Context: an optimization exercise on an open-source flow, tuned for small area. The choices shown serve that exercise and are no tape-out recipe.
In this exercise RTL edits were held to simulation tests only and were not proved equivalent to the original.
Some runs may be left out. An edit can pass the tests and still lose a function that they never use.
No activity file was given, so power comes from the tool's default toggle rates.

File: flow/flow/run.sh
#!/bin/bash
# The standard layout (standard.sh: ORFS with the standard synthesis),
# with one change: the buffer that buffer_ports puts on every input and output
# port is the smallest buffer, sky130_fd_sc_hd__buf_1.
# make's full output goes to flow_make.log; ORFS keeps each step's log under orfs/logs.
set -euo pipefail
bash standard.sh BUFFER_PORTS_ARGS="-buffer_cell sky130_fd_sc_hd__buf_1" finish > flow_make.log 2>&1
File: flow/standard.sh
#!/bin/bash
# synth_recipe.tcl (not shown) runs the flow's synth.tcl, then flattens the netlist and writes it again
# the make line also repeats each setting of config.mk as NAME=value (left out here)
make -C /OpenROAD-flow-scripts/flow DESIGN_CONFIG=/design/flow/config.mk WORK_HOME=/design/flow/orfs CLKGATE_MAP_FILE= SYNTH_SCRIPT=/design/flow/synth_recipe.tcl "${@:-finish}"
File: flow/config.mk
export PLATFORM = sky130hd
export DESIGN_NAME = ccm
export DESIGN_NICKNAME = ccm
export VERILOG_FILES = /design/flow/design.v
export SDC_FILE = /design/flow/constraint.sdc
export NUM_CORES = 4
export LEC_CHECK = 0
export CAP_MARGIN = 20
export CORE_MARGIN = 2
export CORE_UTILIZATION = 40
export SLEW_MARGIN = 20
export SYNTH_HIERARCHICAL = 1
export SYNTH_MINIMUM_KEEP_SIZE = 0
File: flow/constraint.sdc
create_clock -name core_clock -period 7.0 [get_ports {clk}]
set_input_delay 1.4000 -clock core_clock [delete_from_list [all_inputs] [get_ports {clk}]]
set_output_delay 1.4000 -clock core_clock [all_outputs]
set_load 0.01 [all_outputs]
File: flow/design.v
module ccm_fa(input a, input b, input ci, output s, output co);
assign s = a ^ b ^ ci;
assign co = (a & b) | (a & ci) | (b & ci);
endmodule
module ccm_tree(
	input	[7:0]	x0, x1, x2,
	input	[8:0]	m0, m1, m2,
	input	[9:0]	t0, t1, t2,	 
	output	[20:0]	cs
);
	wire e1 = m0[0] & ~m0[1], e2 = ~m0[0] & m0[1], e3 = m0[0] & m0[1];
	wire p4 = ~((m0[0] & x0[0]));
	wire p5;
	ccm_sel u_p5 (.s1(e1), .s2(e2), .s3(e3), .a(x0[1]), .b(x0[0]), .c(t0[1]), .y(p5));
	wire p6;
	ccm_sel u_p6 (.s1(e1), .s2(e2), .s3(e3), .a(x0[2]), .b(x0[1]), .c(t0[2]), .y(p6));
	wire p7;
	ccm_sel u_p7 (.s1(e1), .s2(e2), .s3(e3), .a(x0[3]), .b(x0[2]), .c(t0[3]), .y(p7));
	wire p8;
	ccm_sel u_p8 (.s1(e1), .s2(e2), .s3(e3), .a(x0[4]), .b(x0[3]), .c(t0[4]), .y(p8));
	wire p9;
	ccm_sel u_p9 (.s1(e1), .s2(e2), .s3(e3), .a(x0[5]), .b(x0[4]), .c(t0[5]), .y(p9));
	wire p10;
	ccm_sel u_p10 (.s1(e1), .s2(e2), .s3(e3), .a(x0[6]), .b(x0[5]), .c(t0[6]), .y(p10));
	wire p11;
	ccm_sel u_p11 (.s1(e1), .s2(e2), .s3(e3), .a(x0[7]), .b(x0[6]), .c(t0[7]), .y(p11));
	wire p12;
	ccm_sel2 u_p12 (.s2(e2), .s3(e3), .b(x0[7]), .c(t0[8]), .y(p12));
	wire p13 = ~((e3 & t0[9]));
	wire e14 = m0[2] & ~m0[3], e15 = ~m0[2] & m0[3], e16 = m0[2] & m0[3];
	wire p17 = ~((m0[2] & x0[0]));
	wire p18;
	ccm_sel u_p18 (.s1(e14), .s2(e15), .s3(e16), .a(x0[1]), .b(x0[0]), .c(t0[1]), .y(p18));
	wire p19;
	ccm_sel u_p19 (.s1(e14), .s2(e15), .s3(e16), .a(x0[2]), .b(x0[1]), .c(t0[2]), .y(p19));
	wire p20;
	ccm_sel u_p20 (.s1(e14), .s2(e15), .s3(e16), .a(x0[3]), .b(x0[2]), .c(t0[3]), .y(p20));
	wire p21;
	ccm_sel u_p21 (.s1(e14), .s2(e15), .s3(e16), .a(x0[4]), .b(x0[3]), .c(t0[4]), .y(p21));
	wire p22;
	ccm_sel u_p22 (.s1(e14), .s2(e15), .s3(e16), .a(x0[5]), .b(x0[4]), .c(t0[5]), .y(p22));
	wire p23;
	ccm_sel u_p23 (.s1(e14), .s2(e15), .s3(e16), .a(x0[6]), .b(x0[5]), .c(t0[6]), .y(p23));
	wire p24;
	ccm_sel u_p24 (.s1(e14), .s2(e15), .s3(e16), .a(x0[7]), .b(x0[6]), .c(t0[7]), .y(p24));
	wire p25;
	ccm_sel2 u_p25 (.s2(e15), .s3(e16), .b(x0[7]), .c(t0[8]), .y(p25));
	wire p26 = ~((e16 & t0[9]));
	wire e27 = m0[4] & ~m0[5], e28 = ~m0[4] & m0[5], e29 = m0[4] & m0[5];
	wire p30 = ~((m0[4] & x0[0]));
	wire p31;
	ccm_sel u_p31 (.s1(e27), .s2(e28), .s3(e29), .a(x0[1]), .b(x0[0]), .c(t0[1]), .y(p31));
	wire p32;
	ccm_sel u_p32 (.s1(e27), .s2(e28), .s3(e29), .a(x0[2]), .b(x0[1]), .c(t0[2]), .y(p32));
	wire p33;
	ccm_sel u_p33 (.s1(e27), .s2(e28), .s3(e29), .a(x0[3]), .b(x0[2]), .c(t0[3]), .y(p33));
	wire p34;
	ccm_sel u_p34 (.s1(e27), .s2(e28), .s3(e29), .a(x0[4]), .b(x0[3]), .c(t0[4]), .y(p34));
	wire p35;
	ccm_sel u_p35 (.s1(e27), .s2(e28), .s3(e29), .a(x0[5]), .b(x0[4]), .c(t0[5]), .y(p35));
	wire p36;
	ccm_sel u_p36 (.s1(e27), .s2(e28), .s3(e29), .a(x0[6]), .b(x0[5]), .c(t0[6]), .y(p36));
	wire p37;
	ccm_sel u_p37 (.s1(e27), .s2(e28), .s3(e29), .a(x0[7]), .b(x0[6]), .c(t0[7]), .y(p37));
	wire p38;
	ccm_sel2 u_p38 (.s2(e28), .s3(e29), .b(x0[7]), .c(t0[8]), .y(p38));
	wire p39 = ~((e29 & t0[9]));
	wire e40 = m0[6] & ~m0[7], e41 = ~m0[6] & m0[7], e42 = m0[6] & m0[7];
	wire p43 = ~((m0[6] & x0[0]));
	wire p44;
	ccm_sel u_p44 (.s1(e40), .s2(e41), .s3(e42), .a(x0[1]), .b(x0[0]), .c(t0[1]), .y(p44));
	wire p45;
	ccm_sel u_p45 (.s1(e40), .s2(e41), .s3(e42), .a(x0[2]), .b(x0[1]), .c(t0[2]), .y(p45));
	wire p46;
	ccm_sel u_p46 (.s1(e40), .s2(e41), .s3(e42), .a(x0[3]), .b(x0[2]), .c(t0[3]), .y(p46));
	wire p47;
	ccm_sel u_p47 (.s1(e40), .s2(e41), .s3(e42), .a(x0[4]), .b(x0[3]), .c(t0[4]), .y(p47));
	wire p48;
	ccm_sel u_p48 (.s1(e40), .s2(e41), .s3(e42), .a(x0[5]), .b(x0[4]), .c(t0[5]), .y(p48));
	wire p49;
	ccm_sel u_p49 (.s1(e40), .s2(e41), .s3(e42), .a(x0[6]), .b(x0[5]), .c(t0[6]), .y(p49));
	wire p50;
	ccm_sel u_p50 (.s1(e40), .s2(e41), .s3(e42), .a(x0[7]), .b(x0[6]), .c(t0[7]), .y(p50));
	wire p51;
	ccm_sel2 u_p51 (.s2(e41), .s3(e42), .b(x0[7]), .c(t0[8]), .y(p51));
	wire p52 = ~((e42 & t0[9]));
	wire p53 = x0[0] & m0[8];
	wire p54 = x0[1] & m0[8];
	wire p55 = x0[2] & m0[8];
	wire p56 = x0[3] & m0[8];
	wire p57 = x0[4] & m0[8];
	wire p58 = x0[5] & m0[8];
	wire p59 = x0[6] & m0[8];
	wire p60 = x0[7] & m0[8];
	wire e61 = m1[0] & ~m1[1], e62 = ~m1[0] & m1[1], e63 = m1[0] & m1[1];
	wire p64 = ~((m1[0] & x1[0]));
	wire p65;
	ccm_sel u_p65 (.s1(e61), .s2(e62), .s3(e63), .a(x1[1]), .b(x1[0]), .c(t1[1]), .y(p65));
	wire p66;
	ccm_sel u_p66 (.s1(e61), .s2(e62), .s3(e63), .a(x1[2]), .b(x1[1]), .c(t1[2]), .y(p66));
	wire p67;
	ccm_sel u_p67 (.s1(e61), .s2(e62), .s3(e63), .a(x1[3]), .b(x1[2]), .c(t1[3]), .y(p67));
	wire p68;
	ccm_sel u_p68 (.s1(e61), .s2(e62), .s3(e63), .a(x1[4]), .b(x1[3]), .c(t1[4]), .y(p68));
	wire p69;
	ccm_sel u_p69 (.s1(e61), .s2(e62), .s3(e63), .a(x1[5]), .b(x1[4]), .c(t1[5]), .y(p69));
	wire p70;
	ccm_sel u_p70 (.s1(e61), .s2(e62), .s3(e63), .a(x1[6]), .b(x1[5]), .c(t1[6]), .y(p70));
	wire p71;
	ccm_sel u_p71 (.s1(e61), .s2(e62), .s3(e63), .a(x1[7]), .b(x1[6]), .c(t1[7]), .y(p71));
	wire p72;
	ccm_sel2 u_p72 (.s2(e62), .s3(e63), .b(x1[7]), .c(t1[8]), .y(p72));
	wire p73 = ~((e63 & t1[9]));
	wire e74 = m1[2] & ~m1[3], e75 = ~m1[2] & m1[3], e76 = m1[2] & m1[3];
	wire p77 = ~((m1[2] & x1[0]));
	wire p78;
	ccm_sel u_p78 (.s1(e74), .s2(e75), .s3(e76), .a(x1[1]), .b(x1[0]), .c(t1[1]), .y(p78));
	wire p79;
	ccm_sel u_p79 (.s1(e74), .s2(e75), .s3(e76), .a(x1[2]), .b(x1[1]), .c(t1[2]), .y(p79));
	wire p80;
	ccm_sel u_p80 (.s1(e74), .s2(e75), .s3(e76), .a(x1[3]), .b(x1[2]), .c(t1[3]), .y(p80));
	wire p81;
	ccm_sel u_p81 (.s1(e74), .s2(e75), .s3(e76), .a(x1[4]), .b(x1[3]), .c(t1[4]), .y(p81));
	wire p82;
	ccm_sel u_p82 (.s1(e74), .s2(e75), .s3(e76), .a(x1[5]), .b(x1[4]), .c(t1[5]), .y(p82));
	wire p83;
	ccm_sel u_p83 (.s1(e74), .s2(e75), .s3(e76), .a(x1[6]), .b(x1[5]), .c(t1[6]), .y(p83));
	wire p84;
	ccm_sel u_p84 (.s1(e74), .s2(e75), .s3(e76), .a(x1[7]), .b(x1[6]), .c(t1[7]), .y(p84));
	wire p85;
	ccm_sel2 u_p85 (.s2(e75), .s3(e76), .b(x1[7]), .c(t1[8]), .y(p85));
	wire p86 = ~((e76 & t1[9]));
	wire e87 = m1[4] & ~m1[5], e88 = ~m1[4] & m1[5], e89 = m1[4] & m1[5];
	wire p90 = ~((m1[4] & x1[0]));
	wire p91;
	ccm_sel u_p91 (.s1(e87), .s2(e88), .s3(e89), .a(x1[1]), .b(x1[0]), .c(t1[1]), .y(p91));
	wire p92;
	ccm_sel u_p92 (.s1(e87), .s2(e88), .s3(e89), .a(x1[2]), .b(x1[1]), .c(t1[2]), .y(p92));
	wire p93;
	ccm_sel u_p93 (.s1(e87), .s2(e88), .s3(e89), .a(x1[3]), .b(x1[2]), .c(t1[3]), .y(p93));
	wire p94;
	ccm_sel u_p94 (.s1(e87), .s2(e88), .s3(e89), .a(x1[4]), .b(x1[3]), .c(t1[4]), .y(p94));
	wire p95;
	ccm_sel u_p95 (.s1(e87), .s2(e88), .s3(e89), .a(x1[5]), .b(x1[4]), .c(t1[5]), .y(p95));
	wire p96;
	ccm_sel u_p96 (.s1(e87), .s2(e88), .s3(e89), .a(x1[6]), .b(x1[5]), .c(t1[6]), .y(p96));
	wire p97;
	ccm_sel u_p97 (.s1(e87), .s2(e88), .s3(e89), .a(x1[7]), .b(x1[6]), .c(t1[7]), .y(p97));
	wire p98;
	ccm_sel2 u_p98 (.s2(e88), .s3(e89), .b(x1[7]), .c(t1[8]), .y(p98));
	wire p99 = ~((e89 & t1[9]));
	wire e100 = m1[6] & ~m1[7], e101 = ~m1[6] & m1[7], e102 = m1[6] & m1[7];
	wire p103 = ~((m1[6] & x1[0]));
	wire p104;
	ccm_sel u_p104 (.s1(e100), .s2(e101), .s3(e102), .a(x1[1]), .b(x1[0]), .c(t1[1]), .y(p104));
	wire p105;
	ccm_sel u_p105 (.s1(e100), .s2(e101), .s3(e102), .a(x1[2]), .b(x1[1]), .c(t1[2]), .y(p105));
	wire p106;
	ccm_sel u_p106 (.s1(e100), .s2(e101), .s3(e102), .a(x1[3]), .b(x1[2]), .c(t1[3]), .y(p106));
	wire p107;
	ccm_sel u_p107 (.s1(e100), .s2(e101), .s3(e102), .a(x1[4]), .b(x1[3]), .c(t1[4]), .y(p107));
	wire p108;
	ccm_sel u_p108 (.s1(e100), .s2(e101), .s3(e102), .a(x1[5]), .b(x1[4]), .c(t1[5]), .y(p108));
	wire p109;
	ccm_sel u_p109 (.s1(e100), .s2(e101), .s3(e102), .a(x1[6]), .b(x1[5]), .c(t1[6]), .y(p109));
	wire p110;
	ccm_sel u_p110 (.s1(e100), .s2(e101), .s3(e102), .a(x1[7]), .b(x1[6]), .c(t1[7]), .y(p110));
	wire p111;
	ccm_sel2 u_p111 (.s2(e101), .s3(e102), .b(x1[7]), .c(t1[8]), .y(p111));
	wire p112 = ~((e102 & t1[9]));
	wire p113 = x1[0] & m1[8];
	wire p114 = x1[1] & m1[8];
	wire p115 = x1[2] & m1[8];
	wire p116 = x1[3] & m1[8];
	wire p117 = x1[4] & m1[8];
	wire p118 = x1[5] & m1[8];
	wire p119 = x1[6] & m1[8];
	wire p120 = x1[7] & m1[8];
	wire e121 = m2[0] & ~m2[1], e122 = ~m2[0] & m2[1], e123 = m2[0] & m2[1];
	wire p124 = ~((m2[0] & x2[0]));
	wire p125;
	ccm_sel u_p125 (.s1(e121), .s2(e122), .s3(e123), .a(x2[1]), .b(x2[0]), .c(t2[1]), .y(p125));
	wire p126;
	ccm_sel u_p126 (.s1(e121), .s2(e122), .s3(e123), .a(x2[2]), .b(x2[1]), .c(t2[2]), .y(p126));
	wire p127;
	ccm_sel u_p127 (.s1(e121), .s2(e122), .s3(e123), .a(x2[3]), .b(x2[2]), .c(t2[3]), .y(p127));
	wire p128;
	ccm_sel u_p128 (.s1(e121), .s2(e122), .s3(e123), .a(x2[4]), .b(x2[3]), .c(t2[4]), .y(p128));
	wire p129;
	ccm_sel u_p129 (.s1(e121), .s2(e122), .s3(e123), .a(x2[5]), .b(x2[4]), .c(t2[5]), .y(p129));
	wire p130;
	ccm_sel u_p130 (.s1(e121), .s2(e122), .s3(e123), .a(x2[6]), .b(x2[5]), .c(t2[6]), .y(p130));
	wire p131;
	ccm_sel u_p131 (.s1(e121), .s2(e122), .s3(e123), .a(x2[7]), .b(x2[6]), .c(t2[7]), .y(p131));
	wire p132;
	ccm_sel2 u_p132 (.s2(e122), .s3(e123), .b(x2[7]), .c(t2[8]), .y(p132));
	wire p133 = ~((e123 & t2[9]));
	wire e134 = m2[2] & ~m2[3], e135 = ~m2[2] & m2[3], e136 = m2[2] & m2[3];
	wire p137 = ~((m2[2] & x2[0]));
	wire p138;
	ccm_sel u_p138 (.s1(e134), .s2(e135), .s3(e136), .a(x2[1]), .b(x2[0]), .c(t2[1]), .y(p138));
	wire p139;
	ccm_sel u_p139 (.s1(e134), .s2(e135), .s3(e136), .a(x2[2]), .b(x2[1]), .c(t2[2]), .y(p139));
	wire p140;
	ccm_sel u_p140 (.s1(e134), .s2(e135), .s3(e136), .a(x2[3]), .b(x2[2]), .c(t2[3]), .y(p140));
	wire p141;
	ccm_sel u_p141 (.s1(e134), .s2(e135), .s3(e136), .a(x2[4]), .b(x2[3]), .c(t2[4]), .y(p141));
	wire p142;
	ccm_sel u_p142 (.s1(e134), .s2(e135), .s3(e136), .a(x2[5]), .b(x2[4]), .c(t2[5]), .y(p142));
	wire p143;
	ccm_sel u_p143 (.s1(e134), .s2(e135), .s3(e136), .a(x2[6]), .b(x2[5]), .c(t2[6]), .y(p143));
	wire p144;
	ccm_sel u_p144 (.s1(e134), .s2(e135), .s3(e136), .a(x2[7]), .b(x2[6]), .c(t2[7]), .y(p144));
	wire p145;
	ccm_sel2 u_p145 (.s2(e135), .s3(e136), .b(x2[7]), .c(t2[8]), .y(p145));
	wire p146 = ~((e136 & t2[9]));
	wire e147 = m2[4] & ~m2[5], e148 = ~m2[4] & m2[5], e149 = m2[4] & m2[5];
	wire p150 = ~((m2[4] & x2[0]));
	wire p151;
	ccm_sel u_p151 (.s1(e147), .s2(e148), .s3(e149), .a(x2[1]), .b(x2[0]), .c(t2[1]), .y(p151));
	wire p152;
	ccm_sel u_p152 (.s1(e147), .s2(e148), .s3(e149), .a(x2[2]), .b(x2[1]), .c(t2[2]), .y(p152));
	wire p153;
	ccm_sel u_p153 (.s1(e147), .s2(e148), .s3(e149), .a(x2[3]), .b(x2[2]), .c(t2[3]), .y(p153));
	wire p154;
	ccm_sel u_p154 (.s1(e147), .s2(e148), .s3(e149), .a(x2[4]), .b(x2[3]), .c(t2[4]), .y(p154));
	wire p155;
	ccm_sel u_p155 (.s1(e147), .s2(e148), .s3(e149), .a(x2[5]), .b(x2[4]), .c(t2[5]), .y(p155));
	wire p156;
	ccm_sel u_p156 (.s1(e147), .s2(e148), .s3(e149), .a(x2[6]), .b(x2[5]), .c(t2[6]), .y(p156));
	wire p157;
	ccm_sel u_p157 (.s1(e147), .s2(e148), .s3(e149), .a(x2[7]), .b(x2[6]), .c(t2[7]), .y(p157));
	wire p158;
	ccm_sel2 u_p158 (.s2(e148), .s3(e149), .b(x2[7]), .c(t2[8]), .y(p158));
	wire p159 = ~((e149 & t2[9]));
	wire e160 = m2[6] & ~m2[7], e161 = ~m2[6] & m2[7], e162 = m2[6] & m2[7];
	wire p163 = ~((m2[6] & x2[0]));
	wire p164;
	ccm_sel u_p164 (.s1(e160), .s2(e161), .s3(e162), .a(x2[1]), .b(x2[0]), .c(t2[1]), .y(p164));
	wire p165;
	ccm_sel u_p165 (.s1(e160), .s2(e161), .s3(e162), .a(x2[2]), .b(x2[1]), .c(t2[2]), .y(p165));
	wire p166;
	ccm_sel u_p166 (.s1(e160), .s2(e161), .s3(e162), .a(x2[3]), .b(x2[2]), .c(t2[3]), .y(p166));
	wire p167;
	ccm_sel u_p167 (.s1(e160), .s2(e161), .s3(e162), .a(x2[4]), .b(x2[3]), .c(t2[4]), .y(p167));
	wire p168;
	ccm_sel u_p168 (.s1(e160), .s2(e161), .s3(e162), .a(x2[5]), .b(x2[4]), .c(t2[5]), .y(p168));
	wire p169;
	ccm_sel u_p169 (.s1(e160), .s2(e161), .s3(e162), .a(x2[6]), .b(x2[5]), .c(t2[6]), .y(p169));
	wire p170;
	ccm_sel u_p170 (.s1(e160), .s2(e161), .s3(e162), .a(x2[7]), .b(x2[6]), .c(t2[7]), .y(p170));
	wire p171;
	ccm_sel2 u_p171 (.s2(e161), .s3(e162), .b(x2[7]), .c(t2[8]), .y(p171));
	wire p172 = ~((e162 & t2[9]));
	wire p173 = x2[0] & m2[8];
	wire p174 = x2[1] & m2[8];
	wire p175 = x2[2] & m2[8];
	wire p176 = x2[3] & m2[8];
	wire p177 = x2[4] & m2[8];
	wire p178 = x2[5] & m2[8];
	wire p179 = x2[6] & m2[8];
	wire p180 = x2[7] & m2[8];
	wire c182 = (p4 & p64) | (p4 & p124) | (p64 & p124);
	wire s183, c184;
	ccm_fa u_s183 (.a(c182), .b(p5), .ci(p65), .s(s183), .co(c184));
	wire c185 = p125 | s183;
	wire s186, c187;
	ccm_fa u_s186 (.a(p17), .b(p77), .ci(p137), .s(s186), .co(c187));
	wire s188, c189;
	ccm_fa u_s188 (.a(s186), .b(p6), .ci(p66), .s(s188), .co(c189));
	wire s190, c191;
	ccm_fa u_s190 (.a(p126), .b(c184), .ci(s188), .s(s190), .co(c191));
	wire c192 = c185 | s190;
	wire s193, c194;
	ccm_fa u_s193 (.a(c187), .b(p7), .ci(p18), .s(s193), .co(c194));
	wire s195, c196;
	ccm_fa u_s195 (.a(p67), .b(p78), .ci(p127), .s(s195), .co(c196));
	wire s197, c198;
	ccm_fa u_s197 (.a(p138), .b(c189), .ci(s193), .s(s197), .co(c198));
	wire s199, c200;
	ccm_fa u_s199 (.a(s195), .b(c191), .ci(s197), .s(s199), .co(c200));
	wire c201 = c192 | s199;
	wire s202, c203;
	ccm_fa u_s202 (.a(p30), .b(p90), .ci(p150), .s(s202), .co(c203));
	wire s204, c205;
	ccm_fa u_s204 (.a(s202), .b(p8), .ci(p19), .s(s204), .co(c205));
	wire s206, c207;
	ccm_fa u_s206 (.a(p68), .b(p79), .ci(p128), .s(s206), .co(c207));
	wire s208, c209;
	ccm_fa u_s208 (.a(p139), .b(c194), .ci(c196), .s(s208), .co(c209));
	wire s210, c211;
	ccm_fa u_s210 (.a(s204), .b(s206), .ci(s208), .s(s210), .co(c211));
	wire s212, c213;
	ccm_fa u_s212 (.a(c198), .b(s210), .ci(c200), .s(s212), .co(c213));
	wire c214 = c201 | s212;
	wire s215, c216;
	ccm_fa u_s215 (.a(c203), .b(p9), .ci(p20), .s(s215), .co(c216));
	wire s217, c218;
	ccm_fa u_s217 (.a(p31), .b(p69), .ci(p80), .s(s217), .co(c218));
	wire s219, c220;
	ccm_fa u_s219 (.a(p91), .b(p129), .ci(p140), .s(s219), .co(c220));
	wire s221, c222;
	ccm_fa u_s221 (.a(p151), .b(c205), .ci(c207), .s(s221), .co(c222));
	wire s223, c224;
	ccm_fa u_s223 (.a(s215), .b(s217), .ci(s219), .s(s223), .co(c224));
	wire s225, c226;
	ccm_fa u_s225 (.a(c209), .b(s221), .ci(s223), .s(s225), .co(c226));
	wire s227, c228;
	ccm_fa u_s227 (.a(c211), .b(s225), .ci(c213), .s(s227), .co(c228));
	wire c229 = c214 | s227;
	wire s230, c231;
	ccm_fa u_s230 (.a(p43), .b(p103), .ci(p163), .s(s230), .co(c231));
	wire s232, c233;
	ccm_fa u_s232 (.a(s230), .b(p10), .ci(p21), .s(s232), .co(c233));
	wire s234, c235;
	ccm_fa u_s234 (.a(p32), .b(p70), .ci(p81), .s(s234), .co(c235));
	wire s236, c237;
	ccm_fa u_s236 (.a(p92), .b(p130), .ci(p141), .s(s236), .co(c237));
	wire s238, c239;
	ccm_fa u_s238 (.a(p152), .b(c216), .ci(c218), .s(s238), .co(c239));
	wire s240, c241;
	ccm_fa u_s240 (.a(c220), .b(s232), .ci(s234), .s(s240), .co(c241));
	wire s242, c243;
	ccm_fa u_s242 (.a(s236), .b(c222), .ci(s238), .s(s242), .co(c243));
	wire s244, c245;
	ccm_fa u_s244 (.a(c224), .b(s240), .ci(s242), .s(s244), .co(c245));
	wire s246, c247;
	ccm_fa u_s246 (.a(c226), .b(s244), .ci(c228), .s(s246), .co(c247));
	wire c248 = c229 | s246;
	wire s249, c250;
	ccm_fa u_s249 (.a(c231), .b(p11), .ci(p22), .s(s249), .co(c250));
	wire s251, c252;
	ccm_fa u_s251 (.a(p33), .b(p44), .ci(p71), .s(s251), .co(c252));
	wire s253, c254;
	ccm_fa u_s253 (.a(p82), .b(p93), .ci(p104), .s(s253), .co(c254));
	wire s255, c256;
	ccm_fa u_s255 (.a(p131), .b(p142), .ci(p153), .s(s255), .co(c256));
	wire s257, c258;
	ccm_fa u_s257 (.a(p164), .b(c233), .ci(c235), .s(s257), .co(c258));
	wire s259, c260;
	ccm_fa u_s259 (.a(c237), .b(s249), .ci(s251), .s(s259), .co(c260));
	wire s261, c262;
	ccm_fa u_s261 (.a(s253), .b(s255), .ci(c239), .s(s261), .co(c262));
	wire s263, c264;
	ccm_fa u_s263 (.a(s257), .b(c241), .ci(s259), .s(s263), .co(c264));
	wire s265, c266;
	ccm_fa u_s265 (.a(c243), .b(s261), .ci(s263), .s(s265), .co(c266));
	wire s267, c268;
	ccm_fa u_s267 (.a(c245), .b(s265), .ci(c247), .s(s267), .co(c268));
	wire s269 = p53 ^ p113;
	wire c270 = p53 & p113;
	wire s271, c272;
	ccm_fa u_s271 (.a(p173), .b(s269), .ci(p12), .s(s271), .co(c272));
	wire s273, c274;
	ccm_fa u_s273 (.a(p23), .b(p34), .ci(p45), .s(s273), .co(c274));
	wire s275, c276;
	ccm_fa u_s275 (.a(p72), .b(p83), .ci(p94), .s(s275), .co(c276));
	wire s277, c278;
	ccm_fa u_s277 (.a(p105), .b(p132), .ci(p143), .s(s277), .co(c278));
	wire s279, c280;
	ccm_fa u_s279 (.a(p154), .b(p165), .ci(c250), .s(s279), .co(c280));
	wire s281, c282;
	ccm_fa u_s281 (.a(c252), .b(c254), .ci(c256), .s(s281), .co(c282));
	wire s283, c284;
	ccm_fa u_s283 (.a(s271), .b(s273), .ci(s275), .s(s283), .co(c284));
	wire s285, c286;
	ccm_fa u_s285 (.a(s277), .b(c258), .ci(s279), .s(s285), .co(c286));
	wire s287, c288;
	ccm_fa u_s287 (.a(s281), .b(c260), .ci(s283), .s(s287), .co(c288));
	wire s289, c290;
	ccm_fa u_s289 (.a(c262), .b(s285), .ci(c264), .s(s289), .co(c290));
	wire s291, c292;
	ccm_fa u_s291 (.a(s287), .b(c266), .ci(s289), .s(s291), .co(c292));
	wire s293 = p54 ^ p114;
	wire c294 = p54 & p114;
	wire s295, c296;
	ccm_fa u_s295 (.a(p174), .b(c270), .ci(s293), .s(s295), .co(c296));
	wire s297, c298;
	ccm_fa u_s297 (.a(s295), .b(p13), .ci(p24), .s(s297), .co(c298));
	wire s299, c300;
	ccm_fa u_s299 (.a(p35), .b(p46), .ci(p73), .s(s299), .co(c300));
	wire s301, c302;
	ccm_fa u_s301 (.a(p84), .b(p95), .ci(p106), .s(s301), .co(c302));
	wire s303, c304;
	ccm_fa u_s303 (.a(p133), .b(p144), .ci(p155), .s(s303), .co(c304));
	wire s305, c306;
	ccm_fa u_s305 (.a(p166), .b(c272), .ci(c274), .s(s305), .co(c306));
	wire s307, c308;
	ccm_fa u_s307 (.a(c276), .b(c278), .ci(s297), .s(s307), .co(c308));
	wire s309, c310;
	ccm_fa u_s309 (.a(s299), .b(s301), .ci(s303), .s(s309), .co(c310));
	wire s311, c312;
	ccm_fa u_s311 (.a(c280), .b(c282), .ci(s305), .s(s311), .co(c312));
	wire s313, c314;
	ccm_fa u_s313 (.a(c284), .b(s307), .ci(s309), .s(s313), .co(c314));
	wire s315, c316;
	ccm_fa u_s315 (.a(c286), .b(s311), .ci(c288), .s(s315), .co(c316));
	wire s317, c318;
	ccm_fa u_s317 (.a(s313), .b(c290), .ci(s315), .s(s317), .co(c318));
	wire s319, c320;
	ccm_fa u_s319 (.a(p55), .b(p115), .ci(p175), .s(s319), .co(c320));
	wire s321, c322;
	ccm_fa u_s321 (.a(c294), .b(s319), .ci(c296), .s(s321), .co(c322));
	wire s323, c324;
	ccm_fa u_s323 (.a(p25), .b(p36), .ci(p47), .s(s323), .co(c324));
	wire s325, c326;
	ccm_fa u_s325 (.a(p85), .b(p96), .ci(p107), .s(s325), .co(c326));
	wire s327, c328;
	ccm_fa u_s327 (.a(p145), .b(p156), .ci(p167), .s(s327), .co(c328));
	wire s329, c330;
	ccm_fa u_s329 (.a(s321), .b(c298), .ci(c300), .s(s329), .co(c330));
	wire s331, c332;
	ccm_fa u_s331 (.a(c302), .b(c304), .ci(s323), .s(s331), .co(c332));
	wire s333, c334;
	ccm_fa u_s333 (.a(s325), .b(s327), .ci(c306), .s(s333), .co(c334));
	wire s335, c336;
	ccm_fa u_s335 (.a(s329), .b(c308), .ci(c310), .s(s335), .co(c336));
	wire s337, c338;
	ccm_fa u_s337 (.a(s331), .b(c312), .ci(s333), .s(s337), .co(c338));
	wire s339, c340;
	ccm_fa u_s339 (.a(c314), .b(s335), .ci(s337), .s(s339), .co(c340));
	wire s341, c342;
	ccm_fa u_s341 (.a(c316), .b(s339), .ci(c318), .s(s341), .co(c342));
	wire s343, c344;
	ccm_fa u_s343 (.a(p56), .b(p116), .ci(p176), .s(s343), .co(c344));
	wire s345, c346;
	ccm_fa u_s345 (.a(c320), .b(s343), .ci(p26), .s(s345), .co(c346));
	wire s347, c348;
	ccm_fa u_s347 (.a(p37), .b(p48), .ci(p86), .s(s347), .co(c348));
	wire s349, c350;
	ccm_fa u_s349 (.a(p97), .b(p108), .ci(p146), .s(s349), .co(c350));
	wire s351, c352;
	ccm_fa u_s351 (.a(p157), .b(p168), .ci(c322), .s(s351), .co(c352));
	wire s353, c354;
	ccm_fa u_s353 (.a(c324), .b(c326), .ci(c328), .s(s353), .co(c354));
	wire s355, c356;
	ccm_fa u_s355 (.a(s345), .b(s347), .ci(s349), .s(s355), .co(c356));
	wire s357, c358;
	ccm_fa u_s357 (.a(s351), .b(c330), .ci(s353), .s(s357), .co(c358));
	wire s359, c360;
	ccm_fa u_s359 (.a(c332), .b(s355), .ci(c334), .s(s359), .co(c360));
	wire s361, c362;
	ccm_fa u_s361 (.a(c336), .b(s357), .ci(c338), .s(s361), .co(c362));
	wire s363, c364;
	ccm_fa u_s363 (.a(s359), .b(c340), .ci(s361), .s(s363), .co(c364));
	wire s365, c366;
	ccm_fa u_s365 (.a(p57), .b(p117), .ci(p177), .s(s365), .co(c366));
	wire s367, c368;
	ccm_fa u_s367 (.a(c344), .b(s365), .ci(p38), .s(s367), .co(c368));
	wire s369, c370;
	ccm_fa u_s369 (.a(p49), .b(p98), .ci(p109), .s(s369), .co(c370));
	wire s371, c372;
	ccm_fa u_s371 (.a(p158), .b(p169), .ci(c346), .s(s371), .co(c372));
	wire s373, c374;
	ccm_fa u_s373 (.a(c348), .b(c350), .ci(s367), .s(s373), .co(c374));
	wire s375, c376;
	ccm_fa u_s375 (.a(s369), .b(c352), .ci(c354), .s(s375), .co(c376));
	wire s377, c378;
	ccm_fa u_s377 (.a(s371), .b(c356), .ci(s373), .s(s377), .co(c378));
	wire s379, c380;
	ccm_fa u_s379 (.a(c358), .b(s375), .ci(s377), .s(s379), .co(c380));
	wire s381, c382;
	ccm_fa u_s381 (.a(c360), .b(s379), .ci(c362), .s(s381), .co(c382));
	wire s383, c384;
	ccm_fa u_s383 (.a(p58), .b(p118), .ci(p178), .s(s383), .co(c384));
	wire s385, c386;
	ccm_fa u_s385 (.a(c366), .b(s383), .ci(p39), .s(s385), .co(c386));
	wire s387, c388;
	ccm_fa u_s387 (.a(p50), .b(p99), .ci(p110), .s(s387), .co(c388));
	wire s389, c390;
	ccm_fa u_s389 (.a(p159), .b(p170), .ci(c368), .s(s389), .co(c390));
	wire s391, c392;
	ccm_fa u_s391 (.a(c370), .b(s385), .ci(s387), .s(s391), .co(c392));
	wire s393, c394;
	ccm_fa u_s393 (.a(c372), .b(s389), .ci(c374), .s(s393), .co(c394));
	wire s395, c396;
	ccm_fa u_s395 (.a(s391), .b(c376), .ci(c378), .s(s395), .co(c396));
	wire s397, c398;
	ccm_fa u_s397 (.a(s393), .b(c380), .ci(s395), .s(s397), .co(c398));
	wire s399, c400;
	ccm_fa u_s399 (.a(p59), .b(p119), .ci(p179), .s(s399), .co(c400));
	wire s401, c402;
	ccm_fa u_s401 (.a(c384), .b(s399), .ci(p51), .s(s401), .co(c402));
	wire s403, c404;
	ccm_fa u_s403 (.a(p111), .b(p171), .ci(c386), .s(s403), .co(c404));
	wire s405, c406;
	ccm_fa u_s405 (.a(c388), .b(s401), .ci(c390), .s(s405), .co(c406));
	wire s407, c408;
	ccm_fa u_s407 (.a(s403), .b(c392), .ci(s405), .s(s407), .co(c408));
	wire s409, c410;
	ccm_fa u_s409 (.a(c394), .b(s407), .ci(c396), .s(s409), .co(c410));
	wire s411, c412;
	ccm_fa u_s411 (.a(p60), .b(p120), .ci(p180), .s(s411), .co(c412));
	wire s413, c414;
	ccm_fa u_s413 (.a(c400), .b(s411), .ci(p52), .s(s413), .co(c414));
	wire s415, c416;
	ccm_fa u_s415 (.a(p112), .b(p172), .ci(c402), .s(s415), .co(c416));
	wire s417, c418;
	ccm_fa u_s417 (.a(s413), .b(c404), .ci(s415), .s(s417), .co(c418));
	wire s419, c420;
	ccm_fa u_s419 (.a(c406), .b(s417), .ci(c408), .s(s419), .co(c420));
	wire s421 = c412 ^ c414;
	wire c422 = c412 & c414;
	wire s423, c424;
	ccm_fa u_s423 (.a(c416), .b(s421), .ci(c418), .s(s423), .co(c424));
	assign cs = {c424, c422, c420, s423, c410, s419, s409, c398, c382, s397, s381, c364, s363, c342, s341, s317, c292, c268, s291, s267, c248};
endmodule
module ccm_fin(
	input	[20:0]	cs,
	output	[7:0]	y
);
	wire [11:0] ta = ~{1'b0, cs[19], cs[17], cs[15], cs[13], cs[11], cs[9], cs[7], cs[6], cs[4], cs[2], cs[0]};
	wire [11:0] tb = ~{1'b1, cs[20], cs[18], cs[16], cs[14], cs[12], cs[10], cs[8], 1'b1, cs[5], cs[3], cs[1]};
	wire tc = ~1'b1;
	wire [11:0] ns;
	assign ns[0] = cs[0] ^ cs[1] ^ 1'b1;
	wire k425 = (cs[0] & cs[1]) | (cs[0] & 1'b1) | (cs[1] & 1'b1);
	wire k426;
	ccm_fa u_k426 (.a(cs[2]), .b(cs[3]), .ci(k425), .s(ns[1]), .co(k426));
	wire k427;
	ccm_fa u_k427 (.a(cs[4]), .b(cs[5]), .ci(k426), .s(ns[2]), .co(k427));
	assign ns[3] = cs[6] ^ 1'b1 ^ k427;
	wire k428 = (cs[6] & 1'b1) | (cs[6] & k427) | (1'b1 & k427);
	wire k429;
	ccm_fa u_k429 (.a(cs[7]), .b(cs[8]), .ci(k428), .s(ns[4]), .co(k429));
	wire k430;
	ccm_fa u_k430 (.a(cs[9]), .b(cs[10]), .ci(k429), .s(ns[5]), .co(k430));
	wire k431;
	ccm_fa u_k431 (.a(cs[11]), .b(cs[12]), .ci(k430), .s(ns[6]), .co(k431));
	wire k432;
	ccm_fa u_k432 (.a(cs[13]), .b(cs[14]), .ci(k431), .s(ns[7]), .co(k432));
	wire k433;
	ccm_fa u_k433 (.a(cs[15]), .b(cs[16]), .ci(k432), .s(ns[8]), .co(k433));
	wire k434;
	ccm_fa u_k434 (.a(cs[17]), .b(cs[18]), .ci(k433), .s(ns[9]), .co(k434));
	wire k435;
	ccm_fa u_k435 (.a(cs[19]), .b(cs[20]), .ci(k434), .s(ns[10]), .co(k435));
	assign ns[11] = 1'b0 ^ 1'b1 ^ k435;
	wire [11:0] sum = ~ns;
	wire neg = sum[11];
	wire ovf = |sum[10:8];
	assign y = neg ? 8'd0 : ovf ? 8'd255 : sum[7:0];
endmodule
module ccm_x3(
	input	[7:0]	x,
	output	[9:0]	t
);
wire [7:1] g = x[7:1] & x[6:0];
wire [7:1] p = x[7:1] ^ x[6:0];
wire G1 = g[2] | (p[2] & g[1]);
wire P1 = p[2] & p[1];
wire G2 = g[4] | (p[4] & g[3]);
wire P2 = p[4] & p[3];
wire G3 = g[6] | (p[6] & g[5]);
wire P3 = p[6] & p[5];
wire G4 = g[3] | (p[3] & G1);
wire P4 = p[3] & P1;
wire G5 = G2 | (P2 & G1);
wire P5 = P2 & P1;
wire G6 = g[7] | (p[7] & G3);
wire P6 = p[7] & P3;
wire G7 = g[5] | (p[5] & G5);
wire P7 = p[5] & P5;
wire G8 = G3 | (P3 & G5);
wire P8 = P3 & P5;
wire G9 = G6 | (P6 & G5);
wire P9 = P6 & P5;
assign t[0] = x[0];
assign t[1] = p[1];
assign t[2] = p[2] ^ g[1];
assign t[3] = p[3] ^ G1;
assign t[4] = p[4] ^ G4;
assign t[5] = p[5] ^ G5;
assign t[6] = p[6] ^ G7;
assign t[7] = p[7] ^ G8;
assign t[8] = x[7] ^ G9;
assign t[9] = x[7] & G9;
endmodule
module ccm_sel(input s1, input s2, input s3, input a, input b, input c, output y);
assign y = ~((s1 & a) | (s2 & b) | (s3 & c));
endmodule
module ccm_sel2(input s2, input s3, input b, input c, output y);
assign y = ~((s2 & b) | (s3 & c));
endmodule
module ccm(
	input			clk,
	input			reset_n,
	input	[8:0]	i_ccm_1m1,	 
	input	[8:0]	i_ccm_1m2,
	input	[8:0]	i_ccm_1m3,
	input	[8:0]	i_ccm_2m1,
	input	[8:0]	i_ccm_2m2,
	input	[8:0]	i_ccm_2m3,
	input	[8:0]	i_ccm_3m1,
	input	[8:0]	i_ccm_3m2,
	input	[8:0]	i_ccm_3m3,
	input	[2:0]	i_video_syn,
	input	[23:0]	i_data,
	output	[2:0]	o_video_sync,
	output	[23:0]	o_data
);
reg		[3:0]		syn_v,syn_h,syn_d;
always @(posedge clk or negedge reset_n)
	if(~reset_n) begin
		syn_v	<=	0;
		syn_h	<=	0;
		syn_d	<=	0;
	end else begin
		syn_v	<=	{syn_v[2:0],	i_video_syn[2]};
		syn_d	<=	{syn_d[2:0],	i_video_syn[1]};
		syn_h	<=	{syn_h[2:0],	i_video_syn[0]};
	end
wire	[9:0]	t_r, t_g, t_b;
ccm_x3 u_x3_r(.x(i_data[23:16]), .t(t_r));
ccm_x3 u_x3_g(.x(i_data[15:8]), .t(t_g));
ccm_x3 u_x3_b(.x(i_data[7:0]), .t(t_b));
wire	[20:0]	cs_r, cs_g, cs_b;
ccm_tree u_tree_r(
	.x0	(i_data[23:16]), .x1 (i_data[15:8]), .x2 (i_data[7:0]),
	.t0	(t_r), .t1 (t_g), .t2 (t_b),
	.m0	(i_ccm_1m1), .m1 (i_ccm_1m2), .m2 (i_ccm_1m3),
	.cs	(cs_r)
);
ccm_tree u_tree_g(
	.x0	(i_data[23:16]), .x1 (i_data[15:8]), .x2 (i_data[7:0]),
	.t0	(t_r), .t1 (t_g), .t2 (t_b),
	.m0	(i_ccm_2m1), .m1 (i_ccm_2m2), .m2 (i_ccm_2m3),
	.cs	(cs_g)
);
ccm_tree u_tree_b(
	.x0	(i_data[23:16]), .x1 (i_data[15:8]), .x2 (i_data[7:0]),
	.t0	(t_r), .t1 (t_g), .t2 (t_b),
	.m0	(i_ccm_3m1), .m1 (i_ccm_3m2), .m2 (i_ccm_3m3),
	.cs	(cs_b)
);
reg		[20:0]	c1_r, c1_g, c1_b;
always @(posedge clk) begin
	c1_r	<=	cs_r;
	c1_g	<=	cs_g;
	c1_b	<=	cs_b;
end
wire	[7:0]	r_new, g_new, b_new;
ccm_fin u_fin_r(.cs(c1_r), .y(r_new));
ccm_fin u_fin_g(.cs(c1_g), .y(g_new));
ccm_fin u_fin_b(.cs(c1_b), .y(b_new));
reg		[23:0]	d2, d3, d4;
always @(posedge clk) begin
	d2	<=	{r_new, g_new, b_new};
	d3	<=	d2;
	d4	<=	d3;
end
assign			o_data			=	d4;
assign			o_video_sync	=	{syn_v[3],syn_d[3],syn_h[3]};
endmodule
run_1/wires.png
Drawn at 3 px/um. Only two layers are drawn.
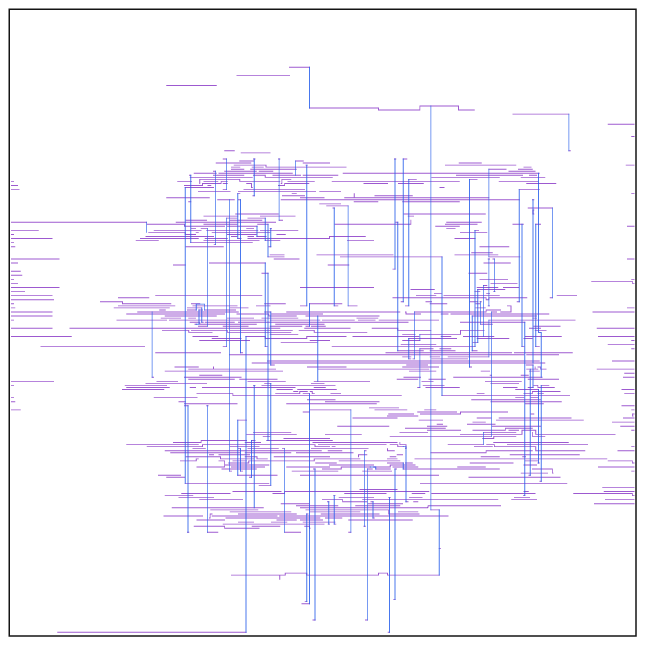
color	layer	wire length
purple	metal 3	7550 um
blue	metal 4	2600 um

run_1/layer_met2.png
Drawn at 3 px/um. Cells faint in the background.
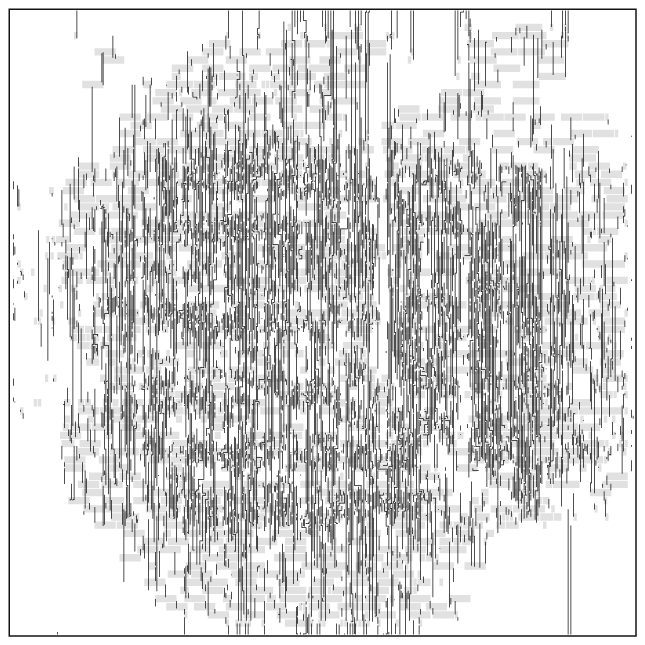
longest straight run	93.5 um
share of all routed wire	46%

==> results.toml, run 1 <==
[synth]
ys.warnings.count = 7
synthCells = 1293
syn-num-nets = 1820

[final_layout]
final_cells = 1981
nFillCells = 3780
nNonClkBuffers = 196
n_all_inverters = 48
regArea_mm2 = 0.00300
fin_util_pct = 44.9

[place]
dpl.cell_count = 1949
pre_cts_slack_ns = 0.193
globalplace.congestion = 0.956
place_hpwl_um = 44300

[global_routing]
use_met3_pct = 8.71
antenna_found_initial = 1
grt_start_max_net_pins = 29
grt_overflow_total = 0

[die]
die_y_um = 208
ioPinCount = 137
die_area_mm2 = 0.0434
coreArea_mm2 = 0.0410
tapCellCount = 532
rows = 74

[timing]
hold_slack_ns = 0.313
relSlewSlack_pct = 41.9
min_period_over_period_pct = 91.6

[critical_path]
cp-start-kind = "primary input"
path_max_fanout = 12
crit_start = "i_data[9]"
worstReg2RegEnd = "d2[8]"
cp-endpoint = "c1_r[6]"
worstPathArrival_ns = 6.75

[detailed_routing]
met1_length_um = 21200
drc = 0
highest_layer = "met5"
dr.pass1.iters = 17
drt_iter0_markers = 3501
wl_um = 57600
met3_length_um = 7550
wl_met2_um = 26200

[worst_hold_path]
hold_class = "reg -> reg"
hp-start = "d3[9]"
min_path_cells = 0

[power]
p_per_area_mw_per_mm2 = 364
clkPwrFrac_pct = 14.4
total_power_mw = 6.71
seq-power_mw = 1.47
comb-power_mw = 4.28
pwr-share-comb_pct = 63.7
seq_power_share_pct = 21.8

[clock_network]
numCtsBuffers = 17
postCtsSetupBuffers = 0
cts_tree = "done"

[run_status]
outcome = "complete, no violations"
run_1/flops_by_reg.png
Drawn at 2 px/um.
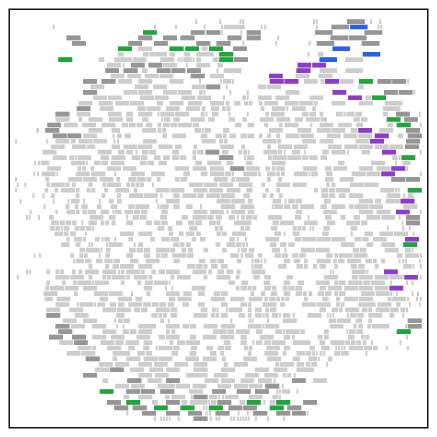
color	netlist name	flops
blue	`syn_v`	4
green	`d2`	24
purple	`c1_g`	21
not colored	98

-- run 1: state kept, by name (all words and copies together) (netlist names) --
name / flops
c1_g: 21
c1_b: 21
syn_d: 4
d4: 24
d3: 24
d2: 24
c1_r: 21
syn_v: 4
syn_h: 4
-- run 1: critical path: stages --
cell	delay, ns
buf_1	0.13
ha_1	0.21
fa_1	0.49
a21oi_2	0.22
inv_1	0.05
a21oi_1	0.17
fa_1	0.43
inv_1	0.58
a222oi_1	0.24
fa_1	0.52
fa_1	0.43
fa_1	0.43
fa_1	0.53
fa_1	0.44
fa_1	0.46
-- run 1: placed cells by master, fill, tap and decap left out, drive strengths merged --
| cell | n |
|---|---|
| fa | 381 |
| a222oi | 252 |
| buf | 195 |
| dfxtp | 135 |
| and2 | 108 |
| nand2 | 75 |
| nor2b | 72 |
| inv | 54 |
| ha | 36 |
| a22oi | 36 |
| a21oi | 33 |
| clkbuf | 20 |
| dfrtp | 12 |
| a21o | 6 |
| xnor2 | 6 |
| clkinvlp | 4 |
| and3 | 3 |
| maj3 | 3 |
| nor4 | 3 |
| nor3 | 3 |
| nand3 | 3 |
| o21ai | 3 |
| xor2 | 3 |
| bufinv | 2 |
| clkinv | 1 |
--- run 2 (changed files replaced; the others as in run 1) ---
==> flow/design.v <==
module ccm_fa(input a, input b, input ci, output s, output co);
assign s = a ^ b ^ ci;
assign co = (a & b) | (a & ci) | (b & ci);
endmodule
module ccm_tree(
	input	[7:0]	x0, x1, x2,
	input	[8:0]	m0, m1, m2,
	input	[8:0]	t0, t1, t2,	 
	output	[20:0]	cs
);
	wire e1 = m0[0] & ~m0[1], e2 = ~m0[0] & m0[1], e3 = m0[0] & m0[1];
	wire p4 = ~(m0[0] & x0[0]);
	wire p5;
	ccm_sel u_p5 (.s1(e1), .s2(e2), .s3(e3), .a(x0[1]), .b(x0[0]), .c(t0[1]), .y(p5));
	wire p6;
	ccm_sel u_p6 (.s1(e1), .s2(e2), .s3(e3), .a(x0[2]), .b(x0[1]), .c(t0[2]), .y(p6));
	wire p7;
	ccm_sel u_p7 (.s1(e1), .s2(e2), .s3(e3), .a(x0[3]), .b(x0[2]), .c(t0[3]), .y(p7));
	wire p8;
	ccm_sel u_p8 (.s1(e1), .s2(e2), .s3(e3), .a(x0[4]), .b(x0[3]), .c(t0[4]), .y(p8));
	wire p9;
	ccm_sel u_p9 (.s1(e1), .s2(e2), .s3(e3), .a(x0[5]), .b(x0[4]), .c(t0[5]), .y(p9));
	wire p10;
	ccm_sel u_p10 (.s1(e1), .s2(e2), .s3(e3), .a(x0[6]), .b(x0[5]), .c(t0[6]), .y(p10));
	wire p11;
	ccm_sel u_p11 (.s1(e1), .s2(e2), .s3(e3), .a(x0[7]), .b(x0[6]), .c(t0[7]), .y(p11));
	wire p12 = ~(m0[1] & x0[7]);
	wire p13 = ~(e3 & t0[8]);
	wire e14 = m0[2] & ~m0[3], e15 = ~m0[2] & m0[3], e16 = m0[2] & m0[3];
	wire p17 = ~(m0[2] & x0[0]);
	wire p18;
	ccm_sel u_p18 (.s1(e14), .s2(e15), .s3(e16), .a(x0[1]), .b(x0[0]), .c(t0[1]), .y(p18));
	wire p19;
	ccm_sel u_p19 (.s1(e14), .s2(e15), .s3(e16), .a(x0[2]), .b(x0[1]), .c(t0[2]), .y(p19));
	wire p20;
	ccm_sel u_p20 (.s1(e14), .s2(e15), .s3(e16), .a(x0[3]), .b(x0[2]), .c(t0[3]), .y(p20));
	wire p21;
	ccm_sel u_p21 (.s1(e14), .s2(e15), .s3(e16), .a(x0[4]), .b(x0[3]), .c(t0[4]), .y(p21));
	wire p22;
	ccm_sel u_p22 (.s1(e14), .s2(e15), .s3(e16), .a(x0[5]), .b(x0[4]), .c(t0[5]), .y(p22));
	wire p23;
	ccm_sel u_p23 (.s1(e14), .s2(e15), .s3(e16), .a(x0[6]), .b(x0[5]), .c(t0[6]), .y(p23));
	wire p24;
	ccm_sel u_p24 (.s1(e14), .s2(e15), .s3(e16), .a(x0[7]), .b(x0[6]), .c(t0[7]), .y(p24));
	wire p25 = ~(m0[3] & x0[7]);
	wire p26 = ~(e16 & t0[8]);
	wire e27 = m0[4] & ~m0[5], e28 = ~m0[4] & m0[5], e29 = m0[4] & m0[5];
	wire p30 = ~(m0[4] & x0[0]);
	wire p31;
	ccm_sel u_p31 (.s1(e27), .s2(e28), .s3(e29), .a(x0[1]), .b(x0[0]), .c(t0[1]), .y(p31));
	wire p32;
	ccm_sel u_p32 (.s1(e27), .s2(e28), .s3(e29), .a(x0[2]), .b(x0[1]), .c(t0[2]), .y(p32));
	wire p33;
	ccm_sel u_p33 (.s1(e27), .s2(e28), .s3(e29), .a(x0[3]), .b(x0[2]), .c(t0[3]), .y(p33));
	wire p34;
	ccm_sel u_p34 (.s1(e27), .s2(e28), .s3(e29), .a(x0[4]), .b(x0[3]), .c(t0[4]), .y(p34));
	wire p35;
	ccm_sel u_p35 (.s1(e27), .s2(e28), .s3(e29), .a(x0[5]), .b(x0[4]), .c(t0[5]), .y(p35));
	wire p36;
	ccm_sel u_p36 (.s1(e27), .s2(e28), .s3(e29), .a(x0[6]), .b(x0[5]), .c(t0[6]), .y(p36));
	wire p37;
	ccm_sel u_p37 (.s1(e27), .s2(e28), .s3(e29), .a(x0[7]), .b(x0[6]), .c(t0[7]), .y(p37));
	wire p38 = ~(m0[5] & x0[7]);
	wire p39 = ~(e29 & t0[8]);
	wire e40 = m0[6] & ~m0[7], e41 = ~m0[6] & m0[7], e42 = m0[6] & m0[7];
	wire p43 = ~(m0[6] & x0[0]);
	wire p44;
	ccm_sel u_p44 (.s1(e40), .s2(e41), .s3(e42), .a(x0[1]), .b(x0[0]), .c(t0[1]), .y(p44));
	wire p45;
	ccm_sel u_p45 (.s1(e40), .s2(e41), .s3(e42), .a(x0[2]), .b(x0[1]), .c(t0[2]), .y(p45));
	wire p46;
	ccm_sel u_p46 (.s1(e40), .s2(e41), .s3(e42), .a(x0[3]), .b(x0[2]), .c(t0[3]), .y(p46));
	wire p47;
	ccm_sel u_p47 (.s1(e40), .s2(e41), .s3(e42), .a(x0[4]), .b(x0[3]), .c(t0[4]), .y(p47));
	wire p48;
	ccm_sel u_p48 (.s1(e40), .s2(e41), .s3(e42), .a(x0[5]), .b(x0[4]), .c(t0[5]), .y(p48));
	wire p49;
	ccm_sel u_p49 (.s1(e40), .s2(e41), .s3(e42), .a(x0[6]), .b(x0[5]), .c(t0[6]), .y(p49));
	wire p50;
	ccm_sel u_p50 (.s1(e40), .s2(e41), .s3(e42), .a(x0[7]), .b(x0[6]), .c(t0[7]), .y(p50));
	wire p51 = ~(m0[7] & x0[7]);
	wire p52 = ~(e42 & t0[8]);
	wire p53 = x0[0] & m0[8];
	wire p54 = x0[1] & m0[8];
	wire p55 = x0[2] & m0[8];
	wire p56 = x0[3] & m0[8];
	wire p57 = x0[4] & m0[8];
	wire p58 = x0[5] & m0[8];
	wire p59 = x0[6] & m0[8];
	wire p60 = x0[7] & m0[8];
	wire e61 = m1[0] & ~m1[1], e62 = ~m1[0] & m1[1], e63 = m1[0] & m1[1];
	wire p64 = ~(m1[0] & x1[0]);
	wire p65;
	ccm_sel u_p65 (.s1(e61), .s2(e62), .s3(e63), .a(x1[1]), .b(x1[0]), .c(t1[1]), .y(p65));
	wire p66;
	ccm_sel u_p66 (.s1(e61), .s2(e62), .s3(e63), .a(x1[2]), .b(x1[1]), .c(t1[2]), .y(p66));
	wire p67;
	ccm_sel u_p67 (.s1(e61), .s2(e62), .s3(e63), .a(x1[3]), .b(x1[2]), .c(t1[3]), .y(p67));
	wire p68;
	ccm_sel u_p68 (.s1(e61), .s2(e62), .s3(e63), .a(x1[4]), .b(x1[3]), .c(t1[4]), .y(p68));
	wire p69;
	ccm_sel u_p69 (.s1(e61), .s2(e62), .s3(e63), .a(x1[5]), .b(x1[4]), .c(t1[5]), .y(p69));
	wire p70;
	ccm_sel u_p70 (.s1(e61), .s2(e62), .s3(e63), .a(x1[6]), .b(x1[5]), .c(t1[6]), .y(p70));
	wire p71;
	ccm_sel u_p71 (.s1(e61), .s2(e62), .s3(e63), .a(x1[7]), .b(x1[6]), .c(t1[7]), .y(p71));
	wire p72 = ~(m1[1] & x1[7]);
	wire p73 = ~(e63 & t1[8]);
	wire e74 = m1[2] & ~m1[3], e75 = ~m1[2] & m1[3], e76 = m1[2] & m1[3];
	wire p77 = ~(m1[2] & x1[0]);
	wire p78;
	ccm_sel u_p78 (.s1(e74), .s2(e75), .s3(e76), .a(x1[1]), .b(x1[0]), .c(t1[1]), .y(p78));
	wire p79;
	ccm_sel u_p79 (.s1(e74), .s2(e75), .s3(e76), .a(x1[2]), .b(x1[1]), .c(t1[2]), .y(p79));
	wire p80;
	ccm_sel u_p80 (.s1(e74), .s2(e75), .s3(e76), .a(x1[3]), .b(x1[2]), .c(t1[3]), .y(p80));
	wire p81;
	ccm_sel u_p81 (.s1(e74), .s2(e75), .s3(e76), .a(x1[4]), .b(x1[3]), .c(t1[4]), .y(p81));
	wire p82;
	ccm_sel u_p82 (.s1(e74), .s2(e75), .s3(e76), .a(x1[5]), .b(x1[4]), .c(t1[5]), .y(p82));
	wire p83;
	ccm_sel u_p83 (.s1(e74), .s2(e75), .s3(e76), .a(x1[6]), .b(x1[5]), .c(t1[6]), .y(p83));
	wire p84;
	ccm_sel u_p84 (.s1(e74), .s2(e75), .s3(e76), .a(x1[7]), .b(x1[6]), .c(t1[7]), .y(p84));
	wire p85 = ~(m1[3] & x1[7]);
	wire p86 = ~(e76 & t1[8]);
	wire e87 = m1[4] & ~m1[5], e88 = ~m1[4] & m1[5], e89 = m1[4] & m1[5];
	wire p90 = ~(m1[4] & x1[0]);
	wire p91;
	ccm_sel u_p91 (.s1(e87), .s2(e88), .s3(e89), .a(x1[1]), .b(x1[0]), .c(t1[1]), .y(p91));
	wire p92;
	ccm_sel u_p92 (.s1(e87), .s2(e88), .s3(e89), .a(x1[2]), .b(x1[1]), .c(t1[2]), .y(p92));
	wire p93;
	ccm_sel u_p93 (.s1(e87), .s2(e88), .s3(e89), .a(x1[3]), .b(x1[2]), .c(t1[3]), .y(p93));
	wire p94;
	ccm_sel u_p94 (.s1(e87), .s2(e88), .s3(e89), .a(x1[4]), .b(x1[3]), .c(t1[4]), .y(p94));
	wire p95;
	ccm_sel u_p95 (.s1(e87), .s2(e88), .s3(e89), .a(x1[5]), .b(x1[4]), .c(t1[5]), .y(p95));
	wire p96;
	ccm_sel u_p96 (.s1(e87), .s2(e88), .s3(e89), .a(x1[6]), .b(x1[5]), .c(t1[6]), .y(p96));
	wire p97;
	ccm_sel u_p97 (.s1(e87), .s2(e88), .s3(e89), .a(x1[7]), .b(x1[6]), .c(t1[7]), .y(p97));
	wire p98 = ~(m1[5] & x1[7]);
	wire p99 = ~(e89 & t1[8]);
	wire e100 = m1[6] & ~m1[7], e101 = ~m1[6] & m1[7], e102 = m1[6] & m1[7];
	wire p103 = ~(m1[6] & x1[0]);
	wire p104;
	ccm_sel u_p104 (.s1(e100), .s2(e101), .s3(e102), .a(x1[1]), .b(x1[0]), .c(t1[1]), .y(p104));
	wire p105;
	ccm_sel u_p105 (.s1(e100), .s2(e101), .s3(e102), .a(x1[2]), .b(x1[1]), .c(t1[2]), .y(p105));
	wire p106;
	ccm_sel u_p106 (.s1(e100), .s2(e101), .s3(e102), .a(x1[3]), .b(x1[2]), .c(t1[3]), .y(p106));
	wire p107;
	ccm_sel u_p107 (.s1(e100), .s2(e101), .s3(e102), .a(x1[4]), .b(x1[3]), .c(t1[4]), .y(p107));
	wire p108;
	ccm_sel u_p108 (.s1(e100), .s2(e101), .s3(e102), .a(x1[5]), .b(x1[4]), .c(t1[5]), .y(p108));
	wire p109;
	ccm_sel u_p109 (.s1(e100), .s2(e101), .s3(e102), .a(x1[6]), .b(x1[5]), .c(t1[6]), .y(p109));
	wire p110;
	ccm_sel u_p110 (.s1(e100), .s2(e101), .s3(e102), .a(x1[7]), .b(x1[6]), .c(t1[7]), .y(p110));
	wire p111 = ~(m1[7] & x1[7]);
	wire p112 = ~(e102 & t1[8]);
	wire p113 = x1[0] & m1[8];
	wire p114 = x1[1] & m1[8];
	wire p115 = x1[2] & m1[8];
	wire p116 = x1[3] & m1[8];
	wire p117 = x1[4] & m1[8];
	wire p118 = x1[5] & m1[8];
	wire p119 = x1[6] & m1[8];
	wire p120 = x1[7] & m1[8];
	wire e121 = m2[0] & ~m2[1], e122 = ~m2[0] & m2[1], e123 = m2[0] & m2[1];
	wire p124 = ~(m2[0] & x2[0]);
	wire p125;
	ccm_sel u_p125 (.s1(e121), .s2(e122), .s3(e123), .a(x2[1]), .b(x2[0]), .c(t2[1]), .y(p125));
	wire p126;
	ccm_sel u_p126 (.s1(e121), .s2(e122), .s3(e123), .a(x2[2]), .b(x2[1]), .c(t2[2]), .y(p126));
	wire p127;
	ccm_sel u_p127 (.s1(e121), .s2(e122), .s3(e123), .a(x2[3]), .b(x2[2]), .c(t2[3]), .y(p127));
	wire p128;
	ccm_sel u_p128 (.s1(e121), .s2(e122), .s3(e123), .a(x2[4]), .b(x2[3]), .c(t2[4]), .y(p128));
	wire p129;
	ccm_sel u_p129 (.s1(e121), .s2(e122), .s3(e123), .a(x2[5]), .b(x2[4]), .c(t2[5]), .y(p129));
	wire p130;
	ccm_sel u_p130 (.s1(e121), .s2(e122), .s3(e123), .a(x2[6]), .b(x2[5]), .c(t2[6]), .y(p130));
	wire p131;
	ccm_sel u_p131 (.s1(e121), .s2(e122), .s3(e123), .a(x2[7]), .b(x2[6]), .c(t2[7]), .y(p131));
	wire p132 = ~(m2[1] & x2[7]);
	wire p133 = ~(e123 & t2[8]);
	wire e134 = m2[2] & ~m2[3], e135 = ~m2[2] & m2[3], e136 = m2[2] & m2[3];
	wire p137 = ~(m2[2] & x2[0]);
	wire p138;
	ccm_sel u_p138 (.s1(e134), .s2(e135), .s3(e136), .a(x2[1]), .b(x2[0]), .c(t2[1]), .y(p138));
	wire p139;
	ccm_sel u_p139 (.s1(e134), .s2(e135), .s3(e136), .a(x2[2]), .b(x2[1]), .c(t2[2]), .y(p139));
	wire p140;
	ccm_sel u_p140 (.s1(e134), .s2(e135), .s3(e136), .a(x2[3]), .b(x2[2]), .c(t2[3]), .y(p140));
	wire p141;
	ccm_sel u_p141 (.s1(e134), .s2(e135), .s3(e136), .a(x2[4]), .b(x2[3]), .c(t2[4]), .y(p141));
	wire p142;
	ccm_sel u_p142 (.s1(e134), .s2(e135), .s3(e136), .a(x2[5]), .b(x2[4]), .c(t2[5]), .y(p142));
	wire p143;
	ccm_sel u_p143 (.s1(e134), .s2(e135), .s3(e136), .a(x2[6]), .b(x2[5]), .c(t2[6]), .y(p143));
	wire p144;
	ccm_sel u_p144 (.s1(e134), .s2(e135), .s3(e136), .a(x2[7]), .b(x2[6]), .c(t2[7]), .y(p144));
	wire p145 = ~(m2[3] & x2[7]);
	wire p146 = ~(e136 & t2[8]);
	wire e147 = m2[4] & ~m2[5], e148 = ~m2[4] & m2[5], e149 = m2[4] & m2[5];
	wire p150 = ~(m2[4] & x2[0]);
	wire p151;
	ccm_sel u_p151 (.s1(e147), .s2(e148), .s3(e149), .a(x2[1]), .b(x2[0]), .c(t2[1]), .y(p151));
	wire p152;
	ccm_sel u_p152 (.s1(e147), .s2(e148), .s3(e149), .a(x2[2]), .b(x2[1]), .c(t2[2]), .y(p152));
	wire p153;
	ccm_sel u_p153 (.s1(e147), .s2(e148), .s3(e149), .a(x2[3]), .b(x2[2]), .c(t2[3]), .y(p153));
	wire p154;
	ccm_sel u_p154 (.s1(e147), .s2(e148), .s3(e149), .a(x2[4]), .b(x2[3]), .c(t2[4]), .y(p154));
	wire p155;
	ccm_sel u_p155 (.s1(e147), .s2(e148), .s3(e149), .a(x2[5]), .b(x2[4]), .c(t2[5]), .y(p155));
	wire p156;
	ccm_sel u_p156 (.s1(e147), .s2(e148), .s3(e149), .a(x2[6]), .b(x2[5]), .c(t2[6]), .y(p156));
	wire p157;
	ccm_sel u_p157 (.s1(e147), .s2(e148), .s3(e149), .a(x2[7]), .b(x2[6]), .c(t2[7]), .y(p157));
	wire p158 = ~(m2[5] & x2[7]);
	wire p159 = ~(e149 & t2[8]);
	wire e160 = m2[6] & ~m2[7], e161 = ~m2[6] & m2[7], e162 = m2[6] & m2[7];
	wire p163 = ~(m2[6] & x2[0]);
	wire p164;
	ccm_sel u_p164 (.s1(e160), .s2(e161), .s3(e162), .a(x2[1]), .b(x2[0]), .c(t2[1]), .y(p164));
	wire p165;
	ccm_sel u_p165 (.s1(e160), .s2(e161), .s3(e162), .a(x2[2]), .b(x2[1]), .c(t2[2]), .y(p165));
	wire p166;
	ccm_sel u_p166 (.s1(e160), .s2(e161), .s3(e162), .a(x2[3]), .b(x2[2]), .c(t2[3]), .y(p166));
	wire p167;
	ccm_sel u_p167 (.s1(e160), .s2(e161), .s3(e162), .a(x2[4]), .b(x2[3]), .c(t2[4]), .y(p167));
	wire p168;
	ccm_sel u_p168 (.s1(e160), .s2(e161), .s3(e162), .a(x2[5]), .b(x2[4]), .c(t2[5]), .y(p168));
	wire p169;
	ccm_sel u_p169 (.s1(e160), .s2(e161), .s3(e162), .a(x2[6]), .b(x2[5]), .c(t2[6]), .y(p169));
	wire p170;
	ccm_sel u_p170 (.s1(e160), .s2(e161), .s3(e162), .a(x2[7]), .b(x2[6]), .c(t2[7]), .y(p170));
	wire p171 = ~(m2[7] & x2[7]);
	wire p172 = ~(e162 & t2[8]);
	wire p173 = x2[0] & m2[8];
	wire p174 = x2[1] & m2[8];
	wire p175 = x2[2] & m2[8];
	wire p176 = x2[3] & m2[8];
	wire p177 = x2[4] & m2[8];
	wire p178 = x2[5] & m2[8];
	wire p179 = x2[6] & m2[8];
	wire p180 = x2[7] & m2[8];
	wire c182 = (p4 & p64) | (p4 & p124) | (p64 & p124);
	wire s183, c184;
	ccm_fa u_s183 (.a(c182), .b(p5), .ci(p65), .s(s183), .co(c184));
	wire c185 = p125 | s183;
	wire s186, c187;
	ccm_fa u_s186 (.a(p17), .b(p77), .ci(p137), .s(s186), .co(c187));
	wire s188, c189;
	ccm_fa u_s188 (.a(s186), .b(p6), .ci(p66), .s(s188), .co(c189));
	wire s190, c191;
	ccm_fa u_s190 (.a(p126), .b(c184), .ci(s188), .s(s190), .co(c191));
	wire c192 = c185 | s190;
	wire s193, c194;
	ccm_fa u_s193 (.a(c187), .b(p7), .ci(p18), .s(s193), .co(c194));
	wire s195, c196;
	ccm_fa u_s195 (.a(p67), .b(p78), .ci(p127), .s(s195), .co(c196));
	wire s197, c198;
	ccm_fa u_s197 (.a(p138), .b(c189), .ci(s193), .s(s197), .co(c198));
	wire s199, c200;
	ccm_fa u_s199 (.a(s195), .b(c191), .ci(s197), .s(s199), .co(c200));
	wire c201 = c192 | s199;
	wire s202, c203;
	ccm_fa u_s202 (.a(p30), .b(p90), .ci(p150), .s(s202), .co(c203));
	wire s204, c205;
	ccm_fa u_s204 (.a(s202), .b(p8), .ci(p19), .s(s204), .co(c205));
	wire s206, c207;
	ccm_fa u_s206 (.a(p68), .b(p79), .ci(p128), .s(s206), .co(c207));
	wire s208, c209;
	ccm_fa u_s208 (.a(p139), .b(c194), .ci(c196), .s(s208), .co(c209));
	wire s210, c211;
	ccm_fa u_s210 (.a(s204), .b(s206), .ci(c198), .s(s210), .co(c211));
	wire s212, c213;
	ccm_fa u_s212 (.a(s208), .b(c200), .ci(s210), .s(s212), .co(c213));
	wire c214 = c201 | s212;
	wire s215, c216;
	ccm_fa u_s215 (.a(c203), .b(p9), .ci(p20), .s(s215), .co(c216));
	wire s217, c218;
	ccm_fa u_s217 (.a(p31), .b(p69), .ci(p80), .s(s217), .co(c218));
	wire s219, c220;
	ccm_fa u_s219 (.a(p91), .b(p129), .ci(p140), .s(s219), .co(c220));
	wire s221, c222;
	ccm_fa u_s221 (.a(p151), .b(c205), .ci(c207), .s(s221), .co(c222));
	wire s223, c224;
	ccm_fa u_s223 (.a(s215), .b(s217), .ci(s219), .s(s223), .co(c224));
	wire s225, c226;
	ccm_fa u_s225 (.a(c209), .b(s221), .ci(s223), .s(s225), .co(c226));
	wire s227, c228;
	ccm_fa u_s227 (.a(c211), .b(s225), .ci(c213), .s(s227), .co(c228));
	wire c229 = c214 | s227;
	wire s230, c231;
	ccm_fa u_s230 (.a(p43), .b(p103), .ci(p163), .s(s230), .co(c231));
	wire s232, c233;
	ccm_fa u_s232 (.a(s230), .b(p10), .ci(p21), .s(s232), .co(c233));
	wire s234, c235;
	ccm_fa u_s234 (.a(p32), .b(p70), .ci(p81), .s(s234), .co(c235));
	wire s236, c237;
	ccm_fa u_s236 (.a(p92), .b(p130), .ci(p141), .s(s236), .co(c237));
	wire s238, c239;
	ccm_fa u_s238 (.a(p152), .b(c216), .ci(c218), .s(s238), .co(c239));
	wire s240, c241;
	ccm_fa u_s240 (.a(c220), .b(s232), .ci(s234), .s(s240), .co(c241));
	wire s242, c243;
	ccm_fa u_s242 (.a(s236), .b(c222), .ci(c224), .s(s242), .co(c243));
	wire s244, c245;
	ccm_fa u_s244 (.a(s238), .b(s240), .ci(c226), .s(s244), .co(c245));
	wire s246, c247;
	ccm_fa u_s246 (.a(s242), .b(s244), .ci(c228), .s(s246), .co(c247));
	wire c248 = c229 | s246;
	wire s249, c250;
	ccm_fa u_s249 (.a(c231), .b(p11), .ci(p22), .s(s249), .co(c250));
	wire s251, c252;
	ccm_fa u_s251 (.a(p33), .b(p44), .ci(p71), .s(s251), .co(c252));
	wire s253, c254;
	ccm_fa u_s253 (.a(p82), .b(p93), .ci(p104), .s(s253), .co(c254));
	wire s255, c256;
	ccm_fa u_s255 (.a(p131), .b(p142), .ci(p153), .s(s255), .co(c256));
	wire s257, c258;
	ccm_fa u_s257 (.a(p164), .b(c233), .ci(c235), .s(s257), .co(c258));
	wire s259, c260;
	ccm_fa u_s259 (.a(c237), .b(s249), .ci(s251), .s(s259), .co(c260));
	wire s261, c262;
	ccm_fa u_s261 (.a(s253), .b(s255), .ci(c239), .s(s261), .co(c262));
	wire s263, c264;
	ccm_fa u_s263 (.a(c241), .b(s257), .ci(s259), .s(s263), .co(c264));
	wire s265, c266;
	ccm_fa u_s265 (.a(c243), .b(s261), .ci(s263), .s(s265), .co(c266));
	wire s267, c268;
	ccm_fa u_s267 (.a(c245), .b(s265), .ci(c247), .s(s267), .co(c268));
	wire s269 = p12 ^ p72;
	wire c270 = p12 & p72;
	wire s271, c272;
	ccm_fa u_s271 (.a(p132), .b(p53), .ci(p113), .s(s271), .co(c272));
	wire s273, c274;
	ccm_fa u_s273 (.a(p173), .b(s269), .ci(s271), .s(s273), .co(c274));
	wire s275, c276;
	ccm_fa u_s275 (.a(s273), .b(p13), .ci(p73), .s(s275), .co(c276));
	wire s277, c278;
	ccm_fa u_s277 (.a(p133), .b(p23), .ci(p34), .s(s277), .co(c278));
	wire s279, c280;
	ccm_fa u_s279 (.a(p45), .b(p83), .ci(p94), .s(s279), .co(c280));
	wire s281, c282;
	ccm_fa u_s281 (.a(p105), .b(p143), .ci(p154), .s(s281), .co(c282));
	wire s283, c284;
	ccm_fa u_s283 (.a(p165), .b(c250), .ci(c252), .s(s283), .co(c284));
	wire s285, c286;
	ccm_fa u_s285 (.a(c254), .b(c256), .ci(s275), .s(s285), .co(c286));
	wire s287, c288;
	ccm_fa u_s287 (.a(s277), .b(s279), .ci(s281), .s(s287), .co(c288));
	wire s289, c290;
	ccm_fa u_s289 (.a(c258), .b(c260), .ci(s283), .s(s289), .co(c290));
	wire s291, c292;
	ccm_fa u_s291 (.a(s285), .b(s287), .ci(c262), .s(s291), .co(c292));
	wire s293, c294;
	ccm_fa u_s293 (.a(c264), .b(s289), .ci(s291), .s(s293), .co(c294));
	wire s295 = ~(c266 ^ s293);
	wire c296 = c266 | s293;
	wire s297 = p54 ^ p114;
	wire c298 = p54 & p114;
	wire s299, c300;
	ccm_fa u_s299 (.a(p174), .b(c270), .ci(c272), .s(s299), .co(c300));
	wire s301, c302;
	ccm_fa u_s301 (.a(s297), .b(c274), .ci(s299), .s(s301), .co(c302));
	wire s303, c304;
	ccm_fa u_s303 (.a(s301), .b(p24), .ci(p35), .s(s303), .co(c304));
	wire s305, c306;
	ccm_fa u_s305 (.a(p46), .b(p84), .ci(p95), .s(s305), .co(c306));
	wire s307, c308;
	ccm_fa u_s307 (.a(p106), .b(p144), .ci(p155), .s(s307), .co(c308));
	wire s309, c310;
	ccm_fa u_s309 (.a(p166), .b(c276), .ci(c278), .s(s309), .co(c310));
	wire s311, c312;
	ccm_fa u_s311 (.a(c280), .b(c282), .ci(s303), .s(s311), .co(c312));
	wire s313, c314;
	ccm_fa u_s313 (.a(s305), .b(s307), .ci(c284), .s(s313), .co(c314));
	wire s315, c316;
	ccm_fa u_s315 (.a(c286), .b(c288), .ci(s309), .s(s315), .co(c316));
	wire s317, c318;
	ccm_fa u_s317 (.a(s311), .b(c290), .ci(s313), .s(s317), .co(c318));
	wire s319, c320;
	ccm_fa u_s319 (.a(s315), .b(c292), .ci(s317), .s(s319), .co(c320));
	wire s321, c322;
	ccm_fa u_s321 (.a(c294), .b(s319), .ci(c296), .s(s321), .co(c322));
	wire s323, c324;
	ccm_fa u_s323 (.a(p25), .b(p85), .ci(p145), .s(s323), .co(c324));
	wire s325, c326;
	ccm_fa u_s325 (.a(p55), .b(p115), .ci(p175), .s(s325), .co(c326));
	wire s327, c328;
	ccm_fa u_s327 (.a(c298), .b(s323), .ci(s325), .s(s327), .co(c328));
	wire s329, c330;
	ccm_fa u_s329 (.a(c300), .b(s327), .ci(c302), .s(s329), .co(c330));
	wire s331, c332;
	ccm_fa u_s331 (.a(s329), .b(p26), .ci(p86), .s(s331), .co(c332));
	wire s333, c334;
	ccm_fa u_s333 (.a(p146), .b(p36), .ci(p47), .s(s333), .co(c334));
	wire s335, c336;
	ccm_fa u_s335 (.a(p96), .b(p107), .ci(p156), .s(s335), .co(c336));
	wire s337, c338;
	ccm_fa u_s337 (.a(p167), .b(c304), .ci(c306), .s(s337), .co(c338));
	wire s339, c340;
	ccm_fa u_s339 (.a(c308), .b(s331), .ci(s333), .s(s339), .co(c340));
	wire s341, c342;
	ccm_fa u_s341 (.a(s335), .b(c310), .ci(c312), .s(s341), .co(c342));
	wire s343, c344;
	ccm_fa u_s343 (.a(s337), .b(s339), .ci(c314), .s(s343), .co(c344));
	wire s345, c346;
	ccm_fa u_s345 (.a(c316), .b(s341), .ci(c318), .s(s345), .co(c346));
	wire s347, c348;
	ccm_fa u_s347 (.a(s343), .b(s345), .ci(c320), .s(s347), .co(c348));
	wire s349, c350;
	ccm_fa u_s349 (.a(p56), .b(p116), .ci(p176), .s(s349), .co(c350));
	wire s351, c352;
	ccm_fa u_s351 (.a(c324), .b(c326), .ci(s349), .s(s351), .co(c352));
	wire s353, c354;
	ccm_fa u_s353 (.a(c328), .b(s351), .ci(c330), .s(s353), .co(c354));
	wire s355, c356;
	ccm_fa u_s355 (.a(p37), .b(p48), .ci(p97), .s(s355), .co(c356));
	wire s357, c358;
	ccm_fa u_s357 (.a(p108), .b(p157), .ci(p168), .s(s357), .co(c358));
	wire s359, c360;
	ccm_fa u_s359 (.a(s353), .b(c332), .ci(c334), .s(s359), .co(c360));
	wire s361, c362;
	ccm_fa u_s361 (.a(c336), .b(s355), .ci(s357), .s(s361), .co(c362));
	wire s363, c364;
	ccm_fa u_s363 (.a(c338), .b(c340), .ci(s359), .s(s363), .co(c364));
	wire s365, c366;
	ccm_fa u_s365 (.a(s361), .b(c342), .ci(s363), .s(s365), .co(c366));
	wire s367, c368;
	ccm_fa u_s367 (.a(c344), .b(s365), .ci(c346), .s(s367), .co(c368));
	wire s369, c370;
	ccm_fa u_s369 (.a(p38), .b(p98), .ci(p158), .s(s369), .co(c370));
	wire s371, c372;
	ccm_fa u_s371 (.a(p57), .b(p117), .ci(p177), .s(s371), .co(c372));
	wire s373, c374;
	ccm_fa u_s373 (.a(c350), .b(s369), .ci(s371), .s(s373), .co(c374));
	wire s375, c376;
	ccm_fa u_s375 (.a(c352), .b(s373), .ci(p39), .s(s375), .co(c376));
	wire s377, c378;
	ccm_fa u_s377 (.a(p99), .b(p159), .ci(c354), .s(s377), .co(c378));
	wire s379, c380;
	ccm_fa u_s379 (.a(p49), .b(p109), .ci(p169), .s(s379), .co(c380));
	wire s381, c382;
	ccm_fa u_s381 (.a(c356), .b(c358), .ci(s375), .s(s381), .co(c382));
	wire s383, c384;
	ccm_fa u_s383 (.a(s377), .b(s379), .ci(c360), .s(s383), .co(c384));
	wire s385, c386;
	ccm_fa u_s385 (.a(c362), .b(s381), .ci(c364), .s(s385), .co(c386));
	wire s387, c388;
	ccm_fa u_s387 (.a(s383), .b(c366), .ci(s385), .s(s387), .co(c388));
	wire s389, c390;
	ccm_fa u_s389 (.a(p58), .b(p118), .ci(p178), .s(s389), .co(c390));
	wire s391, c392;
	ccm_fa u_s391 (.a(c370), .b(c372), .ci(s389), .s(s391), .co(c392));
	wire s393, c394;
	ccm_fa u_s393 (.a(c374), .b(s391), .ci(p50), .s(s393), .co(c394));
	wire s395, c396;
	ccm_fa u_s395 (.a(p110), .b(p170), .ci(c376), .s(s395), .co(c396));
	wire s397, c398;
	ccm_fa u_s397 (.a(c378), .b(c380), .ci(s393), .s(s397), .co(c398));
	wire s399, c400;
	ccm_fa u_s399 (.a(c382), .b(s395), .ci(s397), .s(s399), .co(c400));
	wire s401, c402;
	ccm_fa u_s401 (.a(c384), .b(s399), .ci(c386), .s(s401), .co(c402));
	wire s403, c404;
	ccm_fa u_s403 (.a(p51), .b(p111), .ci(p171), .s(s403), .co(c404));
	wire s405, c406;
	ccm_fa u_s405 (.a(p59), .b(p119), .ci(p179), .s(s405), .co(c406));
	wire s407, c408;
	ccm_fa u_s407 (.a(c390), .b(s403), .ci(s405), .s(s407), .co(c408));
	wire s409, c410;
	ccm_fa u_s409 (.a(c392), .b(s407), .ci(p52), .s(s409), .co(c410));
	wire s411, c412;
	ccm_fa u_s411 (.a(p112), .b(p172), .ci(c394), .s(s411), .co(c412));
	wire s413, c414;
	ccm_fa u_s413 (.a(s409), .b(c396), .ci(c398), .s(s413), .co(c414));
	wire s415, c416;
	ccm_fa u_s415 (.a(s411), .b(c400), .ci(s413), .s(s415), .co(c416));
	wire s417, c418;
	ccm_fa u_s417 (.a(p60), .b(p120), .ci(p180), .s(s417), .co(c418));
	wire s419, c420;
	ccm_fa u_s419 (.a(c404), .b(c406), .ci(s417), .s(s419), .co(c420));
	wire s421, c422;
	ccm_fa u_s421 (.a(c408), .b(s419), .ci(c410), .s(s421), .co(c422));
	wire s423, c424;
	ccm_fa u_s423 (.a(c412), .b(s421), .ci(c414), .s(s423), .co(c424));
	wire s425 = c418 ^ c420;
	wire c426 = c418 & c420;
	wire s427 = ~(s425 ^ c422);
	wire c428 = s425 | c422;
	assign cs = {c428, c426, c424, s427, s423, c416, c402, s415, c388, s401, c368, s387, c348, s367, c322, s347, s321, c268, s295, s267, c248};
endmodule
module ccm_fin(
	input	[20:0]	cs,
	output	[7:0]	y
);
	wire [11:0] ta = ~{1'b0, cs[19], cs[17], cs[15], cs[13], cs[11], cs[9], cs[7], cs[5], cs[4], cs[2], cs[0]};
	wire [11:0] tb = ~{1'b1, cs[20], cs[18], cs[16], cs[14], cs[12], cs[10], cs[8], cs[6], 1'b1, cs[3], cs[1]};
	wire tc = ~1'b1;
	wire [11:0] ns;
	assign ns[0] = cs[0] ^ cs[1] ^ 1'b1;
	wire k429 = (cs[0] & cs[1]) | (cs[0] & 1'b1) | (cs[1] & 1'b1);
	wire k430;
	ccm_fa u_k430 (.a(cs[2]), .b(cs[3]), .ci(k429), .s(ns[1]), .co(k430));
	assign ns[2] = cs[4] ^ 1'b1 ^ k430;
	wire k431 = (cs[4] & 1'b1) | (cs[4] & k430) | (1'b1 & k430);
	wire k432;
	ccm_fa u_k432 (.a(cs[5]), .b(cs[6]), .ci(k431), .s(ns[3]), .co(k432));
	wire k433;
	ccm_fa u_k433 (.a(cs[7]), .b(cs[8]), .ci(k432), .s(ns[4]), .co(k433));
	wire k434;
	ccm_fa u_k434 (.a(cs[9]), .b(cs[10]), .ci(k433), .s(ns[5]), .co(k434));
	wire k435;
	ccm_fa u_k435 (.a(cs[11]), .b(cs[12]), .ci(k434), .s(ns[6]), .co(k435));
	wire k436;
	ccm_fa u_k436 (.a(cs[13]), .b(cs[14]), .ci(k435), .s(ns[7]), .co(k436));
	wire k437;
	ccm_fa u_k437 (.a(cs[15]), .b(cs[16]), .ci(k436), .s(ns[8]), .co(k437));
	wire k438;
	ccm_fa u_k438 (.a(cs[17]), .b(cs[18]), .ci(k437), .s(ns[9]), .co(k438));
	wire k439;
	ccm_fa u_k439 (.a(cs[19]), .b(cs[20]), .ci(k438), .s(ns[10]), .co(k439));
	assign ns[11] = 1'b0 ^ 1'b1 ^ k439;
	wire [11:0] sum = ~ns;
	wire neg = sum[11];
	wire ovf = |sum[10:8];
	assign y = neg ? 8'd0 : ovf ? 8'd255 : sum[7:0];
endmodule
module ccm_x3(
	input	[7:0]	x,
	output	[8:0]	t
);
wire [7:1] g = x[7:1] & x[6:0];
wire [7:1] p = x[7:1] ^ x[6:0];
wire G1;
ccm_ao u_ao1 (.g(g[2]), .p(p[2]), .c(g[1]), .y(G1));
wire G2;
ccm_ao u_ao2 (.g(g[4]), .p(p[4]), .c(g[3]), .y(G2));
wire P2 = p[4] & p[3];
wire G3;
ccm_ao u_ao3 (.g(g[6]), .p(p[6]), .c(g[5]), .y(G3));
wire P3 = p[6] & p[5];
wire G4;
ccm_ao u_ao4 (.g(g[3]), .p(p[3]), .c(G1), .y(G4));
wire P4 = p[3] & p[2];
wire G5;
ccm_ao u_ao5 (.g(G2), .p(P2), .c(G1), .y(G5));
wire P5 = P2 & p[2];
wire G6;
ccm_ao u_ao6 (.g(g[7]), .p(p[7]), .c(G3), .y(G6));
wire P6 = p[7] & P3;
wire G7;
ccm_ao u_ao7 (.g(g[5]), .p(p[5]), .c(G5), .y(G7));
wire P7 = p[5] & P5;
wire G8;
ccm_ao u_ao8 (.g(G3), .p(P3), .c(G5), .y(G8));
wire P8 = P3 & P5;
wire G9;
ccm_ao u_ao9 (.g(G6), .p(P6), .c(G5), .y(G9));
wire P9 = P6 & P5;
assign t[0] = x[0];
assign t[1] = p[1];
assign t[2] = p[2] ^ g[1];
assign t[3] = p[3] ^ G1;
assign t[4] = p[4] ^ G4;
assign t[5] = p[5] ^ G5;
assign t[6] = p[6] ^ G7;
assign t[7] = p[7] ^ G8;
assign t[8] = G9;
endmodule
module ccm_ao(input g, input p, input c, output y);
assign y = g | (p & c);
endmodule
module ccm_sel(input s1, input s2, input s3, input a, input b, input c, output y);
assign y = ~((s1 & a) | (s2 & b) | (s3 & c));
endmodule
module ccm(
	input			clk,
	input			reset_n,
	input	[8:0]	i_ccm_1m1,	 
	input	[8:0]	i_ccm_1m2,
	input	[8:0]	i_ccm_1m3,
	input	[8:0]	i_ccm_2m1,
	input	[8:0]	i_ccm_2m2,
	input	[8:0]	i_ccm_2m3,
	input	[8:0]	i_ccm_3m1,
	input	[8:0]	i_ccm_3m2,
	input	[8:0]	i_ccm_3m3,
	input	[2:0]	i_video_syn,
	input	[23:0]	i_data,
	output	[2:0]	o_video_sync,
	output	[23:0]	o_data
);
reg		[3:0]		syn_v,syn_h,syn_d;
always @(posedge clk or negedge reset_n)
	if(~reset_n) begin
		syn_v	<=	0;
		syn_h	<=	0;
		syn_d	<=	0;
	end else begin
		syn_v	<=	{syn_v[2:0],	i_video_syn[2]};
		syn_d	<=	{syn_d[2:0],	i_video_syn[1]};
		syn_h	<=	{syn_h[2:0],	i_video_syn[0]};
	end
wire	[8:0]	t_r, t_g, t_b;
ccm_x3 u_x3_r(.x(i_data[23:16]), .t(t_r));
ccm_x3 u_x3_g(.x(i_data[15:8]), .t(t_g));
ccm_x3 u_x3_b(.x(i_data[7:0]), .t(t_b));
wire	[20:0]	cs_r, cs_g, cs_b;
ccm_tree u_tree_r(
	.x0	(i_data[23:16]), .x1 (i_data[15:8]), .x2 (i_data[7:0]),
	.t0	(t_r), .t1 (t_g), .t2 (t_b),
	.m0	(i_ccm_1m1), .m1 (i_ccm_1m2), .m2 (i_ccm_1m3),
	.cs	(cs_r)
);
ccm_tree u_tree_g(
	.x0	(i_data[23:16]), .x1 (i_data[15:8]), .x2 (i_data[7:0]),
	.t0	(t_r), .t1 (t_g), .t2 (t_b),
	.m0	(i_ccm_2m1), .m1 (i_ccm_2m2), .m2 (i_ccm_2m3),
	.cs	(cs_g)
);
ccm_tree u_tree_b(
	.x0	(i_data[23:16]), .x1 (i_data[15:8]), .x2 (i_data[7:0]),
	.t0	(t_r), .t1 (t_g), .t2 (t_b),
	.m0	(i_ccm_3m1), .m1 (i_ccm_3m2), .m2 (i_ccm_3m3),
	.cs	(cs_b)
);
reg		[20:0]	c1_r, c1_g, c1_b;
always @(posedge clk) begin
	c1_r	<=	cs_r;
	c1_g	<=	cs_g;
	c1_b	<=	cs_b;
end
wire	[7:0]	r_new, g_new, b_new;
ccm_fin u_fin_r(.cs(c1_r), .y(r_new));
ccm_fin u_fin_g(.cs(c1_g), .y(g_new));
ccm_fin u_fin_b(.cs(c1_b), .y(b_new));
reg		[23:0]	d2, d3, d4;
always @(posedge clk) begin
	d2	<=	{r_new, g_new, b_new};
	d3	<=	d2;
	d4	<=	d3;
end
assign			o_data			=	d4;
assign			o_video_sync	=	{syn_v[3],syn_d[3],syn_h[3]};
endmodule
==> flow/flow/run.sh <==
#!/bin/bash
# The standard layout (standard.sh: ORFS with the standard synthesis),
# with two changes to how the layout is made:
#  - buffer_ports puts the smallest buffer, sky130_fd_sc_hd__buf_1, on every
#    input and output port;
#  - clock tree synthesis uses sky130_fd_sc_hd__clkbuf_8 and adds no dummy
#    loads.
# make's full output goes to flow_make.log; ORFS keeps each step's log under orfs/logs.
set -euo pipefail
bash standard.sh \
  BUFFER_PORTS_ARGS="-buffer_cell sky130_fd_sc_hd__buf_1" \
  CTS_ARGS="-sink_clustering_enable -repair_clock_nets -buf_list sky130_fd_sc_hd__clkbuf_8 -dont_use_dummy_load" \
  finish > flow_make.log 2>&1
==> flow/config.mk <==
export PLATFORM = sky130hd
export DESIGN_NAME = ccm
export DESIGN_NICKNAME = ccm
export VERILOG_FILES = /design/flow/design.v
export SDC_FILE = /design/flow/constraint.sdc
export NUM_CORES = 4
export LEC_CHECK = 0
export CAP_MARGIN = 20
export CELL_PAD_IN_SITES_DETAIL_PLACEMENT = 1
export CORE_MARGIN = 2
export CORE_UTILIZATION = 40
export GPL_TIMING_DRIVEN = 0
export SLEW_MARGIN = 20
export SYNTH_HIERARCHICAL = 1
export SYNTH_MINIMUM_KEEP_SIZE = 0
==> results.toml, run 2 <==
[final_layout]
nFillCells = 4322
fin_nets = 2018
final_cell_mix = "fa_1 (372), a222oi_1 (252), dfxtp_1 (135)"
fin_util_pct = 45.1
reg_top3 = "d2 x24, d3 x24, d4 x24"
syn_to_final_growth_pct = 11.4
mostFrequentLayoutCell = "fa_1"
regArea_mm2 = 0.00300
final_cells = 2027

[power]
power_top_consumer = "combinational cells"
clkPwrFrac_pct = 6.1
comb-power_mw = 6.45
seq-power_mw = 1.49
seq_power_share_pct = 17.6
pwr-share-comb_pct = 76.3

[worst_hold_path]
hold_class = "reg -> reg"
min_path_cells = 0
hp-start = "d2[23]"

[global_routing]
grt_pass1_wl_um = 89300
antenna_found_initial = 3
grt_overflow_total = 0
grt_start_max_net_pins = 30
grt_usage_pct = 27.9

[place]
globalplace.congestion = 0.922
dpl.cell_count = 2007
place_hpwl_um = 44400
pre_cts_slack_ns = -0.0599

[die]
die_area_mm2 = 0.0430
die_y_um = 207
ioPinCount = 137
rows = 74
coreArea_mm2 = 0.0408

[timing]
relSlewSlack_pct = 37.9
hold_slack_ns = 0.316
setup_viol = 0
fin_skew_ns = 0.0334
tightest_slew_ns = 0.931
min_period_over_period_pct = 95.3

[critical_path]
worstPathArrival_ns = 7.10
cp-endpoint = "c1_g[4]"
r2r_slack_ns = 2.10
cp_data_required_time_ns = 7.43
crit_start = "i_data[10]"
cp-start-kind = "primary input"
path_max_fanout = 29
worstReg2RegEnd = "d2[22]"

[detailed_routing]
via_per_inst = 6.73
routed-via-count = 13600
wl_um = 59200
drt_iter0_markers = 3678
dr.pass1.iters = 15
drc = 0

[synth]
synth_area_mm2 = 0.0165
ys.warnings.count = 7
syn-mean-instance-area_um2 = 12.5
syn-num-nets = 1844
synthCells = 1320

[clock_network]
cts_tree = "done"
numCtsBuffers = 17
tritoncts_num_sinks = 147
postCtsSetupBuffers = 0

[flow_run]
maxCapViolCount = 0

[run_status]
outcome = "complete, no violations"
## run 2: worst max-delay path, stage by stage
cell and delay [ns]:
buf_2 0.61, ha_1 0.41, a21o_1 0.25, a21o_1 0.24, a21o_1 0.20, xor2_2 0.24
buf_8 0.23, a222oi_1 0.48, fa_1 0.54, fa_1 0.40, fa_1 0.47, fa_1 0.55
fa_1 0.45, fa_1 0.46, buf_4 0.13
## run 2: cell type report
| cell class | count | area share [%] |
|---|---|---|
| Antenna cell | 3 | 0.0408 |
| Buffer | 78 | 3.20 |
| Clock buffer | 17 | 1.27 |
| Inverter | 48 | 0.978 |
| Multi-Input combinational cell | 1047 | 70.0 |
| Sequential cell | 147 | 16.3 |
| Tap cell | 532 | 3.61 |
| Timing Repair Buffer | 155 | 4.58 |
## run 2: metal layers
layer / share of wire [%] / global-route usage [%] / vias up
met4: 5.1 / 14.0 / 0
met2: 45 / 43.2 / 1243
met1: 35 / 34.7 / 6891
met3: 14 / 9.68 / 209
met5: 0 / 0 / -
li1: - / - / 5292
run_2/wires.png
Drawn at 3 px/um. Only two layers are drawn.
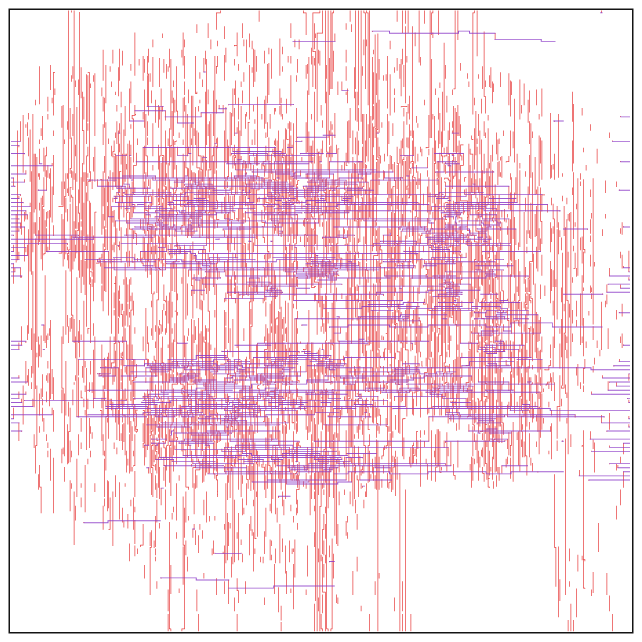
color	layer	wire length
red	metal 2	26.8 mm
purple	metal 3	8470 um

run_2/layer_met2.png
Drawn at 3 px/um. Cells faint in the background.
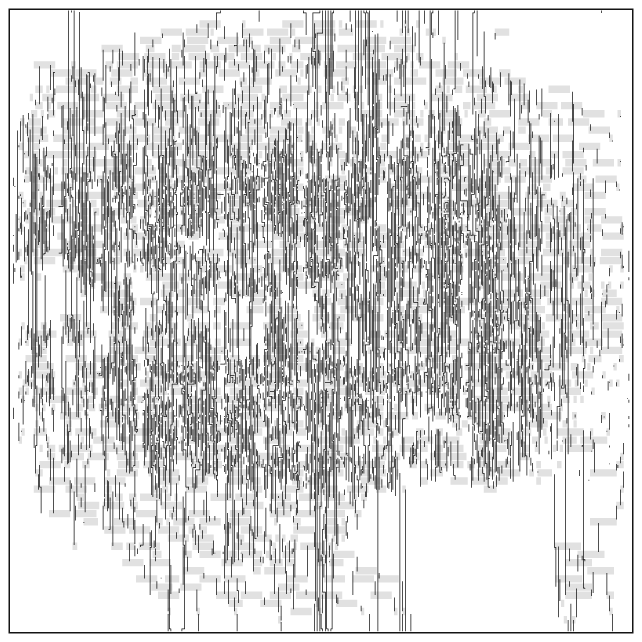
longest straight run	85.2 um
wire length on this layer	26.8 mm
nets with wire on the layer	1887

run_2/ir_drop.png
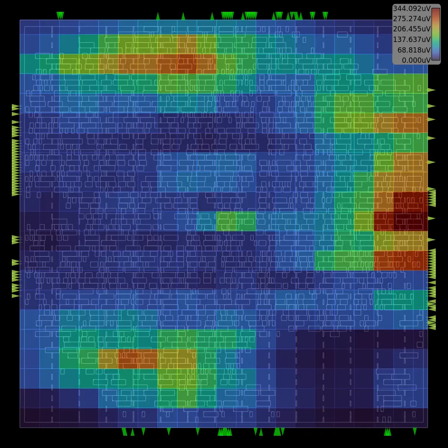
total power: 8.46 mW
Int Power: 5.05 mW
pwr/cell area: 459 mW/mm^2
Switch Pwr: 3.41 mW

run_2/flops_by_reg.png
Drawn at 2 px/um.
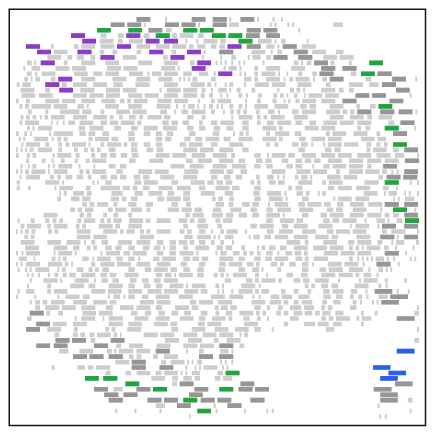
color	netlist name	flops
green	`d2`	24
blue	`syn_v`	4
purple	`c1_g`	21

==> run 3, diff against run 2 <==
--- a/flow/config.mk
+++ b/flow/config.mk
@@ -9,7 +9,6 @@
 export CELL_PAD_IN_SITES_DETAIL_PLACEMENT = 1
 export CORE_MARGIN = 2
 export CORE_UTILIZATION = 40
-export GPL_TIMING_DRIVEN = 0
 export SLEW_MARGIN = 20
 export SYNTH_HIERARCHICAL = 1
 export SYNTH_MINIMUM_KEEP_SIZE = 0
==> results.toml, run 3 <==
[power]
clkPwrFrac_pct = 7.4
seq_power_share_pct = 22.2
p_per_area_mw_per_mm2 = 373
total_power_mw = 6.69
pwr-share-comb_pct = 70.4

[final_layout]
final_cells = 2002
nFillCells = 4401
mostFrequentLayoutCell = "fa_1"
final_cell_mix = "fa_1 (372), a222oi_1 (252), buf_1 (136)"
fin_util_pct = 44.0
fin_nets = 1992
reg_top3 = "d2 x24, d3 x24, d4 x24"
syn_to_final_growth_pct = 8.54

[critical_path]
cp_slowest_cell = "xor2_2"
cp_data_required_time_ns = 7.39
crit_top_cell = "fa_1"
crit_start = "i_data[17]"
path_cells = "buf_1 > buf_4 > ha_1 > a21o_1 > a21o_1 > a21o_1 > xor2_2 > a222oi_1 > fa_1 > fa_1 > fa_1 > fa_1 > fa_1 > fa_1"
r2r_slack_ns = 1.71
worstReg2RegEnd = "d2[12]"
worstPathArrival_ns = 6.70
max_stage_delay_ns = 0.74
path_max_fanout = 12
cp-endpoint = "c1_r[4]"
cp-start-kind = "primary input"

[timing]
setup_viol = 0
setup_tns_ns = 0
hold_viol = 0
fin_skew_ns = 0.0376
relSlewSlack_pct = 33.0
min_period_over_period_pct = 90.2
fin_ws_ns = 0.686
hold_slack_ns = 0.305
tightest_slew_ns = 1.00
timing.fmax_mhz = 158

[die]
coreArea_mm2 = 0.0408
ioPinCount = 137
rows = 74
die_area_mm2 = 0.0430
die_y_um = 207

[clock_network]
cts_tree = "done"
numCtsBuffers = 17
clk_latency_ns = 0.52
tritoncts_num_sinks = 147
postCtsSetupBuffers = 0
cts.clk_slew.worst_paths_ns = 0.08
cts_max_level = 4
postCtsResizedCells = 0
cts_hold_buffers = 0

[detailed_routing]
routed-via-count = 13500
dr.pass1.iters = 20
wl_um = 58800
wire_per_inst_um = 29.4
drt_iter0_markers = 3401
via_per_inst = 6.75
drc = 0

[global_routing]
grt_pass1_wl_um = 88800
grt_usage_pct = 27.7
antenna_found_initial = 5
grt_overflow_total = 0
grt_start_max_net_pins = 29

[worst_hold_path]
hold_path_end = "d3[12]"
min_path_cells = 0
hp-start = "d2[12]"
hold_class = "reg -> reg"

[synth]
ys.warnings.count = 7
syn-mean-instance-area_um2 = 12.5
synthCells = 1320
synth_area_mm2 = 0.0165
syn-num-nets = 1844

[flow_run]
maxCapViolCount = 0

[place]
dpl_cell_area_mm2 = 0.0177
globalplace.congestion = 0.983
pre_cts_slack_ns = 0.221
place_hpwl_um = 46500
dpl.cell_count = 1981

[run_status]
outcome = "complete, no violations"
-- run 3: power groups by stage --
stage	logic, mW	registers, mW	clock network [mW]
after floorplan	4.92	1.53	0
after global placement	4.57	1.50	0
after global routing	5.48	1.53	0.565
final	4.71	1.48	0.493
after detailed placement	4.81	1.51	0
after CTS	4.82	1.50	0.539
-- run 3: area by class of cell --
type,count,area [um^2],area share [%]
tap,532,666,3.71
sequential,147,3000,16.7
inverter,48,180,1.00
clock buffer,17,234,1.30
antenna,4,10.0,0.0558
multi-input combinational,1047,12800,71.2
timing repair buffer,207,1070,5.95
-- run 3: layer usage --
| metal | part of all wire, % | GRT usage [%] | up-vias |
|---|---|---|---|
| met1 | 37 | 35.7 | 6838 |
| met2 | 45 | 42.7 | 1224 |
| li1 | - | - | 5258 |
| met5 | 0.015 | 0 | - |
| met3 | 14 | 9.09 | 193 |
| met4 | 4.3 | 11.9 | 2 |
-- run 3: worst max-delay path: cells and delay by family --
family          cells  cell delay, ns
fa+ha+maj           7            3.03
xor+xnor            1            0.74
buf+inv             2            0.60
compound gates      4            0.90
run_3/flops_by_reg.png
Drawn at 2 px/um.
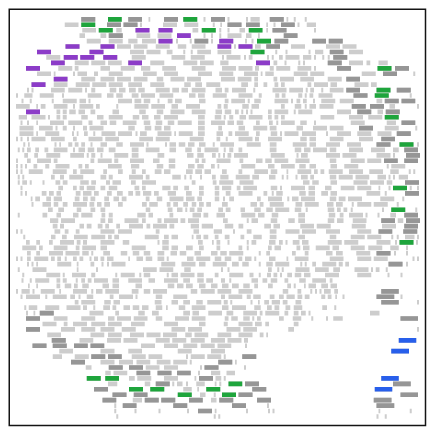
color	netlist name	flops
purple	`c1_g`	21
green	`d2`	24
blue	`syn_v`	4
not colored	98

run_3/ir_drop.png
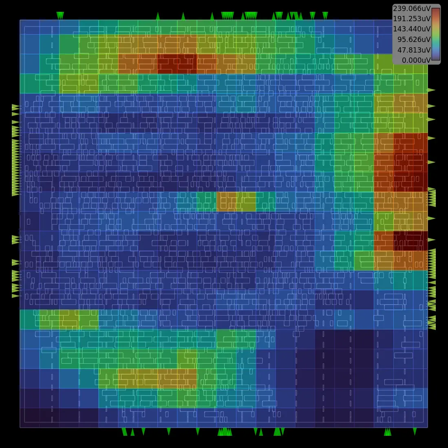
Switch Pwr: 3.04 mW
Int Power: 3.65 mW

run_3/wires.png
Drawn at 3 px/um. Only two layers are drawn.
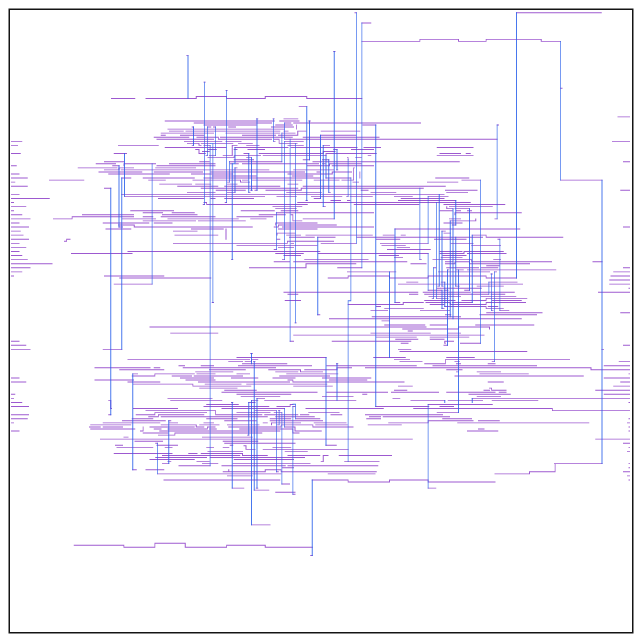
color	layer	wire length
purple	metal 3	8170 um
blue	metal 4	2550 um

run_3/detail.png
Window x 140 to 170, y 37 to 67 um. Cells in gray, sequential cells in the stronger gray; small squares are vias.
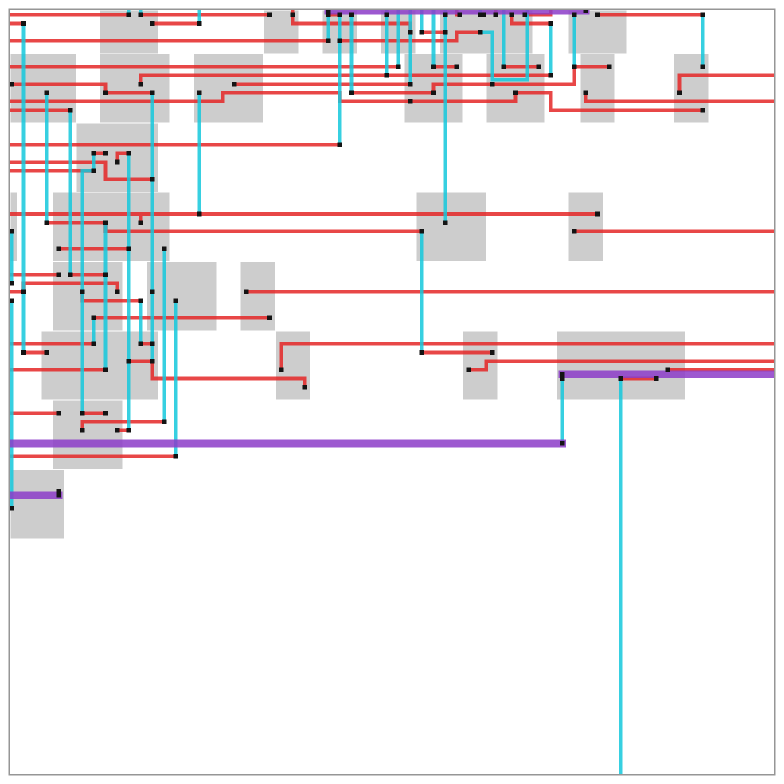
color	layer
red	metal 1
purple	metal 3
cyan	metal 2
sequential cells in the window	0
cells with their middle in the window	26
most frequent	buf_1 (7), buf_4 (4)

==> run 4, diff against run 3 <==
--- a/flow/design.v
+++ b/flow/design.v
@@ -531,7 +531,15 @@
 	wire [11:0] sum = ~ns;
 	wire neg = sum[11];
 	wire ovf = |sum[10:8];
-	assign y = neg ? 8'd0 : ovf ? 8'd255 : sum[7:0];
+	wire nok = ~ovf;
+	ccm_sat u_sat0 (.neg(neg), .nok(nok), .n(ns[0]), .y(y[0]));
+	ccm_sat u_sat1 (.neg(neg), .nok(nok), .n(ns[1]), .y(y[1]));
+	ccm_sat u_sat2 (.neg(neg), .nok(nok), .n(ns[2]), .y(y[2]));
+	ccm_sat u_sat3 (.neg(neg), .nok(nok), .n(ns[3]), .y(y[3]));
+	ccm_sat u_sat4 (.neg(neg), .nok(nok), .n(ns[4]), .y(y[4]));
+	ccm_sat u_sat5 (.neg(neg), .nok(nok), .n(ns[5]), .y(y[5]));
+	ccm_sat u_sat6 (.neg(neg), .nok(nok), .n(ns[6]), .y(y[6]));
+	ccm_sat u_sat7 (.neg(neg), .nok(nok), .n(ns[7]), .y(y[7]));
 endmodule
 module ccm_x3(
 	input	[7:0]	x,
@@ -575,6 +583,9 @@
 assign t[7] = p[7] ^ G8;
 assign t[8] = G9;
 endmodule
+module ccm_sat(input neg, input nok, input n, output y);
+assign y = ~(neg | (nok & n));
+endmodule
 module ccm_ao(input g, input p, input c, output y);
 assign y = g | (p & c);
 endmodule
--- a/flow/config.mk
+++ b/flow/config.mk
@@ -8,7 +8,7 @@
 export CAP_MARGIN = 20
 export CELL_PAD_IN_SITES_DETAIL_PLACEMENT = 1
 export CORE_MARGIN = 2
-export CORE_UTILIZATION = 40
+export CORE_UTILIZATION = 55
 export SLEW_MARGIN = 20
 export SYNTH_HIERARCHICAL = 1
 export SYNTH_MINIMUM_KEEP_SIZE = 0
==> results.toml, run 4 <==
[run_status]
outcome = "complete, no violations"

[die]
die_y_um = 177
die_area_mm2 = 0.0314
rows = 63
initial_core_util_pct = 55.8
ioPinCount = 137
coreArea_mm2 = 0.0296

[critical_path]
crit_buf_inv = 1
cp_data_required_time_ns = 7.36
worstReg2RegEnd = "d2[5]"
crit_top_cell = "fa_1"
path_cells = "buf_1 > ha_1 > a21o_1 > a21o_1 > a21o_1 > xor2_1 > a222oi_1 > fa_1 > fa_1 > fa_1 > fa_1 > fa_1 > fa_1"
path_delay_family = "adder cells"
cp_slowest_cell = "xor2_1"
crit_start = "i_data[17]"
r2r_slack_ns = 1.65
cp-endpoint = "c1_g[4]"
worstPathArrival_ns = 6.86
max_stage_delay_ns = 0.91
rr_startpoint = "c1_b[1]"
path_max_fanout = 9
cp.depth = 13

[global_routing]
grt_pass1_wl_um = 91500
grt_overflow_total = 0
grt_start_max_net_pins = 29
antenna_found_initial = 0

[timing]
hold_slack_ns = 0.308
tightest_slew_ns = 1.19
setup_tns_ns = 0
fin_ws_ns = 0.507
relSlewSlack_pct = 20.2
timing.fmax_mhz = 154
fin_skew_ns = 0.0361
setup_viol = 0
min_period_over_period_pct = 92.8

[final_layout]
fin_nets = 1986
final_cell_mix = "fa_1 (372), a222oi_1 (252), buf_1 (136)"
reg_top3 = "d2 x24, d3 x24, d4 x24"
mostFrequentLayoutCell = "fa_1"
regArea_mm2 = 0.00300
syn_to_final_growth_pct = 7.41
multi_input_area_mm2 = 0.0128
final_cells = 1851

[worst_hold_path]
hold_path_end = "d4[18]"
hold_class = "reg -> reg"
hp-start = "d3[18]"
min_path_cells = 0

[synth]
syn-mean-instance-area_um2 = 12.5
syn-num-nets = 1838
synth_area_mm2 = 0.0165
ys.warnings.count = 7
synthCells = 1314

[place]
globalplace.congestion = 0.987
place_hpwl_um = 46900
dpl_cell_area_mm2 = 0.0175
dpl.cell_count = 1833
pre_cts_slack_ns = -0.00357

[flow_run]
maxCapViolCount = 0

[clock_network]
postCtsSetupBuffers = 0
cts_tree = "done"
postCtsResizedCells = 0
numCtsBuffers = 17
cts_hold_buffers = 0
clk_latency_ns = 0.49
cts.clk_slew.worst_paths_ns = 0.09
tritoncts_num_sinks = 147

[detailed_routing]
via_per_inst = 7.46
drc = 0
routed-via-count = 13800
wire_per_inst_um = 33.2
dr.pass1.iters = 17
wl_um = 61400
## run 4: cell types whose count changed in the layout (fill, tap and decap cells not counted), sizes merged
| cell | before | now |
|---|---|---|
| buf | 207 | 201 |
| diode | 4 | 1 |
## run 4: power by group
group          switching (mW)  internal (mW)  total (mW)
Clock                   0.322          0.214       0.536
Sequential              0.149           1.35        1.50
Combinational            2.88           2.21        5.09
## run 4: routing by layer
| layer | GRT usage [%] | vias to the layer above | share of wire [%] |
|---|---|---|---|
| li1 | - | 5256 | - |
| met1 | 50.9 | 6997 | 35 |
| met4 | 19.9 | 0 | 5.3 |
| met2 | 61.8 | 1308 | 45 |
| met3 | 14.3 | 250 | 15 |
| met5 | 0 | - | 0 |
## run 4: cell type report
class / count / share of cell area [%]
Timing Repair Buffer: 201 / 5.78
Sequential cell: 147 / 17.0
Clock buffer: 17 / 1.32
Inverter: 48 / 1.02
Antenna cell: 1 / 0.0141
Multi-Input combinational cell: 1047 / 72.2
Tap cell: 390 / 2.76
run_4/ir_drop.png
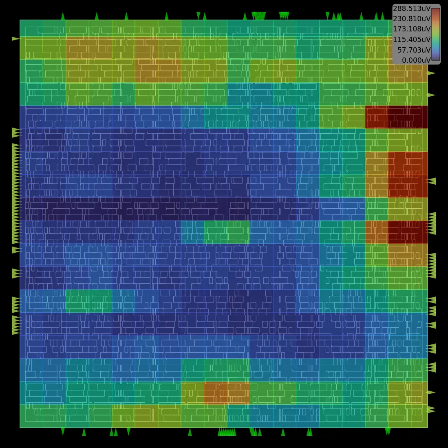
pwr/cell area: 403 mW/mm^2
total power: 7.13 mW
Int Power: 3.78 mW
Switch Pwr: 3.35 mW

run_4/layer_met2.png
Drawn at 3 px/um. Cells faint in the background.
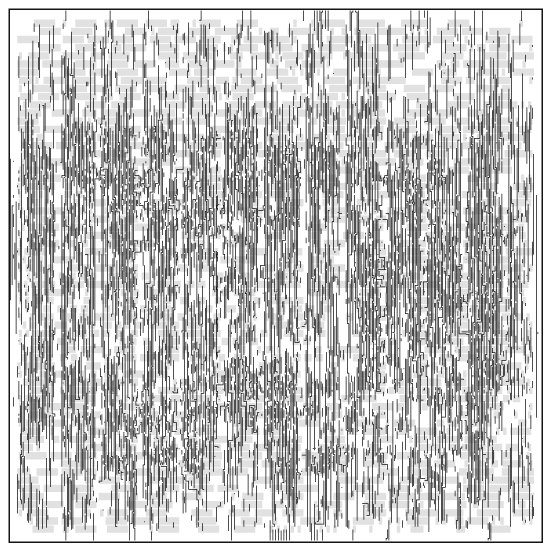
main direction	vertical
share of all routed wire	45%
nets with wire on the layer	1881

run_4/detail.png
Window x 118 to 148, y 29 to 59 um. Cells in gray, sequential cells in the stronger gray; small squares are vias.
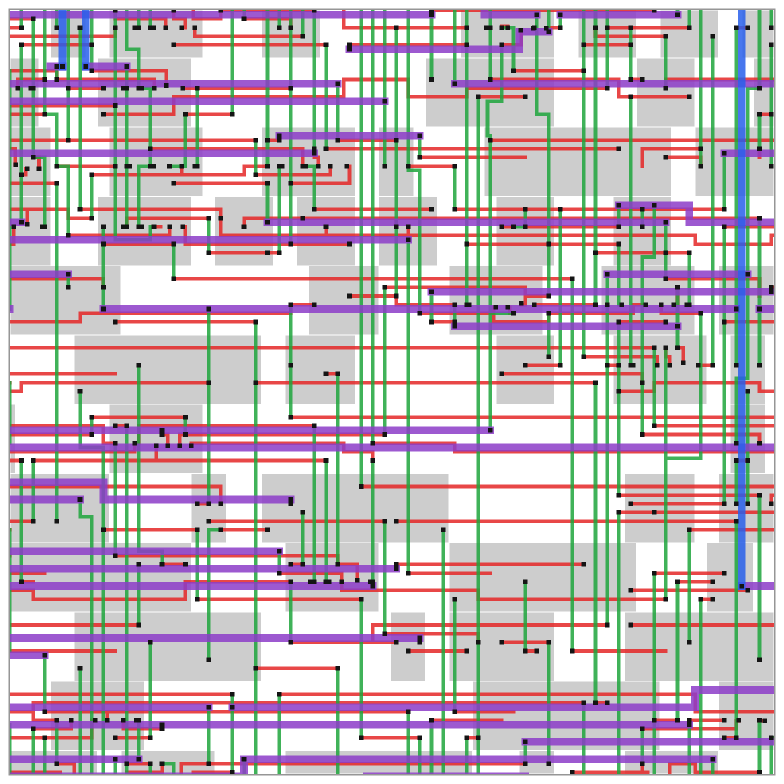
color	layer
red	metal 1
green	metal 2
purple	metal 3
blue	metal 4
cells with their middle in the window	48
sequential cells in the window	0
most frequent	a222oi_1 (13), fa_1 (10), nand2_1 (8)

run_4/clock_tree.png
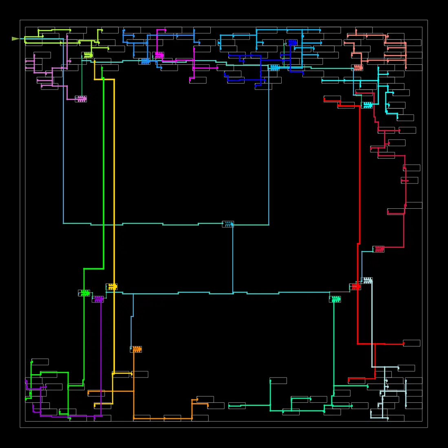
H-tree depth: 4
clock root buffer: clkbuf_8
count of flip-flops and latches: 147

==> run 5, diff against run 4 <==
--- a/flow/config.mk
+++ b/flow/config.mk
@@ -8,7 +8,7 @@
 export CAP_MARGIN = 20
 export CELL_PAD_IN_SITES_DETAIL_PLACEMENT = 1
 export CORE_MARGIN = 2
-export CORE_UTILIZATION = 55
+export CORE_UTILIZATION = 40
 export SLEW_MARGIN = 20
 export SYNTH_HIERARCHICAL = 1
 export SYNTH_MINIMUM_KEEP_SIZE = 0
==> results.toml, run 5 <==
[clock_network]
postCtsSetupBuffers = 0
postCtsResizedCells = 0
cts_tree = "done"
clockRootBuffer = "clkbuf_8"
clk_latency_ns = 0.53

[place]
place_hpwl_um = 48000
globalplace.congestion = 0.976
dpl_cell_area_mm2 = 0.0177
dpl.cell_count = 1983
pre_cts_slack_ns = 0.137

[detailed_routing]
wire_per_inst_um = 31.4
wl_um = 62800
dr.pass1.iters = 12
routed-via-count = 13400

[global_routing]
busiest_layer = "met2"
grt_overflow_total = 0
grt_util_met1_pct = 40.0
grt_start_max_net_pins = 28

[synth]
syn-num-nets = 1838
synth_area_mm2 = 0.0165
ys.warnings.count = 7

[critical_path]
rr_startpoint = "c1_g[0]"
r2r_slack_ns = 1.58
crit_start = "i_data[15]"
cp-endpoint = "c1_b[7]"
worstPathArrival_ns = 6.58
path_max_fanout = 12

[final_layout]
reg_top3 = "d2 x24, d3 x24, d4 x24"
fin_nets = 1994
final_cells = 2001
final_cell_mix = "fa_1 (372), a222oi_1 (252), dfxtp_1 (135)"

[power]
total_power_mw = 6.92
p_int_mw = 3.70
pwr-share-comb_pct = 70.8
p_sw_mw = 3.22
clkPwrFrac_pct = 7.6
p_per_area_mw_per_mm2 = 386
seq_power_share_pct = 21.6

[timing]
setup_tns_ns = 0
relSlewSlack_pct = 27.1
tightest_slew_ns = 1.09
fin_ws_ns = 0.819
min_period_over_period_pct = 88.3
hold_slack_ns = 0.311
fin_skew_ns = 0.0317

[worst_hold_path]
hold_class = "reg -> reg"

[die]
rows = 74
ioPinCount = 137
initial_core_util_pct = 40.5
die_y_um = 207

[flow_run]
maxCapViolCount = 0

[run_status]
outcome = "complete, no violations"
[run 5: cell type report]
type | count | area [um^2] | share of cell area (%)
Antenna cell | 1 | 2.50 | 0.0140
Sequential cell | 147 | 3000 | 16.8
Timing Repair Buffer | 209 | 1060 | 5.93
Tap cell | 532 | 666 | 3.72
Inverter | 48 | 180 | 1.01
Multi-Input combinational cell | 1047 | 12800 | 71.3
Clock buffer | 17 | 234 | 1.31
[run 5: metal layers]
layer | share of wire [%] | wire length (um)
met1 | 40 | 24800
met2 | 43 | 27000
met3 | 14 | 8730
met5 | 0.064 | 40
met4 | 3.5 | 2220
[run 5: power groups by stage]
stage	combinational (mW)	sequential [mW]	clock (mW)
6_report	4.90	1.49	0.528
5_1_grt	5.63	1.54	0.588
4_1_cts	4.94	1.50	0.550
3_5_place_dp	4.92	1.52	0
3_3_place_gp	4.69	1.50	0
2_1_floorplan	4.88	1.53	0
[run 5: critical path: stages]
cell and delay, ns:
buf_1 0.79, nand2_1 0.23, ha_1 0.36, fa_1 0.43, fa_1 0.46, fa_1 0.48
fa_1 0.53, fa_1 0.46, fa_1 0.54, fa_1 0.44, fa_1 0.46
run_5/flops_by_reg.png
Drawn at 2 px/um.
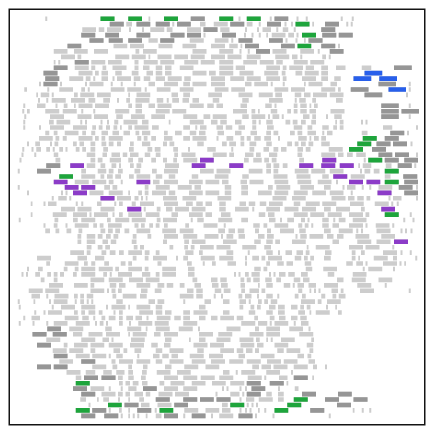
color	netlist name	flops
purple	`c1_g`	21
blue	`syn_v`	4
green	`d2`	24
not colored	98

run_5/wires.png
Drawn at 3 px/um. Only two layers are drawn.
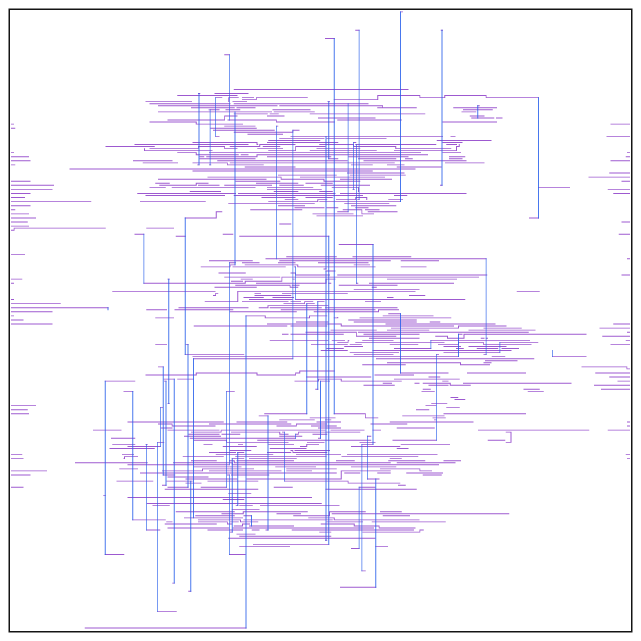
color	layer	wire length
blue	metal 4	2220 um
purple	metal 3	8730 um

run_5/clock_tree.png
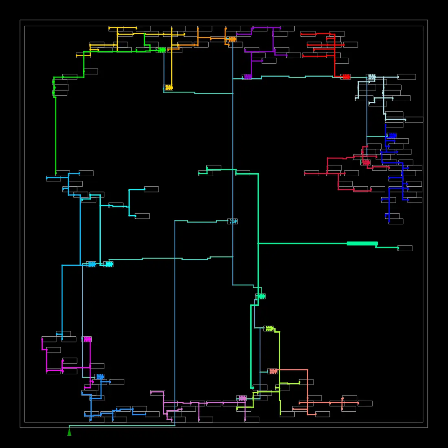
Num CTS Buffers: 17
clk sink count: 147

run_5/detail.png
Window x 140 to 170, y 37 to 67 um. Cells in gray, sequential cells in the stronger gray; small squares are vias.
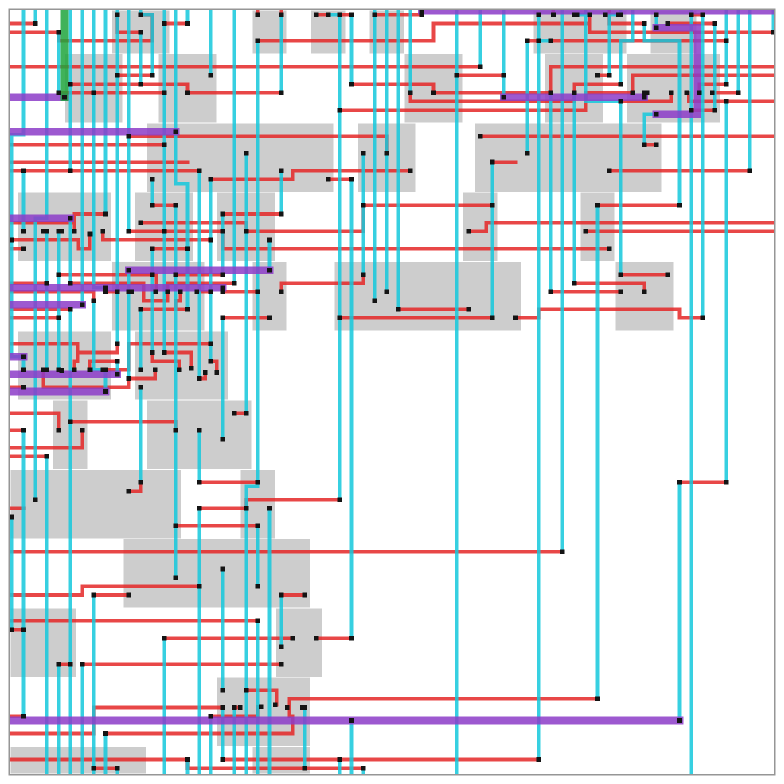
color	layer
cyan	metal 2
red	metal 1
green	metal 4
purple	metal 3
sequential cells in the window	0
most frequent	a222oi_1 (7), nor2b_1 (6)
cells with their middle in the window	32

==> run 6, diff against run 5 <==
--- a/flow/config.mk
+++ b/flow/config.mk
@@ -5,10 +5,10 @@
 export SDC_FILE = /design/flow/constraint.sdc
 export NUM_CORES = 4
 export LEC_CHECK = 0
-export CAP_MARGIN = 20
+export CAP_MARGIN = 0
 export CELL_PAD_IN_SITES_DETAIL_PLACEMENT = 1
 export CORE_MARGIN = 2
 export CORE_UTILIZATION = 40
-export SLEW_MARGIN = 20
+export SLEW_MARGIN = 0
 export SYNTH_HIERARCHICAL = 1
 export SYNTH_MINIMUM_KEEP_SIZE = 0
==> results.toml, run 6 <==
[final_layout]
fin_nets = 1994
reg_top3 = "d2 x24, d3 x24, d4 x24"
antennaDiodeCount = 1
n_sequential_cell = 147
multi_input_area_mm2 = 0.0128
final_cell_mix = "fa_1 (372), a222oi_1 (252), dfxtp_1 (135)"
multi_input_area_share_pct = 71.3
bufAreaShareNonClock_pct = 5.93
final_cells = 2001
clk_share_pct = 1.31
n_all_inverters = 48
multi_input_gates = 1047
sh_seq_area_pct = 16.8
clkbuf_count = 17

[power]
p_per_area_mw_per_mm2 = 386
pwr-share-comb_pct = 70.8
seq_power_share_pct = 21.6
total_power_mw = 6.91
power_top_consumer = "combinational cells"
p_clk_mw = 0.528
clkPwrFrac_pct = 7.6
p_sw_mw = 3.21
p_int_mw = 3.70

[die]
initial_core_util_pct = 40.5
coreArea_mm2 = 0.0407
ioPinCount = 137
die_y_um = 207

[clock_network]
postCtsResizedCells = 0
cts_hold_buffers = 0
numCtsBuffers = 17
postCtsSetupBuffers = 0
tritoncts_num_sinks = 147
clk_latency_ns = 0.53
clockRootBuffer = "clkbuf_8"

[place]
place_hpwl_um = 48000
pre_cts_slack_ns = 0.137
dpl.cell_count = 1983
globalplace.congestion = 0.976

[timing]
setup_tns_ns = 0
min_period_over_period_pct = 91.5
fin_skew_ns = 0.0324
relSlewSlack_pct = 19.0
tightest_slew_ns = 1.21

[critical_path]
cp_slowest_cell = "xor2_1"
cp-start-kind = "primary input"
path_delay_family = "adder cells"
crit_top_cell = "fa_1"
path_max_fanout = 7
path_cells = "buf_1 > ha_1 > a21o_1 > a21o_1 > a21o_1 > xor2_1 > a222oi_1 > fa_1 > fa_1 > fa_1 > fa_1 > fa_1 > fa_1"
max_stage_delay_ns = 0.93
worstPathArrival_ns = 6.80

[detailed_routing]
wire_per_inst_um = 31.4
dr.pass1.iters = 15
wl_um = 62900
routed-via-count = 13500

[global_routing]
grt_start_max_net_pins = 28
grt_overflow_total = 0
antenna_found_initial = 4

[synth]
syn-num-nets = 1838
synth_area_mm2 = 0.0165
ys.warnings.count = 7

[worst_hold_path]
hold_class = "reg -> reg"

[run_status]
outcome = "complete, no violations"

[flow_run]
maxCapViolCount = 0
## run 6: changes by cell type in the layout (fill, tap and decap cells not counted)
cell	before	now
xor2_2	1	0
xor2_1	17	18
## run 6: path summary, 6_finish.rpt
check                                start  endpoint  cells after the start  slack [ns]
worst min register to register       d2[4]     d3[4]                      0        0.31
min in group asynchronous          reset_n  syn_d[1]                      1        0.84
worst max-delay path            i_data[17]   c1_g[4]                     13        0.60
max in group asynchronous          reset_n  syn_v[1]                      1        5.74
worst min-delay path                 d2[4]     d3[4]                      0        0.31
worst max register to register     c1_g[0]    d2[15]                     17        1.57
## run 6: metrics by stage
step / utilization [%] / area (um^2)
2_1_floorplan: - / 16500
3_3_place_gp: 43.4 / 17700
3_5_place_dp: 43.4 / 17700
4_1_cts: 44.0 / 17900
5_1_grt: 44.0 / 17900
6_report: 44.0 / 17900
## run 6: layer usage
metal / GRT usage (%) / vias up / share of wire [%]
met1: 40.0 / 6880 / 39
li1: - / 5264 / -
met3: 10.5 / 144 / 14
met4: 11.0 / 6 / 3.5
met2: 42.6 / 1192 / 43
met5: 0 / - / 0.064
run_6/clock_tree.png
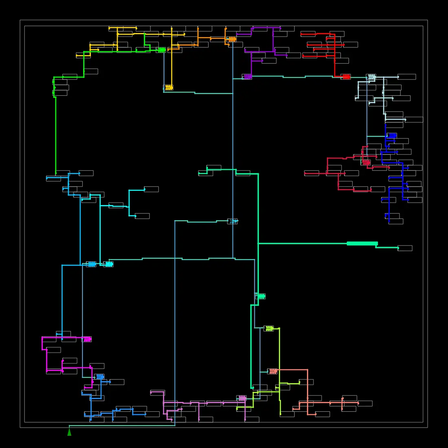

run_6/flops_by_reg.png
Drawn at 2 px/um.
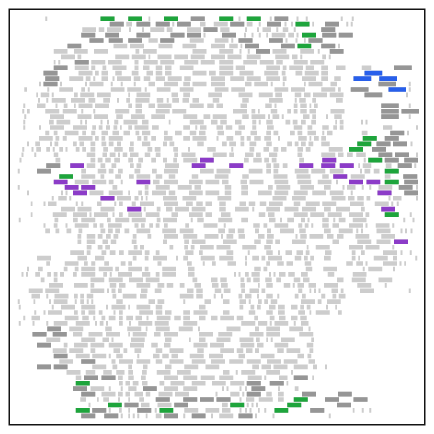
color	netlist name	flops
purple	`c1_g`	21
green	`d2`	24
blue	`syn_v`	4
not colored	98

run_6/detail.png
Window x 140 to 170, y 37 to 67 um. Cells in gray, sequential cells in the stronger gray; small squares are vias.
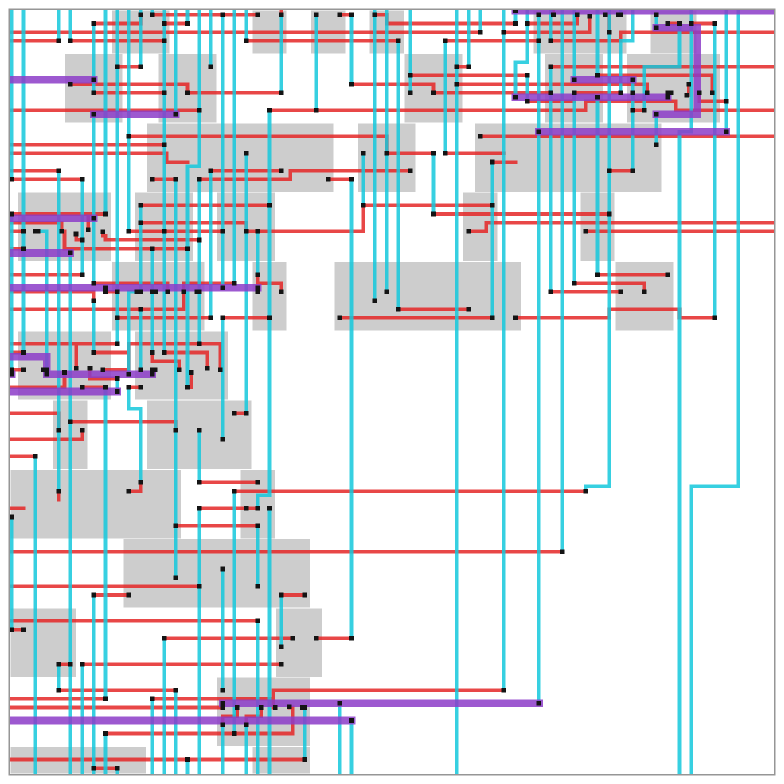
color	layer
purple	metal 3
cyan	metal 2
red	metal 1
sequential cells in the window	0
most frequent	a222oi_1 (7), nor2b_1 (6)
cells with their middle in the window	32

run_6/layer_met2.png
Drawn at 3 px/um. Cells faint in the background.
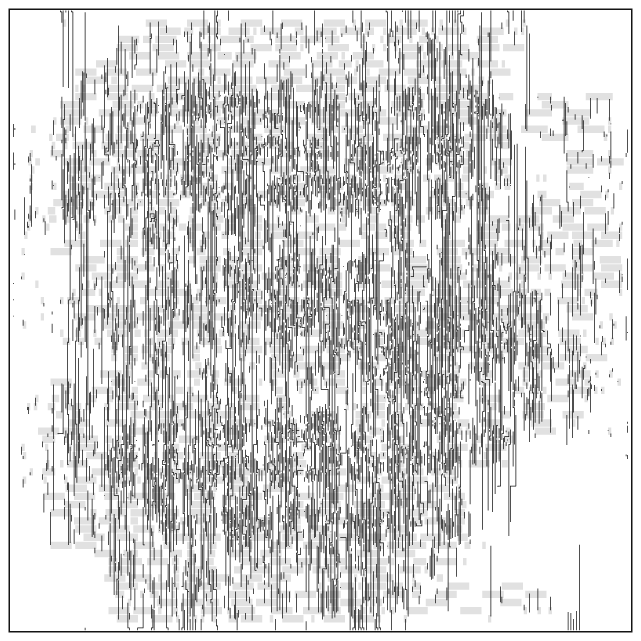
wire length on this layer	26.9 mm
longest straight run	84.0 um
share of all routed wire	43%
main direction	vertical
nets with wire on the layer	1827

[re-timing with driven ports]
In the flow no input, the clock included, has a driving cell. The finished layouts below were timed again as built, in two steps.
Step 1 assumes that a clkbuf_16 drives the clock port and a buf_2 every other input.
Step 2 times the ports against the registers' clock, not the clock port: input delays grow and output delays shrink by t, the midpoint of the rising clock arrivals with the driver on.
a / b / c = no drivers / after step 1 / after step 2; a / b = the first two.
| run | shift t [ns] | slack for setup (ns) | worst hold slack (ns) | clock arrival spread, ns |
|---|---|---|---|---|
| run 1 | 0.513 | 0.585 / 0.616 / 0.103 | 0.313 / 0.313 / 0.313 | 0.020 / 0.020 |
| run 2 | 0.568 | 0.327 / 0.348 / -0.220 | 0.316 / 0.316 / 0.316 | 0.034 / 0.034 |
| run 3 | 0.560 | 0.686 / 0.714 / 0.153 | 0.305 / 0.305 / 0.305 | 0.047 / 0.047 |
| run 4 | 0.530 | 0.507 / 0.535 / 0.005 | 0.308 / 0.308 / 0.308 | 0.038 / 0.038 |
| run 5 | 0.559 | 0.819 / 0.836 / 0.277 | 0.311 / 0.311 / 0.311 | 0.042 / 0.043 |
| run 6 | 0.556 | 0.598 / 0.605 / 0.048 | 0.311 / 0.311 / 0.311 | 0.041 / 0.041 |
With both steps, setup timing fails in run 2, where it was met with ideal ports. The setup slack of run 6, which loses most, moves by +0.007 ns with the drivers and by -0.550 ns with both steps.
